Context: an optimization exercise on an open-source flow, tuned for small area. The choices shown serve that exercise and are no tape-out recipe.
In this exercise RTL edits were held to simulation tests only and were not proved equivalent to the original.
Power and IR drop assume default switching activity.

**flow/config.mk**
```make
export PLATFORM = sky130hd
export DESIGN_NAME = fsm_fail_safe
export DESIGN_NICKNAME = fsm_fail_safe
export VERILOG_FILES = /design/flow/design.v
export SDC_FILE = /design/flow/constraint.sdc
export NUM_CORES = 4
export LEC_CHECK = 0
export CAP_MARGIN = 20
export CORE_MARGIN = 2
export CORE_UTILIZATION = 40
export SLEW_MARGIN = 20
```
**flow/constraint.sdc**
```tcl
create_clock -name core_clock -period 10.0 [get_ports {clk}]
set_input_delay 2.0000 -clock core_clock [delete_from_list [all_inputs] [get_ports {clk}]]
set_output_delay 2.0000 -clock core_clock [all_outputs]
set_load 0.01 [all_outputs]
```
**flow/design.v**
```verilog
module wwdt_core #(
    parameter UDLY = 1,
    parameter MAX_CNT_62P5US = 1250
)(
    input    wire    clk               ,   
    input    wire    clk_en            ,   
    input    wire    rst_n             ,   
    input    wire [3:0]  wdw_period    ,
    input    wire [2:0]  wdw_dc        ,  
    input    wire [3:0]  wdw_recovery  ,
    input    wire        wdw_right     ,
    input    wire        wdw_vld       ,
    input    wire [1:0]  wd_err_limit  ,
    input    wire [1:0]  wd_rfr_limit  ,
    input    wire        wd_off        ,   
    output   reg  [3:0]  wd_err_cnt    ,
    output   reg  [2:0]  wd_rfr_cnt    ,
    input    wire    flag_init_fs      , 
    output   reg     init_fs_done      ,  
    output   reg     wdw_over_256ms    ,  
    output   reg     wdw_over_recovery ,  
    input    wire    flag_initfs_done  ,  
    input    wire    fccu_err          ,  
    output   wire    wdw_sta           ,  
    output   wire    incr_a            ,  
    output   wire    incr_b            ,  
    output   reg     decr              ,  
    output   wire    good_wdw          ,
    output   wire    bad_wdw           ,
    output   wire    bad_wd_data       ,  
    output   wire    bad_wd_timing        
);
reg  flag_recovery     ; 
reg  flag_recovery_r   ;
reg  flag_init_fs_r    ;
wire flag_recovery_pos ;
wire flag_init_fs_pos  ;
assign flag_recovery_pos = ~flag_recovery_r & flag_recovery ;
assign flag_init_fs_pos  = ~flag_init_fs_r & flag_init_fs   ;
always @(posedge clk or negedge rst_n)
    if(!rst_n) begin
        flag_init_fs_r  <= 1'b0;
        flag_recovery_r <= 1'b0;
    end else begin
        flag_init_fs_r  <= flag_init_fs;
        flag_recovery_r <= flag_recovery;
    end
wire flag_closed ;
wire flag_open   ;
reg [10:0] cnt_div;
wire   flag_62p5us     ;
wire   flag_62p5us_pre ;
assign flag_62p5us = (cnt_div == MAX_CNT_62P5US-1);
assign flag_62p5us_pre = (cnt_div == MAX_CNT_62P5US-2);
reg  [14:0] max_cnt_closed ;
reg  [14:0] max_cnt_open   ;
reg  [14:0] cnt_wdw        ;
reg  clr_cnt_wdw           ;
wire   flag_cnt_wdw        ;
assign flag_cnt_wdw = (cnt_wdw==max_cnt_open-1) & flag_62p5us;
reg  [3:0] err_limit       ;
reg  [2:0] rfr_limit       ;
assign incr_a = (wd_err_cnt == err_limit); 
reg    wdw_over_256ms_r    ;
wire   wdw_over_256ms_pos  ;
assign incr_b = wdw_over_256ms_pos;
assign wdw_over_256ms_pos = ~wdw_over_256ms_r & wdw_over_256ms;
localparam WDW_OPEN  = 1'b1;
localparam WDW_CLOSE = 1'b0;
reg wdw_sta_vld  ;  
reg wdw_status   ;  
reg wdw_status_r ;
assign wdw_sta = wdw_sta_vld ? wdw_status : 1'b0;
wire wdw_fresh      ;
reg  wdw_fresh2     ;
reg  flag_cnt_wdw_r ;
assign wdw_fresh = wdw_fresh2 | flag_cnt_wdw_r;
assign good_wdw = wdw_fresh & wdw_status_r & wdw_right;
assign bad_wdw =  wdw_fresh &(~(wdw_status_r & wdw_right));
assign bad_wd_data = wdw_fresh2 & wdw_status_r & (!wdw_right) ;  
assign bad_wd_timing = (wdw_fresh2 & !wdw_status_r)|| flag_cnt_wdw_r;
always @(posedge clk or negedge rst_n)
     if(!rst_n) 
         wdw_fresh2 <= 1'b0;
     else if(wdw_fresh2)
         wdw_fresh2 <= 1'b0;
     else  
         wdw_fresh2 <= (wdw_sta_vld & wdw_vld);
always @(posedge clk or negedge rst_n)
     if(!rst_n) begin
         wdw_status_r   <= 1'b0;
         flag_cnt_wdw_r <= 1'b0;
     end else begin
         wdw_status_r   <= wdw_status   ;
         flag_cnt_wdw_r <= flag_cnt_wdw ;
     end
always @(posedge clk or negedge rst_n)
    if(!rst_n)
        init_fs_done <= 1'b0;
    else 
        init_fs_done <= flag_init_fs & wdw_vld & wdw_right;
always @(posedge clk or negedge rst_n)
    if(!rst_n)
        wdw_over_256ms <= 1'b0;
    else if(flag_init_fs)
        if(flag_cnt_wdw)                     
            wdw_over_256ms <= 1'b1;
        else if(wdw_vld & (!wdw_right))      
            wdw_over_256ms <= 1'b1;
        else 
            wdw_over_256ms <= 1'b0;
always @(posedge clk or negedge rst_n)
    if(!rst_n)
        wdw_over_256ms_r <= 1'b0;     
    else
        wdw_over_256ms_r <= wdw_over_256ms;
always @(posedge clk or negedge rst_n)
     if(!rst_n)
         wdw_over_recovery <= 1'b0;
     else if(flag_recovery)
        if(flag_cnt_wdw)                        
            wdw_over_recovery <= 1'b1;
        else if(wdw_vld & (!wdw_right))          
            wdw_over_recovery <= 1'b1;
        else 
            wdw_over_recovery <= 1'b0;
always @(posedge clk or negedge rst_n)
    if(!rst_n)
       wd_err_cnt <= 'h0;
    else if(wd_off)
       wd_err_cnt <= 'h0;
    else if(wd_err_cnt == err_limit)
       wd_err_cnt <= 'h0;
    else if(flag_initfs_done && !flag_recovery) begin
        if(good_wdw)
           if(wd_err_cnt=='h0)
               wd_err_cnt <= 'h0;
           else
               wd_err_cnt <= wd_err_cnt - 1'h1;
        else if(bad_wdw)
           if((wd_err_cnt + 2'h2) >= err_limit)
               wd_err_cnt <= err_limit;
           else
               wd_err_cnt <= wd_err_cnt + 2'h2;
    end else
           wd_err_cnt <= wd_err_cnt ;
always @(posedge clk or negedge rst_n)
    if(!rst_n)
        wd_rfr_cnt <= 'h0;
    else if(wd_off)
        wd_rfr_cnt <= 'h0;
    else if(flag_initfs_done) begin
        if(bad_wdw)
            wd_rfr_cnt <= 'h0;
        else if(good_wdw)
            if(wd_rfr_cnt == rfr_limit)
                wd_rfr_cnt <= 'h0;  
            else
                wd_rfr_cnt <= wd_rfr_cnt + 1'b1;
    end
always @(posedge clk or negedge rst_n)
    if(!rst_n)
        decr <= 1'b0;
    else if(flag_initfs_done && good_wdw && (wd_rfr_cnt==rfr_limit))
        decr <= 1'b1;
    else 
        decr <= 1'b0;
reg recovery_unlock;
always @(posedge clk or negedge rst_n)
    if(!rst_n)
        flag_recovery <= 1'b0;
    else if(recovery_unlock && wdw_fresh)
        flag_recovery <= 1'b0;
    else if(fccu_err)
        flag_recovery <= 1'b1;
always @(posedge clk or negedge rst_n)
    if(!rst_n)
        recovery_unlock <= 1'b0;
    else if(recovery_unlock && wdw_fresh)
        recovery_unlock <= 1'b0;
    else if(flag_recovery_pos)
        recovery_unlock <= 1'b1;
always @(posedge clk or negedge rst_n)
    if(!rst_n)
        clr_cnt_wdw <= 1'b0;
    else if(clr_cnt_wdw)
        clr_cnt_wdw <= 1'b0;
    else if(flag_init_fs_pos || flag_recovery_pos)
        clr_cnt_wdw <= 1'b1;
    else if(flag_init_fs & wdw_vld & wdw_right)  
        clr_cnt_wdw <= 1'b1;
always @(posedge clk or negedge rst_n)
    if(!rst_n) begin
    	wdw_sta_vld <= 1'b0;
        wdw_status  <= WDW_OPEN;
    end else if(flag_init_fs || flag_recovery) begin   
        if(init_fs_done) begin
            wdw_sta_vld <= 1'b1;
            wdw_status  <= WDW_CLOSE;
        end else begin
    	    wdw_sta_vld <= 1'b1;
    	    wdw_status  <= WDW_OPEN;
        end 
    end else if(wdw_sta_vld) begin
        if(wdw_fresh)
            wdw_status <= WDW_CLOSE;
        else if((cnt_wdw==max_cnt_open-1) && flag_62p5us)  
            wdw_status  <= WDW_CLOSE;
        else if((cnt_wdw==max_cnt_closed-1) && flag_62p5us) 
            wdw_status  <= WDW_OPEN ;
    end else begin
        wdw_sta_vld <= 1'b0;
        wdw_status  <= WDW_OPEN;
    end
always @(posedge clk or negedge rst_n)
    if(!rst_n)
    	cnt_wdw <= 'h0;
    else if(flag_cnt_wdw || clr_cnt_wdw)
    	cnt_wdw <= 'h0;
    else if(wdw_fresh)
        cnt_wdw <= 'h0;
    else if(flag_62p5us)
    	cnt_wdw <= cnt_wdw + 1'b1;
wire  clr_cnt_div;
assign clr_cnt_div = clr_cnt_wdw || wdw_fresh;
always @(posedge clk or negedge rst_n)
    if(!rst_n)
        cnt_div <= 'h0;
    else if(flag_62p5us)
    	cnt_div <= 'h0;
    else if(clr_cnt_div)
        cnt_div <= 'h1;
    else
    	cnt_div <= cnt_div + 1'b1;
always @(*) begin
    case(wd_err_limit)
    2'b00: err_limit = 4'h8;
    2'b01: err_limit = 4'h6;
    2'b10: err_limit = 4'h4;
    2'b11: err_limit = 4'h2;
    default: err_limit = 4'h6;
    endcase
end
always @(*) begin
    case(wd_rfr_limit)
    2'b00: rfr_limit = 3'h6;
    2'b01: rfr_limit = 3'h4;
    2'b10: rfr_limit = 3'h2;
    2'b11: rfr_limit = 3'h1;
    default: rfr_limit = 3'h6;
    endcase
end
always @(*) 
	if(flag_init_fs) begin
		max_cnt_open   = 'd4096;  
		max_cnt_closed = 'd0;
    end else if(flag_recovery) begin
        max_cnt_closed = 'd0;
        case(wdw_recovery)
            4'h0: max_cnt_open = 'd0    ;
            4'h1: max_cnt_open = 'd16   ;
            4'h2: max_cnt_open = 'd32   ;
            4'h3: max_cnt_open = 'd48   ;
            4'h4: max_cnt_open = 'd64   ;
            4'h5: max_cnt_open = 'd96   ;
            4'h6: max_cnt_open = 'd128  ;
            4'h7: max_cnt_open = 'd192  ;
            4'h8: max_cnt_open = 'd256  ;
            4'h9: max_cnt_open = 'd384  ;
            4'ha: max_cnt_open = 'd512  ;
            4'hb: max_cnt_open = 'd1024 ;
            4'hc: max_cnt_open = 'd2048 ;
            4'hd: max_cnt_open = 'd4096 ;
            4'he: max_cnt_open = 'd8192 ;
            4'hf: max_cnt_open = 'd16384;
            default: max_cnt_open = 'd1024;
        endcase
	end else begin
		case(wdw_period)
			4'h0: begin   
				max_cnt_open   = 'd0;
				max_cnt_closed = 'd0;
			end  
			4'h1: begin
				max_cnt_open = 'd16; 
				case(wdw_dc)
					3'b000:  max_cnt_closed = 'd5 ;  
					3'b001:  max_cnt_closed = 'd6 ;  
					3'b010:  max_cnt_closed = 'd8 ;  
					3'b011:  max_cnt_closed = 'd10;  
					3'b100:  max_cnt_closed = 'd11;  
					default: max_cnt_closed = 'd8 ;  
				endcase
			end 
			4'h2: begin
				max_cnt_open = 'd32;
				case(wdw_dc)
					3'b000:  max_cnt_closed = 'd10;  
					3'b001:  max_cnt_closed = 'd12;  
					3'b010:  max_cnt_closed = 'd16;  
					3'b011:  max_cnt_closed = 'd20;  
					3'b100:  max_cnt_closed = 'd22;  
					default: max_cnt_closed = 'd16;  
				endcase
			end 
            4'h3: begin
                max_cnt_open = 'd48;
				case(wdw_dc)
					3'b000:  max_cnt_closed = 'd15;  
					3'b001:  max_cnt_closed = 'd18;  
					3'b010:  max_cnt_closed = 'd24;  
					3'b011:  max_cnt_closed = 'd30;  
					3'b100:  max_cnt_closed = 'd33;  
					default: max_cnt_closed = 'd24;  
				endcase
            end 
			4'h4: begin
			    max_cnt_open = 'd64;
				case(wdw_dc)
					3'b000:  max_cnt_closed = 'd20;  
					3'b001:  max_cnt_closed = 'd24;  
					3'b010:  max_cnt_closed = 'd32;  
					3'b011:  max_cnt_closed = 'd40;  
					3'b100:  max_cnt_closed = 'd44;  
					default: max_cnt_closed = 'd32;  
				endcase
			end 
			4'h5: begin
			    max_cnt_open = 'd96;
				case(wdw_dc)
					3'b000:  max_cnt_closed = 'd30;  
					3'b001:  max_cnt_closed = 'd36;  
					3'b010:  max_cnt_closed = 'd48;  
					3'b011:  max_cnt_closed = 'd64;  
					3'b100:  max_cnt_closed = 'd66;  
					default: max_cnt_closed = 'd48;  
				endcase
			end 
			4'h6: begin
				max_cnt_open = 'd128;
				case(wdw_dc)
					3'b000:  max_cnt_closed = 'd40;  
					3'b001:  max_cnt_closed = 'd48;  
					3'b010:  max_cnt_closed = 'd64;  
					3'b011:  max_cnt_closed = 'd80;  
					3'b100:  max_cnt_closed = 'd88;  
					default: max_cnt_closed = 'd64;  
				endcase
			end 
			4'h7: begin
				max_cnt_open = 'd192;
				case(wdw_dc)
					3'b000:  max_cnt_closed = 'd60 ;  
					3'b001:  max_cnt_closed = 'd72 ;  
					3'b010:  max_cnt_closed = 'd96 ;  
					3'b011:  max_cnt_closed = 'd120;  
					3'b100:  max_cnt_closed = 'd132;  
					default: max_cnt_closed = 'd96 ;  
				endcase
			end 
			4'h8: begin
				max_cnt_open = 'd256;
				case(wdw_dc)
					3'b000:  max_cnt_closed = 'd80 ;  
					3'b001:  max_cnt_closed = 'd96 ;  
					3'b010:  max_cnt_closed = 'd128;  
					3'b011:  max_cnt_closed = 'd160;  
					3'b100:  max_cnt_closed = 'd176;  
					default: max_cnt_closed = 'd128;  
				endcase
			end 
			4'h9: begin
				max_cnt_open = 'd384;
				case(wdw_dc)
					3'b000:  max_cnt_closed = 'd120;  
					3'b001:  max_cnt_closed = 'd144;  
					3'b010:  max_cnt_closed = 'd192;  
					3'b011:  max_cnt_closed = 'd240;  
					3'b100:  max_cnt_closed = 'd264;  
					default: max_cnt_closed = 'd192;  
				endcase
			end 
			4'ha: begin
				max_cnt_open = 'd512;
				case(wdw_dc)
					3'b000:  max_cnt_closed = 'd160;  
					3'b001:  max_cnt_closed = 'd192;  
					3'b010:  max_cnt_closed = 'd256;  
					3'b011:  max_cnt_closed = 'd320;  
					3'b100:  max_cnt_closed = 'd352;  
					default: max_cnt_closed = 'd256;  
				endcase
			end 
			4'hb: begin
				max_cnt_open = 'd1024;
				case(wdw_dc)
					3'b000:  max_cnt_closed = 'd320;  
					3'b001:  max_cnt_closed = 'd384;  
					3'b010:  max_cnt_closed = 'd512;  
					3'b011:  max_cnt_closed = 'd640;  
					3'b100:  max_cnt_closed = 'd704;  
					default: max_cnt_closed = 'd512;  
				endcase
			end 
			4'hc: begin
				max_cnt_open = 'd2048;
				case(wdw_dc)
					3'b000:  max_cnt_closed = 'd640 ;  
					3'b001:  max_cnt_closed = 'd768 ;  
					3'b010:  max_cnt_closed = 'd1024;  
					3'b011:  max_cnt_closed = 'd1280;  
					3'b100:  max_cnt_closed = 'd1408;  
					default: max_cnt_closed = 'd1024;  
				endcase
			end 
			4'hd: begin
				max_cnt_open = 'd4096;
				case(wdw_dc)
					3'b000:  max_cnt_closed = 'd1280;  
					3'b001:  max_cnt_closed = 'd1536;  
					3'b010:  max_cnt_closed = 'd2048;  
					3'b011:  max_cnt_closed = 'd2560;  
					3'b100:  max_cnt_closed = 'd2816;  
					default: max_cnt_closed = 'd2048;  
				endcase
			end 
			4'he: begin
				max_cnt_open = 'd8192;
				case(wdw_dc)
					3'b000:  max_cnt_closed = 'd2560;  
					3'b001:  max_cnt_closed = 'd3072;  
					3'b010:  max_cnt_closed = 'd4096;  
					3'b011:  max_cnt_closed = 'd5120;  
					3'b100:  max_cnt_closed = 'd5632;  
					default: max_cnt_closed = 'd4096;  
				endcase
			end 
			4'hf: begin
				max_cnt_open = 'd16384;
				case(wdw_dc)
					3'b000:  max_cnt_closed = 'd5120 ;  
					3'b001:  max_cnt_closed = 'd6144 ;  
					3'b010:  max_cnt_closed = 'd8192 ;  
					3'b011:  max_cnt_closed = 'd10240;  
					3'b100:  max_cnt_closed = 'd11264;  
					default: max_cnt_closed = 'd8192 ;  
				endcase
			end 
			default: begin
				max_cnt_open   = 'd0;
				max_cnt_closed = 'd0;
			end 
		endcase 
	end 
endmodule
module fault_summary #(
    parameter UDLY = 1,
    parameter MAX_CNT_10US = 200 
)(
    input    wire       clk                     ,   
    input    wire       clk_en                  ,   
    input    wire       rst_n                   ,   
    output   wire       fs0b_active             ,
    output   wire       rstb_active             ,
    output   wire       pgood_active            ,
    output   reg  [3:0] flt_err_cnt             ,
    output   wire       flag_flt_max            ,  
    input    wire       vcoremon_ov             ,
    input    wire       vddio_ov                ,
    input    wire [3:0] vmonx_ov                ,
    input    wire       vcoremon_uv             ,
    input    wire       vddio_uv                ,
    input    wire [3:0] vmonx_uv                ,
    input    wire       fccu1                   ,  
    input    wire       fccu2                   ,  
    input    wire       fccu12                  ,
    output   wire       fccu_err                ,  
    input    wire       errmon                  ,  
    input    wire       errmon_ack              , 
    input    wire [1:0] errmon_ack_time         , 
    input    wire       incr_a                  ,  
    input    wire       incr_b                  ,  
    input    wire       decr                    , 
    input    wire       ext_rstb                ,  
    input    wire       rstb_req                ,  
    input    wire       rstb_diag               ,  
    input    wire       fs0b_diag               ,  
    input    wire       fs0b_sc_high_cfg        ,  
    input    wire       fs0b_req                ,  
    input    wire       reg_corrupt             ,
    input    wire       otp_corrupt             ,
    input    wire       goto_initfs             ,
    input    wire [1:0] vcoremon_ov_fs_impact   ,
    input    wire [1:0] vcoremon_uv_fs_impact   ,
    input    wire [1:0] vddio_ov_fs_impact      ,
    input    wire [1:0] vddio_uv_fs_impact      ,
    input    wire [1:0] vmon1_ov_fs_impact      ,
    input    wire [1:0] vmon1_uv_fs_impact      ,
    input    wire [1:0] vmon2_ov_fs_impact      ,
    input    wire [1:0] vmon2_uv_fs_impact      ,
    input    wire [1:0] vmon3_ov_fs_impact      ,
    input    wire [1:0] vmon3_uv_fs_impact      ,
    input    wire [1:0] vmon4_ov_fs_impact      ,
    input    wire [1:0] vmon4_uv_fs_impact      ,
    input    wire       fccu12_fs_impact        ,
    input    wire       fccu1_fs_impact         ,
    input    wire       fccu2_fs_impact         ,
    input    wire       errmon_fs_impact        ,
    input    wire [1:0] wd_fs_impact            ,
    input    wire [1:0] flt_err_impact          ,
    input    wire [1:0] flt_err_cnt_limit       ,
    input    wire       otp_pgood_rstb          ,       
    input    wire       otp_pgood_vmon4         ,
    input    wire       otp_pgood_vmon3         ,
    input    wire       otp_pgood_vmon2         ,
    input    wire       otp_pgood_vmon1         ,
    input    wire       otp_pgood_vddio         ,
    input    wire       otp_pgood_vcore         
);
reg  [3:0] max_flt_err_cnt      ;
reg  [2:0] intermediate_value   ;  
reg       incr_vld ;
reg [4:0] increment ;
wire flt_err_max = ((flt_err_cnt + increment) >= max_flt_err_cnt);
wire flt_err_zero = (flt_err_cnt == 'd0); 
wire flag_flt_equal_max   = (flt_err_cnt == max_flt_err_cnt);
wire flag_flt_equal_intr  = (flt_err_cnt == intermediate_value);
wire flag_flt_more_intr   = (flt_err_cnt >= intermediate_value);
assign flag_flt_max = flag_flt_equal_max;
reg  [1:0] vcoremon_ov_r ;
wire vcoremon_ov_pos = ~vcoremon_ov_r[1]&vcoremon_ov_r[0];
always @(posedge clk or negedge rst_n)
    if(!rst_n)
        vcoremon_ov_r <= 2'b0;
    else
        vcoremon_ov_r <= {vcoremon_ov_r[0],vcoremon_ov};
wire [2:0] vcore_ov_assert;  
wire [2:0] vcore_ov_impact = {vcoremon_ov_fs_impact[0],vcoremon_ov_fs_impact[1],otp_pgood_vcore};
wire [2:0] vcore_ov_temp = {3{vcoremon_ov_pos}}&vcore_ov_impact;
wire [2:0] vcore_ov_temp2 = ((~vcore_ov_temp)+1'b1) & vcore_ov_temp;  
assign vcore_ov_assert[0] = |vcore_ov_temp2[0];
assign vcore_ov_assert[1] = |vcore_ov_temp2[1:0];
assign vcore_ov_assert[2] = |vcore_ov_temp2[2:0];
reg  [1:0] vcoremon_uv_r ;
wire vcoremon_uv_pos = ~vcoremon_uv_r[1]&vcoremon_uv_r[0];
always @(posedge clk or negedge rst_n)
    if(!rst_n)
        vcoremon_uv_r <= 2'b0;
    else
        vcoremon_uv_r <= {vcoremon_uv_r[0],vcoremon_uv};
wire [2:0] vcore_uv_assert;  
wire [2:0] vcore_uv_impact = {vcoremon_uv_fs_impact[0],vcoremon_uv_fs_impact[1],otp_pgood_vcore};
wire [2:0] vcore_uv_temp = {3{vcoremon_uv_pos}}&vcore_uv_impact;
wire [2:0] vcore_uv_temp2 = ((~vcore_uv_temp)+1'b1) & vcore_uv_temp;  
assign vcore_uv_assert[0] = |vcore_uv_temp2[0];
assign vcore_uv_assert[1] = |vcore_uv_temp2[1:0];
assign vcore_uv_assert[2] = |vcore_uv_temp2[2:0];
reg  [1:0] vddio_ov_r ;
wire vddio_ov_pos = ~vddio_ov_r[1]&vddio_ov_r[0];
always @(posedge clk or negedge rst_n)
    if(!rst_n)
        vddio_ov_r <= 2'b0;
    else
        vddio_ov_r <= {vddio_ov_r[0],vddio_ov};
wire [2:0] vddio_ov_assert;  
wire [2:0] vddio_ov_impact = {vddio_ov_fs_impact[0],vddio_ov_fs_impact[1],otp_pgood_vddio};
wire [2:0] vddio_ov_temp = {3{vddio_ov_pos}}&vddio_ov_impact;
wire [2:0] vddio_ov_temp2 = ((~vddio_ov_temp)+1'b1) & vddio_ov_temp;  
assign vddio_ov_assert[0] = |vddio_ov_temp2[0];
assign vddio_ov_assert[1] = |vddio_ov_temp2[1:0];
assign vddio_ov_assert[2] = |vddio_ov_temp2[2:0];
reg  [1:0] vddio_uv_r ;
wire vddio_uv_pos = ~vddio_uv_r[1]&vddio_uv_r[0];
always @(posedge clk or negedge rst_n)
    if(!rst_n)
        vddio_uv_r <= 2'b0;
    else
        vddio_uv_r <= {vddio_uv_r[0],vddio_uv};
wire [2:0] vddio_uv_assert;  
wire [2:0] vddio_uv_impact = {vddio_uv_fs_impact[0],vddio_uv_fs_impact[1],otp_pgood_vddio};
wire [2:0] vddio_uv_temp = {3{vddio_uv_pos}}&vddio_uv_impact;
wire [2:0] vddio_uv_temp2 = ((~vddio_uv_temp)+1'b1) & vddio_uv_temp;  
assign vddio_uv_assert[0] = |vddio_uv_temp2[0];
assign vddio_uv_assert[1] = |vddio_uv_temp2[1:0];
assign vddio_uv_assert[2] = |vddio_uv_temp2[2:0];
reg  [1:0] vmon1_ov_r ;
wire vmon1_ov_pos = ~vmon1_ov_r[1]&vmon1_ov_r[0];
always @(posedge clk or negedge rst_n)
    if(!rst_n)
        vmon1_ov_r <= 2'b0;
    else
        vmon1_ov_r <= {vmon1_ov_r[0],vmonx_ov[0]};
wire [2:0] vmon1_ov_assert;  
wire [2:0] vmon1_ov_impact = {vmon1_ov_fs_impact[0],vmon1_ov_fs_impact[1],otp_pgood_vmon1};
wire [2:0] vmon1_ov_temp = {3{vmon1_ov_pos}}&vmon1_ov_impact;
wire [2:0] vmon1_ov_temp2 = ((~vmon1_ov_temp)+1'b1) & vmon1_ov_temp;  
assign vmon1_ov_assert[0] = |vmon1_ov_temp2[0];
assign vmon1_ov_assert[1] = |vmon1_ov_temp2[1:0];
assign vmon1_ov_assert[2] = |vmon1_ov_temp2[2:0];
reg  [1:0] vmon1_uv_r ;
wire vmon1_uv_pos = ~vmon1_uv_r[1]&vmon1_uv_r[0];
always @(posedge clk or negedge rst_n)
    if(!rst_n)
        vmon1_uv_r <= 2'b0;
    else
        vmon1_uv_r <= {vmon1_uv_r[0],vmonx_uv[0]};
wire [2:0] vmon1_uv_assert;  
wire [2:0] vmon1_uv_impact = {vmon1_uv_fs_impact[0],vmon1_uv_fs_impact[1],otp_pgood_vmon1};
wire [2:0] vmon1_uv_temp = {3{vmon1_uv_pos}}&vmon1_uv_impact;
wire [2:0] vmon1_uv_temp2 = ((~vmon1_uv_temp)+1'b1) & vmon1_uv_temp;  
assign vmon1_uv_assert[0] = |vmon1_uv_temp2[0];
assign vmon1_uv_assert[1] = |vmon1_uv_temp2[1:0];
assign vmon1_uv_assert[2] = |vmon1_uv_temp2[2:0];
reg  [1:0] vmon2_ov_r ;
wire vmon2_ov_pos = ~vmon2_ov_r[1]&vmon2_ov_r[0];
always @(posedge clk or negedge rst_n)
    if(!rst_n)
        vmon2_ov_r <= 2'b0;
    else
        vmon2_ov_r <= {vmon2_ov_r[0],vmonx_ov[1]};
wire [2:0] vmon2_ov_assert;  
wire [2:0] vmon2_ov_impact = {vmon2_ov_fs_impact[0],vmon2_ov_fs_impact[1],otp_pgood_vmon2};
wire [2:0] vmon2_ov_temp = {3{vmon2_ov_pos}}&vmon2_ov_impact;
wire [2:0] vmon2_ov_temp2 = ((~vmon2_ov_temp)+1'b1) & vmon2_ov_temp;  
assign vmon2_ov_assert[0] = |vmon2_ov_temp2[0];
assign vmon2_ov_assert[1] = |vmon2_ov_temp2[1:0];
assign vmon2_ov_assert[2] = |vmon2_ov_temp2[2:0];
reg  [1:0] vmon2_uv_r ;
wire vmon2_uv_pos = ~vmon2_uv_r[1]&vmon2_uv_r[0];
always @(posedge clk or negedge rst_n)
    if(!rst_n)
        vmon2_uv_r <= 2'b0;
    else
        vmon2_uv_r <= {vmon2_uv_r[0],vmonx_uv[1]};
wire [2:0] vmon2_uv_assert;  
wire [2:0] vmon2_uv_impact = {vmon2_uv_fs_impact[0],vmon2_uv_fs_impact[1],otp_pgood_vmon2};
wire [2:0] vmon2_uv_temp = {3{vmon2_uv_pos}}&vmon2_uv_impact;
wire [2:0] vmon2_uv_temp2 = ((~vmon2_uv_temp)+1'b1) & vmon2_uv_temp;  
assign vmon2_uv_assert[0] = |vmon2_uv_temp2[0];
assign vmon2_uv_assert[1] = |vmon2_uv_temp2[1:0];
assign vmon2_uv_assert[2] = |vmon2_uv_temp2[2:0];
reg  [1:0] vmon3_ov_r ;
wire vmon3_ov_pos = ~vmon3_ov_r[1]&vmon3_ov_r[0];
always @(posedge clk or negedge rst_n)
    if(!rst_n)
        vmon3_ov_r <= 2'b0;
    else
        vmon3_ov_r <= {vmon3_ov_r[0],vmonx_ov[2]};
wire [2:0] vmon3_ov_assert;  
wire [2:0] vmon3_ov_impact = {vmon3_ov_fs_impact[0],vmon3_ov_fs_impact[1],otp_pgood_vmon3};
wire [2:0] vmon3_ov_temp = {3{vmon3_ov_pos}}&vmon3_ov_impact;
wire [2:0] vmon3_ov_temp2 = ((~vmon3_ov_temp)+1'b1) & vmon3_ov_temp;  
assign vmon3_ov_assert[0] = |vmon3_ov_temp2[0];
assign vmon3_ov_assert[1] = |vmon3_ov_temp2[1:0];
assign vmon3_ov_assert[2] = |vmon3_ov_temp2[2:0];
reg  [1:0] vmon3_uv_r ;
wire vmon3_uv_pos = ~vmon3_uv_r[1]&vmon3_uv_r[0];
always @(posedge clk or negedge rst_n)
    if(!rst_n)
        vmon3_uv_r <= 2'b0;
    else
        vmon3_uv_r <= {vmon3_uv_r[0],vmonx_uv[2]};
wire [2:0] vmon3_uv_assert;  
wire [2:0] vmon3_uv_impact = {vmon3_uv_fs_impact[0],vmon3_uv_fs_impact[1],otp_pgood_vmon3};
wire [2:0] vmon3_uv_temp = {3{vmon3_uv_pos}}&vmon3_uv_impact;
wire [2:0] vmon3_uv_temp2 = ((~vmon3_uv_temp)+1'b1) & vmon3_uv_temp;  
assign vmon3_uv_assert[0] = |vmon3_uv_temp2[0];
assign vmon3_uv_assert[1] = |vmon3_uv_temp2[1:0];
assign vmon3_uv_assert[2] = |vmon3_uv_temp2[2:0];
reg  [1:0] vmon4_ov_r ;
wire vmon4_ov_pos = ~vmon4_ov_r[1]&vmon4_ov_r[0];
always @(posedge clk or negedge rst_n)
    if(!rst_n)
        vmon4_ov_r <= 2'b0;
    else
        vmon4_ov_r <= {vmon4_ov_r[0],vmonx_ov[3]};
wire [2:0] vmon4_ov_assert;  
wire [2:0] vmon4_ov_impact = {vmon4_ov_fs_impact[0],vmon4_ov_fs_impact[1],otp_pgood_vmon4};
wire [2:0] vmon4_ov_temp = {3{vmon4_ov_pos}}&vmon4_ov_impact;
wire [2:0] vmon4_ov_temp2 = ((~vmon4_ov_temp)+1'b1) & vmon4_ov_temp;  
assign vmon4_ov_assert[0] = |vmon4_ov_temp2[0];
assign vmon4_ov_assert[1] = |vmon4_ov_temp2[1:0];
assign vmon4_ov_assert[2] = |vmon4_ov_temp2[2:0];
reg  [1:0] vmon4_uv_r ;
wire vmon4_uv_pos = ~vmon4_uv_r[1]&vmon4_uv_r[0];
always @(posedge clk or negedge rst_n)
    if(!rst_n)
        vmon4_uv_r <= 2'b0;
    else
        vmon4_uv_r <= {vmon4_uv_r[0],vmonx_uv[3]};
wire [2:0] vmon4_uv_assert;  
wire [2:0] vmon4_uv_impact = {vmon4_uv_fs_impact[0],vmon4_uv_fs_impact[1],otp_pgood_vmon4};
wire [2:0] vmon4_uv_temp = {3{vmon4_uv_pos}}&vmon4_uv_impact;
wire [2:0] vmon4_uv_temp2 = ((~vmon4_uv_temp)+1'b1) & vmon4_uv_temp;  
assign vmon4_uv_assert[0] = |vmon4_uv_temp2[0];
assign vmon4_uv_assert[1] = |vmon4_uv_temp2[1:0];
assign vmon4_uv_assert[2] = |vmon4_uv_temp2[2:0];
wire [2:0] fccu1_assert;
wire [2:0] fccu2_assert;
wire [2:0] fccu12_assert;  
assign fccu1_assert = fccu1 ? (fccu1_fs_impact ? 3'b110:3'b100):3'b0;
assign fccu2_assert = fccu2 ? (fccu2_fs_impact ? 3'b110:3'b100):3'b0;
assign fccu12_assert= fccu12? (fccu12_fs_impact? 3'b110:3'b100):3'b0;
reg  clr_ms;
reg  ena_ms;
reg  [14:0] errmon_cnt_ms ;  
wire flag_ms = (errmon_cnt_ms == MAX_CNT_10US*100-1);
reg  [5:0] max_ack_cnt   ;
reg  [5:0] errmon_ack_cnt;  
wire flag_ack_timeout = (errmon_ack_cnt==max_ack_cnt-1) & flag_ms;
wire [2:0] errmon_assert;
wire       errmon_flag  ;
assign errmon_flag = (!errmon_ack&flag_ack_timeout);
assign errmon_assert = errmon_flag ? (errmon_fs_impact ? 3'b110:3'b100):3'b0;
always @(posedge clk or negedge rst_n)
    if(!rst_n)
        ena_ms <= 1'b0;
    else if(flag_ack_timeout) 
        ena_ms <= 1'b0;
    else if(errmon)  
        ena_ms <= 1'b1;
always @(posedge clk or negedge rst_n)
    if(!rst_n)
        clr_ms <= 1'b0;
    else if(clr_ms)
        clr_ms <= 1'b0;
    else if(errmon || errmon_ack)
        clr_ms <= 1'b1;
reg [2:0] wd_err_max_assert;  
always @(*)
    if(!incr_a)
        wd_err_max_assert = 3'b000;
    else if(wd_fs_impact[1])
        wd_err_max_assert = 3'b110;
    else if(wd_fs_impact[0])
        wd_err_max_assert = 3'b100;
    else
        wd_err_max_assert = 3'b000;
wire [2:0] wd_initfs_assert;
assign wd_initfs_assert = incr_b ? 3'b110:3'b000;
wire [2:0] ext_rstb_assert ;  
reg  [2:0] ext_rstb_r      ;
wire      ext_rstb_pos     ;
assign ext_rstb_pos = ~ext_rstb_r[2] & ext_rstb_r[1];
always @(posedge clk or negedge rst_n)
    if(!rst_n)
        ext_rstb_r <= 3'b000;
    else
        ext_rstb_r <= {ext_rstb_r[1:0],ext_rstb};
assign ext_rstb_assert = ext_rstb_pos ? (otp_pgood_rstb ? 3'b011:3'b010):3'b000;
wire [2:0] flt_cnt_inter_assert;
assign flt_cnt_inter_assert[2] = (|flt_err_impact) ? flag_flt_equal_intr:1'b0;
assign flt_cnt_inter_assert[1] = (flt_err_impact[1])? flag_flt_more_intr:1'b0;
assign flt_cnt_inter_assert[0] = 1'b0;
wire [2:0] rstb_diag_assert ;
reg  [2:0] rstb_diag_r      ;
wire       rstb_diag_pos    ;
assign rstb_diag_pos = ~rstb_diag_r[2] & rstb_diag_r[1];
assign rstb_diag_assert = rstb_diag_pos ? 3'b100 : 3'b000;
always @(posedge clk or negedge rst_n)
    if(!rst_n)
        rstb_diag_r <= 3'b000;
    else
        rstb_diag_r <= {rstb_diag_r[1:0],rstb_diag};
wire [2:0] fs0b_diag_assert ;
reg  [2:0] fs0b_diag_r      ;
wire       fs0b_diag_pos    ;
assign fs0b_diag_pos = ~fs0b_diag_r[2] & fs0b_diag_r[1];
always @(posedge clk or negedge rst_n)
    if(!rst_n)
        fs0b_diag_r <= 3'b000;
    else
        fs0b_diag_r <= {fs0b_diag_r[1:0],fs0b_diag};
assign fs0b_diag_assert = (fs0b_diag_pos & fs0b_sc_high_cfg) ? 3'b010:3'b000;
wire [2:0] reg_corrupt_assert;
reg [2:0] reg_corrupt_r;
wire      reg_corrupt_pos    ;
assign reg_corrupt_pos = ~reg_corrupt_r[2] & reg_corrupt_r[1];
always @(posedge clk or negedge rst_n)
    if(!rst_n)
        reg_corrupt_r <= 3'b000;
    else
        reg_corrupt_r <= {reg_corrupt_r[1:0],reg_corrupt};
assign reg_corrupt_assert = reg_corrupt_pos ? 3'b100 : 3'b000;
wire [2:0] otp_corrupt_assert;
reg [2:0] otp_corrupt_r;
wire      otp_corrupt_pos    ;
assign otp_corrupt_pos = ~otp_corrupt_r[2] & otp_corrupt_r[1];
always @(posedge clk or negedge rst_n)
    if(!rst_n)
        otp_corrupt_r <= 3'b000;
    else
        otp_corrupt_r <= {otp_corrupt_r[1:0],otp_corrupt};
assign otp_corrupt_assert = otp_corrupt_pos ? 3'b100 : 3'b000;
wire vcore_ov_incr = |vcore_ov_assert;  
wire vcore_uv_incr = |vcore_uv_assert; 
wire vddio_ov_incr = |vddio_ov_assert;
wire vddio_uv_incr = |vddio_uv_assert;
wire vmon1_ov_incr = |vmon1_ov_assert;
wire vmon2_ov_incr = |vmon2_ov_assert;
wire vmon3_ov_incr = |vmon3_ov_assert;
wire vmon4_ov_incr = |vmon4_ov_assert;
wire vmon1_uv_incr = |vmon1_uv_assert;
wire vmon2_uv_incr = |vmon2_uv_assert;
wire vmon3_uv_incr = |vmon3_uv_assert;
wire vmon4_uv_incr = |vmon4_uv_assert;
wire fccu1_incr    = |fccu1_assert   ;
wire fccu2_incr    = |fccu2_assert   ;
wire fccu12_incr   = |fccu12_assert  ;
wire errmon_incr   = |errmon_assert  ;
wire wd_err_max_incr = |wd_err_max_assert;  
wire wd_initfs_incr = |wd_initfs_assert;  
wire ext_rstb_incr  = ext_rstb_pos    ;  
wire rstb_diag_incr = rstb_diag_pos  ;
wire fs0b_diag_incr = fs0b_diag_pos & (|fs0b_diag_assert)  ;  
wire reg_corrupt_incr = reg_corrupt_pos ;
wire otp_corrupt_incr = otp_corrupt_pos ;
assign fccu_err = |{fccu1_incr,fccu2_incr,fccu12_incr};
wire       incr_vld_w             ;  
wire [4:0] increment_w            ;  
assign incr_vld_w = |{vcore_ov_incr,vcore_uv_incr,vddio_ov_incr,vddio_uv_incr,vmon1_ov_incr,vmon2_ov_incr,
vmon3_ov_incr,vmon4_ov_incr,vmon1_uv_incr,vmon2_uv_incr,vmon3_uv_incr,vmon4_uv_incr,fccu1_incr,fccu2_incr, 
fccu12_incr,errmon_incr,wd_err_max_incr,wd_initfs_incr,ext_rstb_incr,rstb_diag_incr,fs0b_diag_incr,reg_corrupt_incr,otp_corrupt_incr};
assign increment_w = vcore_ov_incr+vcore_uv_incr+vddio_ov_incr+vddio_uv_incr+vmon1_ov_incr+vmon2_ov_incr+
vmon3_ov_incr+vmon4_ov_incr+vmon1_uv_incr+vmon2_uv_incr+vmon3_uv_incr+vmon4_uv_incr+fccu1_incr+fccu2_incr+ 
fccu12_incr+errmon_incr+wd_err_max_incr+wd_initfs_incr+ext_rstb_incr+rstb_diag_incr+fs0b_diag_incr+reg_corrupt_incr+otp_corrupt_incr;
always @(posedge clk or negedge rst_n)
    if(!rst_n) begin
        incr_vld <= 1'b0;
        increment <= 'h0;
    end else begin
        incr_vld <= incr_vld_w;
        increment <= increment_w;
    end
wire [2:0] temp1_assert = {1'b0,rstb_req,1'b0};  
wire [2:0] temp2_assert = {fs0b_req,1'b0,1'b0};  
wire [2:0] temp3_assert = {goto_initfs,1'b0,1'b0};
wire [2:0] all_assert  ;
assign all_assert = vcore_ov_assert | vddio_ov_assert | vcore_uv_assert | vddio_uv_assert | 
                    vmon4_ov_assert | vmon3_ov_assert | vmon2_ov_assert | vmon1_ov_assert |
                    vmon4_uv_assert | vmon3_uv_assert | vmon2_uv_assert | vmon1_uv_assert |
                    fccu12_assert   | fccu1_assert    | fccu2_assert    | errmon_assert   |
                    wd_err_max_assert | flt_cnt_inter_assert | wd_initfs_assert | ext_rstb_assert |
                    temp1_assert    | rstb_diag_assert| fs0b_diag_assert| temp2_assert    |
                    temp3_assert    | reg_corrupt_assert | otp_corrupt_assert ;
assign fs0b_active  = all_assert[2];  
assign rstb_active  = all_assert[1];
assign pgood_active = all_assert[0];
always @(posedge clk or negedge rst_n)
    if(!rst_n)
        flt_err_cnt <= 'h0;
    else if(incr_vld)
         if(flt_err_max)
             flt_err_cnt <= max_flt_err_cnt ;
         else
             flt_err_cnt <= flt_err_cnt + increment;
    else if(decr)
         if(flt_err_zero)
             flt_err_cnt <= 'd0;
         else
             flt_err_cnt <= flt_err_cnt - 1'b1;
always @(*) begin
    case(flt_err_cnt_limit)
        2'b00:begin
            max_flt_err_cnt = 'd2;
            intermediate_value = 'd1;
        end
        2'b01:begin
            max_flt_err_cnt = 'd6;
            intermediate_value = 'd3;
        end
        2'b10:begin
            max_flt_err_cnt = 'd8;
            intermediate_value = 'd4;
        end
        2'b11:begin
            max_flt_err_cnt = 'd12;
            intermediate_value = 'd6;
        end
        default: begin
            max_flt_err_cnt = 'd6;
            intermediate_value = 'd3;
        end
    endcase
end
always @(*)begin
    case(errmon_ack_time)
        2'b00  : max_ack_cnt = 'd1 ;
        2'b01  : max_ack_cnt = 'd8 ;
        2'b10  : max_ack_cnt = 'd16;
        2'b11  : max_ack_cnt = 'd32;
        default: max_ack_cnt = 'd8 ;
    endcase
end
always @(posedge clk or negedge rst_n)
    if(!rst_n)
        errmon_cnt_ms <= 'h0;
    else if(clr_ms)
        errmon_cnt_ms <= 'h1;
    else if(ena_ms) begin
       if(flag_ms)
           errmon_cnt_ms <= 'h0;
       else
           errmon_cnt_ms <= errmon_cnt_ms + 1'b1;
    end
always @(posedge clk or negedge rst_n)
    if(!rst_n)
        errmon_ack_cnt <= 'h0;
    else if(clr_ms)
        errmon_ack_cnt <= 'h0; 
    else if(ena_ms)
        if(flag_ack_timeout)
            errmon_ack_cnt <= 'h0;
    else
        errmon_ack_cnt <= errmon_ack_cnt + 1'b1;
endmodule
module fsm_fail_safe#(
    parameter UDLY = 1,
    parameter MAX_CNT_10US   = 4,
    parameter MAX_CNT_62P5US = 8 
)(
    input    wire       clk            ,   
    input    wire       clk_en         ,   
    input    wire       rst_n          ,   
    input    wire       fccu1_pin      ,  
    input    wire       fccu2_pin      ,  
    input    wire       errmon_pin     ,  
    input    wire       dbg_vld        ,
    input    wire       lbist_done     ,
    input    wire       lbist_ok       ,
    input    wire       abist1_done    ,
    input    wire       abist1_ok      ,
    input    wire       abist2_done    ,
    input    wire       abist2_ok      ,
    input    wire       fs_enable      ,
    output   reg        dfs            ,
    output   reg        fs_ready       ,
    output   reg        valid_wd       ,
    input    wire       vcoremon_ov    ,
    input    wire       vddio_ov       ,
    input    wire [3:0] vmonx_ov       ,  
    input    wire       vcoremon_uv    ,
    input    wire       vddio_uv       ,
    input    wire [3:0] vmonx_uv       ,  
    input    wire       rstb_dur       ,  
    input    wire       fs0b_sc_high_cfg, 
    input    wire       dis_8s         ,  
    input    wire       clk_mon_dis    ,  
    input    wire       dbg_exit       ,  
    input    wire       dbg_mode       ,  
    input    wire       otp_corrupt    ,  
    input    wire       reg_corrupt    ,  
    output   wire [3:0] fsm_fs_state   , 
    input    wire       goto_initfs    ,
    input    wire       flag_release_fs0b,  
    input    wire       pgood_sns      ,  
    output   wire       pgood_drv      ,  
    output   wire       pgood_diag     ,  
    output   wire       pgood_event    ,  
    input    wire       rstb_sns       ,  
    output   wire       rstb_drv       ,  
    output   wire       rstb_diag      ,  
    output   wire       rstb_event     ,  
    output   wire       ext_rstb       ,  
    input    wire       rstb_req       ,  
    input    wire       fs0b_sns       ,  
    output   wire       fs0b_drv       ,  
    output   wire       fs0b_diag      ,  
    input    wire       fs0b_req       ,  
    input    wire [1:0] vcoremon_ov_fs_impact,  
    input    wire [1:0] vcoremon_uv_fs_impact,  
    input    wire       vcoremon_abist2      ,
    input    wire [1:0] vddio_ov_fs_impact   ,
    input    wire [1:0] vddio_uv_fs_impact   ,
    input    wire       vddio_abist2         ,
    input    wire [1:0] vmon1_ov_fs_impact   ,
    input    wire [1:0] vmon1_uv_fs_impact   ,
    input    wire       vmon1_abist2         ,
    input    wire [1:0] vmon2_ov_fs_impact   ,
    input    wire [1:0] vmon2_uv_fs_impact   ,
    input    wire       vmon2_abist2         ,
    input    wire [1:0] vmon3_ov_fs_impact   ,
    input    wire [1:0] vmon3_uv_fs_impact   ,
    input    wire       vmon3_abist2         ,
    input    wire [1:0] vmon4_ov_fs_impact   ,
    input    wire [1:0] vmon4_uv_fs_impact   ,
    input    wire       vmon4_abist2         ,
    input    wire [3:0] wdw_period           ,
    input    wire [2:0] wdw_dc               ,
    input    wire [3:0] wdw_recovery         ,
    input    wire       wdw_vld              ,  
    input    wire       wdw_right            ,  
    output   wire       wdw_refresh          ,  
    input    wire [1:0] wd_err_limit         ,
    input    wire [1:0] wd_rfr_limit         ,
    input    wire [1:0] wd_fs_impact         ,
    output   wire [3:0] wd_err_cnt           ,
    output   wire [2:0] wd_rfr_cnt           ,
    output   wire       bad_wd_data          ,  
    output   wire       bad_wd_timing        ,  
    input    wire [1:0] flt_err_limit        ,
    input    wire [1:0] flt_err_impact       ,
    output   wire [3:0] flt_err_cnt          ,
    input    wire [1:0] fccu_cfg             ,  
    input    wire       fccu12_flt_pol       ,  
    input    wire       fccu1_flt_pol        ,  
    input    wire       fccu2_flt_pol        ,  
    input    wire       fccu12_fs_impact     ,  
    input    wire       fccu1_fs_impact      ,  
    input    wire       fccu2_fs_impact      ,  
    output   wire       fccu1_RT             ,  
    output   wire       fccu2_RT             ,  
    input    wire       errmon_flt_pol       ,
    input    wire [1:0] errmon_ack_time      ,
    input    wire       errmon_fs_impact     ,
    input    wire       errmon_ack           ,  
    output   wire       errmon_dect          ,  
    output   wire       errmon_sta           ,  
    input    wire [7:0] otp_cfg_asil   ,  
    input    wire [5:0] otp_cfg_abist1 ,  
    input    wire [6:0] otp_cfg_pgood  ,  
    input    wire       flt_recovery_en,  
    input    wire [7:0] otp_cfg_uvov_1 ,  
    input    wire [7:0] otp_cfg_uvov_2 ,  
    input    wire [5:0] otp_cfg_uvov_3 , 
    input    wire [7:0] otp_cfg_uvov_4 ,  
    input    wire [7:0] otp_cfg_uvov_5 ,  
    input    wire [7:0] otp_cfg_uvov_6 ,  
    input    wire [7:0] otp_cfg_uvov_7 ,  
    input    wire [7:0] otp_cfg_uvov_8 ,  
    input    wire [1:0] vcore_uv_dglt  ,
    input    wire       vcore_ov_dglt  ,
    input    wire [1:0] vddio_uv_dglt  ,
    input    wire       vddio_ov_dglt  ,
    input    wire [1:0] vmonx_uv_dglt  ,  
    input    wire       vmonx_ov_dglt     
);
localparam FS_PWRDN      = 4'b0001 ;
localparam FS_STDBY      = 4'b0010 ;
localparam FS_LBIST      = 4'b0011 ;
localparam FS_READY      = 4'b0100 ;
localparam WAIT_ABIST1   = 4'b0101 ;
localparam ABIST1        = 4'b1111 ;
localparam RELEASE_RESET = 4'b1011 ;
localparam INIT_FS       = 4'b0110 ; 
localparam WAIT_ABIST2   = 4'b0111 ; 
localparam ABIST2        = 4'b1000 ; 
localparam ASSERT_FS0B   = 4'b1001 ; 
localparam ASSERT_PGOOD  = 4'b1100 ;
localparam ASSERT_RSTB   = 4'b1101 ;
localparam NORMAL_FS     = 4'b1010 ;  
reg [3:0] nx_st,st;
assign fsm_fs_state = st;
wire      flag_after_INITFS      = comm_st;
wire      comm_st                = (st==WAIT_ABIST2)   || (st==ABIST2)      || (st==ASSERT_FS0B)  || (st==NORMAL_FS);
wire      flag_after_ABIST1_1    = (st==RELEASE_RESET) || (st==INIT_FS)     || (st==ASSERT_RSTB)  || comm_st; 
wire      flag_after_ABIST1_2    = (st==RELEASE_RESET) || (st==INIT_FS)     || comm_st ; 
wire      flag_after_WAIT_ABIST1 = (st==WAIT_ABIST1)   || (st==ABIST1)      || (st==RELEASE_RESET)|| (st==INIT_FS)||
                                   (st==ASSERT_RSTB)   || (st==ASSERT_PGOOD)|| comm_st;
reg [7:0] cnt_10us  ;
wire      flag_10us = (cnt_10us==MAX_CNT_10US-1);
wire [3:0] abist1_vmonx;
wire       abist1_vddio;
wire       abist1_vcore;
assign abist1_vmonx = otp_cfg_abist1[5:2];  
assign abist1_vddio = otp_cfg_abist1[1];
assign abist1_vcore = otp_cfg_abist1[0];
wire       wd_dis   ;
wire       wd_sel   ;
wire       errmon_en;
wire       fccu_en  ;
wire [3:0] vmonx_en ;
assign wd_dis    = otp_cfg_asil[7];
assign wd_sel    = otp_cfg_asil[6];
assign errmon_en = otp_cfg_asil[5];
assign fccu_en   = otp_cfg_asil[4];
assign vmonx_en  = otp_cfg_asil[3:0];
wire      abist1_rdy;  
wire      abist2_rdy;  
wire      vcore_sta = ((~vcoremon_uv) & (~vcoremon_ov));
wire      vcore_abist1_otp = abist1_vcore;
wire      vcore_abist1_rdy = vcore_sta|(~vcore_abist1_otp);
wire      vcore_abist2_rdy = vcore_sta|(~vcoremon_abist2);
wire      vddio_sta = ((~vddio_uv) & (~vddio_ov));
wire      vddio_abist1_otp = abist1_vddio;
wire      vddio_abist1_rdy = vddio_sta|(~vddio_abist1_otp);
wire      vddio_abist2_rdy = vddio_sta|(~vddio_abist2);
wire [3:0] vmonx_sta = ((~vmonx_uv) & (~vmonx_ov));
wire [3:0] vmonx_abist1_otp = vmonx_en & abist1_vmonx ;  
wire [3:0] vmonx_abist1_rdy = vmonx_sta|(~vmonx_abist1_otp); 
wire [3:0] vmonx_abist2_rdy = vmonx_sta|(~{vmon4_abist2,vmon3_abist2,vmon2_abist2,vmon1_abist2});
assign    abist1_rdy = &{vcore_abist1_rdy,vddio_abist1_rdy,vmonx_abist1_rdy};
assign    abist2_rdy = &{vcore_abist2_rdy,vddio_abist2_rdy,vmonx_abist2_rdy};
wire otp_pgood_rstb  = otp_cfg_pgood[6];
wire otp_pgood_vmon4 = otp_cfg_pgood[5];
wire otp_pgood_vmon3 = otp_cfg_pgood[4];
wire otp_pgood_vmon2 = otp_cfg_pgood[3];
wire otp_pgood_vmon1 = otp_cfg_pgood[2];
wire otp_pgood_vddio = otp_cfg_pgood[1];
wire otp_pgood_vcore = otp_cfg_pgood[0];
wire      fs_release_fs0b   ;  
assign    fs_release_fs0b = (lbist_ok&abist1_ok&abist2_ok) && (flt_err_cnt=='d0) && flag_release_fs0b;
reg        clr_ms            ;
reg        ena_ms            ;
reg [14:0] cnt_ms            ;  
reg        ena_10ms          ;
reg [3:0]  cnt_msx10         ;  
reg [12:0] cnt_msx8000       ;  
wire       flag_ms = (cnt_ms==MAX_CNT_10US*100-1);
wire       flag_10ms = flag_ms & (cnt_msx10=='d9);
wire       flag_flt_max;
wire       flag_rstb0_over8s = (cnt_msx8000 >= 'd1000); 
wire       flag_rstb_expired ;  
assign flag_rstb_expired = rstb_dur ? flag_ms:flag_10ms;
wire    active_fs0b      ; 
wire    active_fs0b1     ;  
wire    active_fs0b2     ;  
wire    active_rstb      ;
wire    active_rstb1     ;  
wire    active_rstb2     ;  
wire    active_pgood     ; 
wire    wdw_over_256ms   ;
wire    wdw_over_recovery;
assign  active_fs0b2 = wdw_over_256ms | wdw_over_recovery;
assign  active_rstb2 = wdw_over_256ms | wdw_over_recovery;
assign  active_rstb = active_rstb1 | active_rstb2;
assign  active_fs0b = active_fs0b1 | active_fs0b2;
wire    wd_ok            ; 
wire    good_wdw         ;
wire    init_fs_done     ;
wire    flag_init_fs     ;
assign wd_ok = init_fs_done  ;
assign flag_init_fs = (st==INIT_FS);
reg    release_pgood    ;
reg    release_rstb     ;
reg    release_fs0b     ;
always @(posedge clk or negedge rst_n)
    if(!rst_n) begin
        release_pgood <= 1'b0;
        release_rstb  <= 1'b0;
    end else if((st==ABIST1) && abist1_done) begin  
        release_pgood <= 1'b1;
        release_rstb  <= 1'b1; 
    end else if((st==ASSERT_RSTB) && flag_rstb_expired) begin  
        release_pgood <= 1'b1;
        release_rstb  <= 1'b1; 
    end else if(active_pgood || active_rstb) begin
        release_pgood <= 1'b0;
        release_rstb  <= 1'b0; 
    end
always @(posedge clk or negedge rst_n)
    if(!rst_n) 
        release_fs0b <= 1'b0;
    else if((!dbg_mode) & fs_release_fs0b)
        release_fs0b <= 1'b1;
    else if(active_fs0b)
        release_fs0b <= 1'b0;
assign pgood_drv = release_pgood ;
assign rstb_drv  = release_rstb  ;
assign fs0b_drv  = release_fs0b  ;
reg  active_pgood_r  ;
reg  active_rstb_r   ;
reg  active_fs0b_r   ;
wire active_pgood_pos;
wire active_rstb_pos ;
wire active_fs0b_pos ;
assign active_pgood_pos = ~active_pgood_r & active_pgood ;
assign active_rstb_pos  = ~active_rstb_r  & active_rstb  ;
assign active_fs0b_pos  = ~active_fs0b_r  & active_fs0b  ;
always @(posedge clk or negedge rst_n)
    if(!rst_n) begin
        active_pgood_r <= 1'b0; 
        active_rstb_r  <= 1'b0; 
        active_fs0b_r  <= 1'b0; 
    end else begin
        active_pgood_r <= active_pgood ; 
        active_rstb_r  <= active_rstb  ; 
        active_fs0b_r  <= active_fs0b  ;
    end
assign pgood_diag = (active_pgood_pos) ? (!pgood_drv & pgood_sns) : 1'b0; 
assign rstb_diag  = (active_rstb_pos ) ? (!rstb_drv  & rstb_sns ) : 1'b0; 
assign fs0b_diag  = (active_fs0b_pos ) ? (!fs0b_drv  & fs0b_sns ) : 1'b0; 
assign rstb_short_to_high = rstb_diag ;
assign fs0b_short_to_high = fs0b_diag ;
reg  ext_rstb_r ;
assign ext_rstb = ext_rstb_r;
always @(posedge clk or negedge rst_n)
    if(!rst_n)
        ext_rstb_r <= 1'b0;
    else if((st==ABIST1) && abist1_done)
        ext_rstb_r <= rstb_drv & !rstb_sns;
assign errmon_dect = 1'b0;
assign errmon_sta  = 1'b0;
assign pgood_event = active_pgood ;
assign rstb_event  = active_rstb  ;
always @(posedge clk or negedge rst_n)
    if(!rst_n)
        dfs <= 1'b0;
    else if(flag_rstb0_over8s || flag_flt_max)
        dfs <= 1'b1;
    else 
        dfs <= 1'b0;
always @(posedge clk or negedge rst_n)
    if(!rst_n)
        fs_ready <= 1'b0;
    else if(fs_enable)
        fs_ready <= 1'b0;
    else if((st==FS_READY) && lbist_done && dbg_vld)
        fs_ready <= 1'b1;
always @(posedge clk or negedge rst_n)
    if(!rst_n)
        st <= FS_PWRDN;
    else if(!fs_enable && flag_after_WAIT_ABIST1)
        st <= FS_STDBY;
    else if(active_pgood && flag_after_ABIST1_1)
        st <= ASSERT_PGOOD;
    else if(active_rstb && flag_after_ABIST1_2)
        st <= ASSERT_RSTB;
    else if(goto_initfs && flag_after_INITFS)
        st <= INIT_FS;
    else
        st <= nx_st  ;
always @(*) begin
    case(st)
        FS_PWRDN      : begin 
            nx_st = FS_STDBY;
        end 
        FS_STDBY      : begin 
            nx_st = flag_10us ? FS_LBIST : FS_STDBY;
        end 
        FS_LBIST      : begin
            nx_st = (!dbg_vld&lbist_done) ? FS_READY : FS_LBIST;
        end 
        FS_READY      : begin
            nx_st = fs_enable ? WAIT_ABIST1 : FS_READY;
        end 
        WAIT_ABIST1   : begin
            nx_st = abist1_rdy ? ABIST1 : WAIT_ABIST1;
        end 
        ABIST1        : begin
            nx_st = abist1_done ? RELEASE_RESET : ABIST1;
        end 
        RELEASE_RESET : begin
            nx_st = (pgood_sns & rstb_sns) ? INIT_FS : RELEASE_RESET;
        end 
        INIT_FS       : begin
            nx_st = wd_ok ? WAIT_ABIST2 : INIT_FS;
        end 
        WAIT_ABIST2   : begin
            nx_st = abist2_rdy ? ABIST2 : WAIT_ABIST2;
        end 
        ABIST2        : begin
            nx_st = (abist1_ok & abist2_ok) ? ASSERT_FS0B : ABIST2 ;
        end 
        ASSERT_FS0B    : begin
            nx_st = ((!dbg_mode) & fs_release_fs0b) ? NORMAL_FS : ASSERT_FS0B;
        end 
        ASSERT_PGOOD   : begin
            nx_st = flag_rstb_expired ? WAIT_ABIST1 : ASSERT_PGOOD; 
        end  
        ASSERT_RSTB    : begin
            nx_st = flag_rstb_expired ? RELEASE_RESET : ASSERT_RSTB; 
        end 
        NORMAL_FS     : begin
            nx_st = active_fs0b ? ASSERT_RSTB : NORMAL_FS;
        end 
        default       : begin
            nx_st = FS_PWRDN ;
        end
    endcase
end
always @(posedge clk or negedge rst_n) 
    if(!rst_n)
        cnt_10us <= 'h0;
    else if(st==FS_STDBY)
        if(flag_10us)
            cnt_10us <= 'h0;
        else
            cnt_10us <= cnt_10us + 1'b1;
always @(posedge clk or negedge rst_n)
    if(!rst_n)
        cnt_ms <= 'h0;
    else if(clr_ms)
        cnt_ms <= 'h1;
    else if(ena_ms) begin
        if(flag_ms)
            cnt_ms <= 'h0;
        else 
            cnt_ms <= cnt_ms + 1'b1;
    end
always @(posedge clk or negedge rst_n)
    if(!rst_n)
        ena_ms <= 1'b0;
    else if(!fs_enable || dis_8s)
        ena_ms <= 1'b0;
    else if((st==WAIT_ABIST1) && (!dbg_vld))
        ena_ms <= 1'b1;
wire st_pgood_assert = (st==ASSERT_PGOOD);
wire st_rstb_assert  = (st==ASSERT_RSTB );
reg  st_pgood_assert_r  ;
reg  st_rstb_assert_r   ;
wire flag_pgood_assert = ~st_pgood_assert_r & st_pgood_assert;
wire flag_rstb_assert  = ~st_rstb_assert_r  & st_rstb_assert ;
always @(posedge clk or negedge rst_n)
    if(!rst_n) begin
       st_pgood_assert_r <= 1'b0;
       st_rstb_assert_r  <= 1'b0;
    end else begin
       st_pgood_assert_r <= st_pgood_assert ;
       st_rstb_assert_r  <= st_rstb_assert  ;
    end
always @(posedge clk or negedge rst_n)
    if(!rst_n)
        clr_ms <= 1'b0;
    else if(clr_ms)
        clr_ms <= 1'b0;
    else if( flag_pgood_assert || flag_rstb_assert )
        clr_ms <= 1'b1;
always @(posedge clk or negedge rst_n)
    if(!rst_n)
        ena_10ms <= 1'b0;
    else if(ena_10ms && flag_10ms)
        ena_10ms <= 1'b0;
    else if(flag_pgood_assert || flag_rstb_assert)
        ena_10ms <= !rstb_dur;
always @(posedge clk or negedge rst_n)
    if(!rst_n)
        cnt_msx10 <= 'd0;
    else if(ena_10ms) begin
        if(clr_ms || flag_10ms)
            cnt_msx10 <= 'd0;
        else if(flag_ms)
            cnt_msx10 <= cnt_msx10 + 1'b1;
    end
reg        rstb_level0 ;
reg  [1:0] rstb_in_r   ;
wire       rstb_in_neg ;
wire       rstb_in_pos ;
assign rstb_in_pos = ~rstb_in_r[1] & rstb_in_r[0];
assign rstb_in_neg = ~rstb_in_r[0] & rstb_in_r[1];
always @(posedge clk or negedge rst_n)
    if(!rst_n)
        rstb_in_r <= 2'b0;
    else
        rstb_in_r <= {rstb_in_r[0],rstb_sns};
always @(posedge clk or negedge rst_n)
    if(!rst_n)
        rstb_level0 <= 1'b0;
    else if(rstb_in_pos)
        rstb_level0 <= 1'b0;
    else if(rstb_in_neg)
        rstb_level0 <= 1'b1;
always @(posedge clk or negedge rst_n)
    if(!rst_n)
        cnt_msx8000 <= 'h0;
    else if(rstb_in_neg || rstb_in_pos)
        cnt_msx8000 <= 'h0;
    else if(flag_rstb0_over8s)
        cnt_msx8000 <= cnt_msx8000;
    else if(rstb_level0 && flag_ms)
        cnt_msx8000 <= cnt_msx8000 + 1'b1;
assign fccu1_RT = fccu1_pin ;
assign fccu2_RT = fccu2_pin ;
reg [3:0] fccu1_r;
reg [3:0] fccu2_r;
always @(posedge clk or negedge rst_n)
    if(!rst_n) begin
        fccu2_r <= 4'b0;
        fccu1_r <= 4'b0;
    end else begin
        fccu2_r <= {fccu2_r[2:0],fccu2_pin};
        fccu1_r <= {fccu1_r[2:0],fccu1_pin};
    end
wire fccu1_pos = ~fccu1_r[3] & fccu1_r[2];
wire fccu2_pos = ~fccu2_r[3] & fccu2_r[2];
wire fccu1_neg = ~fccu1_r[2] & fccu1_r[3];
wire fccu2_neg = ~fccu2_r[2] & fccu2_r[3];
wire fccu1_sta  =  fccu1_flt_pol ? fccu1_pos : fccu1_neg;
wire fccu2_sta  =  fccu2_flt_pol ? fccu2_pos : fccu2_neg;
wire fccu12_sta = fccu12_flt_pol ? (fccu1_pos&fccu2_neg):(fccu1_neg&fccu2_pos);
reg fccu1_in ;
reg fccu2_in ;
reg fccu12_in;
always @(*) 
    if(fccu_en) begin
       case(fccu_cfg)
          2'b00 : {fccu1_in,fccu2_in,fccu12_in} = 3'b0;
          2'b01 : {fccu1_in,fccu2_in,fccu12_in} = {2'b0,fccu12_sta};
          2'b10 : {fccu1_in,fccu2_in,fccu12_in} = {fccu1_sta,fccu2_sta,1'b0};
          2'b11 : {fccu1_in,fccu2_in,fccu12_in} = {fccu1_sta,2'b0};
          default: {fccu1_in,fccu2_in,fccu12_in} = 3'b0;    
       endcase
    end else begin
       {fccu1_in,fccu2_in,fccu12_in} = 3'b0;
    end
reg [3:0] errmon_r;
always @(posedge clk or negedge rst_n)
    if(!rst_n) 
        errmon_r <= 4'b0;
    else 
        errmon_r <= {errmon_r[2:0],errmon_pin};
wire errmon_pos = ~errmon_r[3] & errmon_r[2];
wire errmon_neg = ~errmon_r[2] & errmon_r[3];
wire errmon_in = errmon_en ? (errmon_flt_pol ? errmon_pos:errmon_neg):1'b0;
fault_summary #(
    .UDLY           (UDLY          ),
    .MAX_CNT_10US   (MAX_CNT_10US  ))
u_flt_sum( 
        .clk                      (clk                           ),  
        .clk_en                   (clk_en                        ),  
        .rst_n                    (rst_n                         ),  
        .fs0b_active              (active_fs0b1                  ),  
        .rstb_active              (active_rstb1                  ),  
        .pgood_active             (active_pgood                  ),  
        .flt_err_cnt              (flt_err_cnt[3:0]              ),  
        .flag_flt_max             (flag_flt_max                  ),  
        .vcoremon_ov              (vcoremon_ov                   ),  
        .vddio_ov                 (vddio_ov                      ),  
        .vmonx_ov                 (vmonx_ov                      ),  
        .vcoremon_uv              (vcoremon_uv                   ),  
        .vddio_uv                 (vddio_uv                      ),  
        .vmonx_uv                 (vmonx_uv                      ),  
        .fccu1                    (fccu1_in                      ),  
        .fccu2                    (fccu2_in                      ),  
        .fccu12                   (fccu12_in                     ),  
        .fccu_err                 (fccu_err                      ),  
        .errmon                   (errmon_in                     ),  
        .errmon_ack               (errmon_ack                    ),  
        .errmon_ack_time          (errmon_ack_time[1:0]          ),  
        .incr_a                   (incr_a                        ),  
        .incr_b                   (incr_b                        ),  
        .decr                     (decr                          ),  
        .ext_rstb                 (ext_rstb                      ),  
        .rstb_req                 (rstb_req                      ),  
        .rstb_diag                (rstb_short_to_high            ),  
        .fs0b_diag                (fs0b_short_to_high            ),  
        .fs0b_sc_high_cfg         (fs0b_sc_high_cfg              ),  
        .fs0b_req                 (fs0b_req                      ),  
        .reg_corrupt              (reg_corrupt                   ),  
        .otp_corrupt              (otp_corrupt                   ),  
        .goto_initfs              (goto_initfs                   ),  
        .vcoremon_ov_fs_impact    (vcoremon_ov_fs_impact[1:0]    ),  
        .vcoremon_uv_fs_impact    (vcoremon_uv_fs_impact[1:0]    ),  
        .vddio_ov_fs_impact       (vddio_ov_fs_impact[1:0]       ),  
        .vddio_uv_fs_impact       (vddio_uv_fs_impact[1:0]       ),  
        .vmon1_ov_fs_impact       (vmon1_ov_fs_impact[1:0]       ),  
        .vmon1_uv_fs_impact       (vmon1_uv_fs_impact[1:0]       ),  
        .vmon2_ov_fs_impact       (vmon2_ov_fs_impact[1:0]       ),  
        .vmon2_uv_fs_impact       (vmon2_uv_fs_impact[1:0]       ),  
        .vmon3_ov_fs_impact       (vmon3_ov_fs_impact[1:0]       ),  
        .vmon3_uv_fs_impact       (vmon3_uv_fs_impact[1:0]       ),  
        .vmon4_ov_fs_impact       (vmon4_ov_fs_impact[1:0]       ),  
        .vmon4_uv_fs_impact       (vmon4_uv_fs_impact[1:0]       ),  
        .fccu12_fs_impact         (fccu12_fs_impact              ),  
        .fccu1_fs_impact          (fccu1_fs_impact               ),  
        .fccu2_fs_impact          (fccu2_fs_impact               ),  
        .errmon_fs_impact         (errmon_fs_impact              ),  
        .wd_fs_impact             (wd_fs_impact[1:0]             ),  
        .flt_err_impact           (flt_err_impact[1:0]           ),  
        .flt_err_cnt_limit        (flt_err_limit[1:0]            ),  
        .otp_pgood_rstb           (otp_pgood_rstb                ),  
        .otp_pgood_vmon4          (otp_pgood_vmon4               ),  
        .otp_pgood_vmon3          (otp_pgood_vmon3               ),  
        .otp_pgood_vmon2          (otp_pgood_vmon2               ),  
        .otp_pgood_vmon1          (otp_pgood_vmon1               ),  
        .otp_pgood_vddio          (otp_pgood_vddio               ),  
        .otp_pgood_vcore          (otp_pgood_vcore               )   
    );
wire wd_vld_state  = (st==WAIT_ABIST2)||(st==ABIST2)||(st==ASSERT_FS0B)||(st==NORMAL_FS);
always @(posedge clk or negedge rst_n)
    if(!rst_n)
        valid_wd <= 1'b0;
    else if(wd_dis)
        valid_wd <= 1'b0;
    else if(wd_ok && (wdw_period!='d0))
        valid_wd <= 1'b1;
    else if(!wd_vld_state)
        valid_wd <= 1'b0;
wire  bad_wdw;
assign wdw_refresh = good_wdw | bad_wdw;
wwdt_core #(
    .UDLY           (UDLY          ),
    .MAX_CNT_62P5US (MAX_CNT_62P5US))
u_wwdt_core( 
        .clk                    (clk                            ),  
        .clk_en                 (clk_en                         ),  
        .rst_n                  (rst_n                          ),  
        .wdw_period             (wdw_period[3:0]                ),  
        .wdw_dc                 (wdw_dc[2:0]                    ),  
        .wdw_recovery           (wdw_recovery[3:0]              ),  
        .wdw_right              (wdw_right                      ),  
        .wdw_vld                (wdw_vld                        ),  
        .wd_err_limit           (wd_err_limit[1:0]              ),  
        .wd_rfr_limit           (wd_rfr_limit[1:0]              ),  
        .wd_off                 (!valid_wd                      ),  
        .wd_err_cnt             (wd_err_cnt[3:0]                ),  
        .wd_rfr_cnt             (wd_rfr_cnt[2:0]                ),  
        .flag_init_fs           (flag_init_fs                   ),  
        .init_fs_done           (init_fs_done                   ),  
        .wdw_over_256ms         (wdw_over_256ms                 ),  
        .wdw_over_recovery      (wdw_over_recovery              ),  
        .flag_initfs_done       (valid_wd                       ),  
        .fccu_err               (fccu_err                       ),  
        .wdw_sta                (wdw_sta                        ),  
        .incr_a                 (incr_a                         ),  
        .incr_b                 (incr_b                         ),  
        .decr                   (decr                           ),  
        .good_wdw               (good_wdw                       ),  
        .bad_wdw                (bad_wdw                        ),  
        .bad_wd_data            (bad_wd_data                    ),  
        .bad_wd_timing          (bad_wd_timing                  )   
    );
endmodule
```
**flow/run.sh**
```bash
#!/bin/bash
# synth_recipe.tcl (not shown) runs the flow's synth.tcl, then flattens the netlist and writes it again
# the make line also repeats each setting of config.mk as NAME=value (left out here)
make -C /OpenROAD-flow-scripts/flow DESIGN_CONFIG=/design/flow/config.mk WORK_HOME=/design/flow/orfs CLKGATE_MAP_FILE= SYNTH_SCRIPT=/design/flow/synth_recipe.tcl finish
```
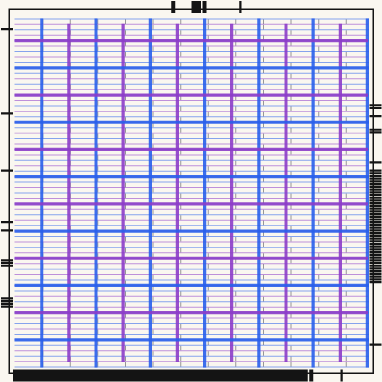
Figure 1: floorplan with the power grid.
(2 px per µm) Pins as bars on the die edge. Tap cells in gray.
VDD: drawn in purple. VSS: drawn in blue.
396 tap cells. 65 met1 rails follow the rows.
maximum ir drop on the vdd rail: 160 µV
Die W: 181 µm

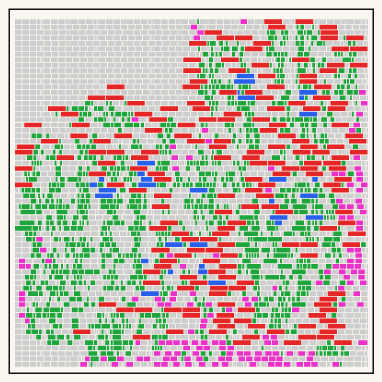
Figure 2: placed cells, one color a class.
(2 px per µm) Fill, decap, tap and diode cells in gray.
remaining buffers and delay cells: drawn in magenta, cells 160. sequential cells: drawn in red, cells 193. clock drivers and dummy loads: drawn in blue, cells 31. combinational and other logic: drawn in green, cells 1172.

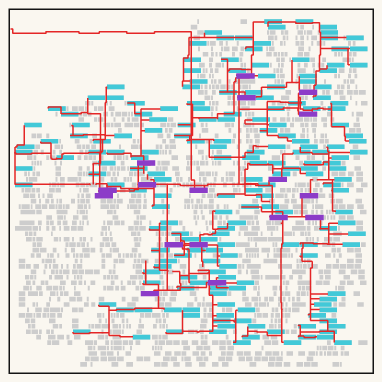
Figure 3: clock distribution.
(2 px per µm)
flip-flops: drawn in cyan, count 193. clock wires: drawn in red, length 2560 µm. clock drivers: drawn in purple, count 17.
Position of the flops: all over the die. There are 18 routed clock nets.

==> run_results.csv <==
group,metric,value,unit
run_status,run_status,"no timing/DRC/antenna violations",
timing,finalWorstPathRequiredPeriod,7.07,ns
final_layout,layout.non_clock_buffers,160,
worst_hold_path,hold_path_startpoint,"fccu1_r[0]",
power,share_seq_of_total_power,0.376,
global_routing,globalRouteOverflowTotal,0,
clock_network,clock_tree.buffer_depth,2,
routing,first_pass_detailed_route_iteration_total,6,
final_layout,final_layout_size_suffix_gt1_frac,0.0437,
synthesis,dominant_combinational_cell_family_by_area_after_synthesis,"simple AND/OR/NAND/NOR gates",
timing,worst_slack,2.93,ns
routing,wl_met1,15100,µm
global_routing,grt_util_met3,0.0381,
final_layout,final_common_cell,"dfrtp_1",
floorplanning,initial_utilization,0.409,
timing,fin_crit_sh,0.707,
clock_network,worst_setup_hold_path_clk_slew,0.08,ns
timing,clock.fmax,0.141,GHz
synthesis,synth_common_cells,"191 x dfrtp_1, 142 x nor2_1, 120 x nand2_1",
floorplanning,boundaryPins,234,
global_routing,grt.busiest_layer,"met2",
critical_path,critPathCaptureType,"primary output",
synthesis,synth_fa_ha_area_frac,0.0699,
worst_hold_path,hold_path_depth,0,
routing,met2RoutedLength,16400,µm
clock_network,clk_root_buffer_cell,"clkbuf_16",
final_layout,final_cell_count_no_fill,1954,
synthesis,synth_top_area_share,0.380,
floorplanning,count_of_inserted_tapcells,396,
final_layout,layout.filler_cells,2954,
final_layout,seqAreaFraction,0.324,
power,cellLeakagePower,0.00631,µW
power,power.combinational.total,1010,µW
final_layout,largestRegisters,"cnt_ms x15, u_flt_sum.errmon_cnt_ms x15, u_wwdt_core.cnt_wdw x15",
timing,max-slew-margin-rel,0.296,
synthesis,netlist-cell-type-count,92,
routing,antenna_violating_nets_remaining,0,
synthesis,leading_post_synthesis_cells_by_cell_area,"dfrtp_1 38%, ha_1 4.3%, nor2_1 4.2%",
timing,fin_setup_tns,0,ns
clock_network,tritoncts.num_buffers,17,
placed_design,gp_congestion,0.932,
power,dominant_power_group,"registers",
critical_path,critPathLaunchType,"input pin",
timing,holdWs,0.340,ns
floorplanning,fp.dieArea,32900,µm²
placed_design,placed_area,14300,µm²
synthesis,synth_area_per_cell,8.79,µm²
timing,final-setup-viol-count,0,
critical_path,cp_slowest_cell,"clkdlybuf4s50_1",
final_layout,layout.cells.most_common_list,"191 x dfrtp_1, 153 x clkdlybuf4s50_1, 142 x nor2_1, 120 x nand2_1, 94 x o21ai_0",
placed_design,io_buffer_count,154,
final_layout,non_clock_inverter_count,82,
synthesis,cell_count_after_synthesis,1429,
synthesis,yosysSeqAreaShare,0.385,
floorplanning,core_region_area,30700,µm²
critical_path,worstPathMaxFanout,4,
timing,timing_worst_slew_pin_value,1.05,ns
placed_design,pre_cts_slack,2.92,ns
critical_path,path_buf_inv,4,
routing,routed_via_density,5.57,
final_layout,register_area,4830,µm²
synthesis,post_synth_mux_area_share,0.00717,
final_layout,signal_buffer_area_fraction,0.107,
critical_path,worstReg2RegStart,"u_flt_sum.errmon_cnt_ms[11]",
power,comb_power_share,0.370,
synthesis,synth_xor_area_frac,0.0571,
clock_network,post_cts.repair.setup_buffers,0,
final_layout,nNetsFinal,1804,
clock_network,cts_hold_repair.buffers,0,
run,max_cap_violations,0,
final_layout,antenna_cells_inserted,2,
power,p_per_area,183,nW/µm²
final_layout,clock_buffer_count,19,
final_layout,layout.cells.largest_class,"multi-input gates",
synthesis,yosysWarningCount,10,
critical_path,r2r.worst_path.cells,20,
timing,clock_skew,0.0156,ns
placed_design,placed_cells_incl_taps,1921,
global_routing,grt_pass1_wl,55400,µm
synthesis,yosys.cell_count.top_type,"dfrtp_1",
worst_hold_path,timing.hold.worst.class,"flop to flop",
critical_path,register_to_register_setup_slack,3.88,ns
worst_hold_path,timing.hold.worst_endpoint,"fccu1_r[1]",
global_routing,grt.met2_usage,0.350,
critical_path,wp_depth,12,
critical_path,regToRegEndpoint,"u_flt_sum.increment[4]",
critical_path,critical_path.endpoint,"fs0b_diag",
critical_path,worst-endpoint-arrival,5.07,ns
critical_path,worst-endpoint-required,8.00,ns
synthesis,summed_instance_area_of_the_synthesized_netlist,12600,µm²
timing,maxSlewViolCount,0,
synthesis,synth-simple-area-share,0.252,
timing,timing_hold_violations_final,0,
critical_path,crit_chain,"clkdlybuf4s50_1, inv_1, ha_1, xor2_1, nor4_1, buf_4, o21ai_0, nand3_1, or3_1, nor2_1, nor4b_1, clkdlybuf4s50_1",
critical_path,max_stage_delay,0.63,ns
clock_network,cts_max_level,4,
critical_path,critical-path-top-cell-by-count,"clkdlybuf4s50_1",
final_layout,area_of_combinational_cells_with_multiple_inputs,7100,µm²
routing,route.detailed.wl_per_inst,17.3,µm
final_layout,layout.clock.cell_area_share,0.0393,
clock_network,tritoncts_clock_tree,"yes",
critical_path,cp-startpoint,"wd_err_limit[0]",
final_layout,comb.multi_input.count,1090,
power,power.switching,1040,µW
global_routing,grt_pass1_vias,10400,
routing,first_iter_violations,796,
final_layout,seq_cells,193,
synthesis,synth_seq_cells,193,
routing,top_layer_used,"met4",
final_layout,proportion_of_cell_area_occupied_by_multi_input_gates,0.476,
power,power.internal,1680,µW
routing,number_of_remaining_drc_errors,0,
global_routing,grt_antenna_before_repair,2,
power,switching_part_of_the_total_power,0.382,
clock_network,clock_insertion_delay_worst_skew,0.44,ns
synthesis,netlist.top_cell.by_area,"dfrtp_1",

==> port drivers added, routing unchanged <==
Ports are ideal in the flow. The routed layout listed here was re-timed in OpenROAD.
Step 1 assumes that a clkbuf_16 drives the clock port and a buf_2 every other input.
Step 2, shift: input delay + t, output delay - t, t = (earliest + latest rising clock arrival at the registers) / 2. This alone moves slack from input paths to output paths.
a / b / c = no drivers / after step 1 / after step 2; a / b = the first two.
shift t [ns]: 0.478
setup slack, ns: 2.929 / 2.904 / 2.886
worst slew at a driven data input, ns: 0.08
After both steps setup and hold are still met in this run. The setup slack of this run moves by -0.025 ns with the drivers and by -0.043 ns with both steps.
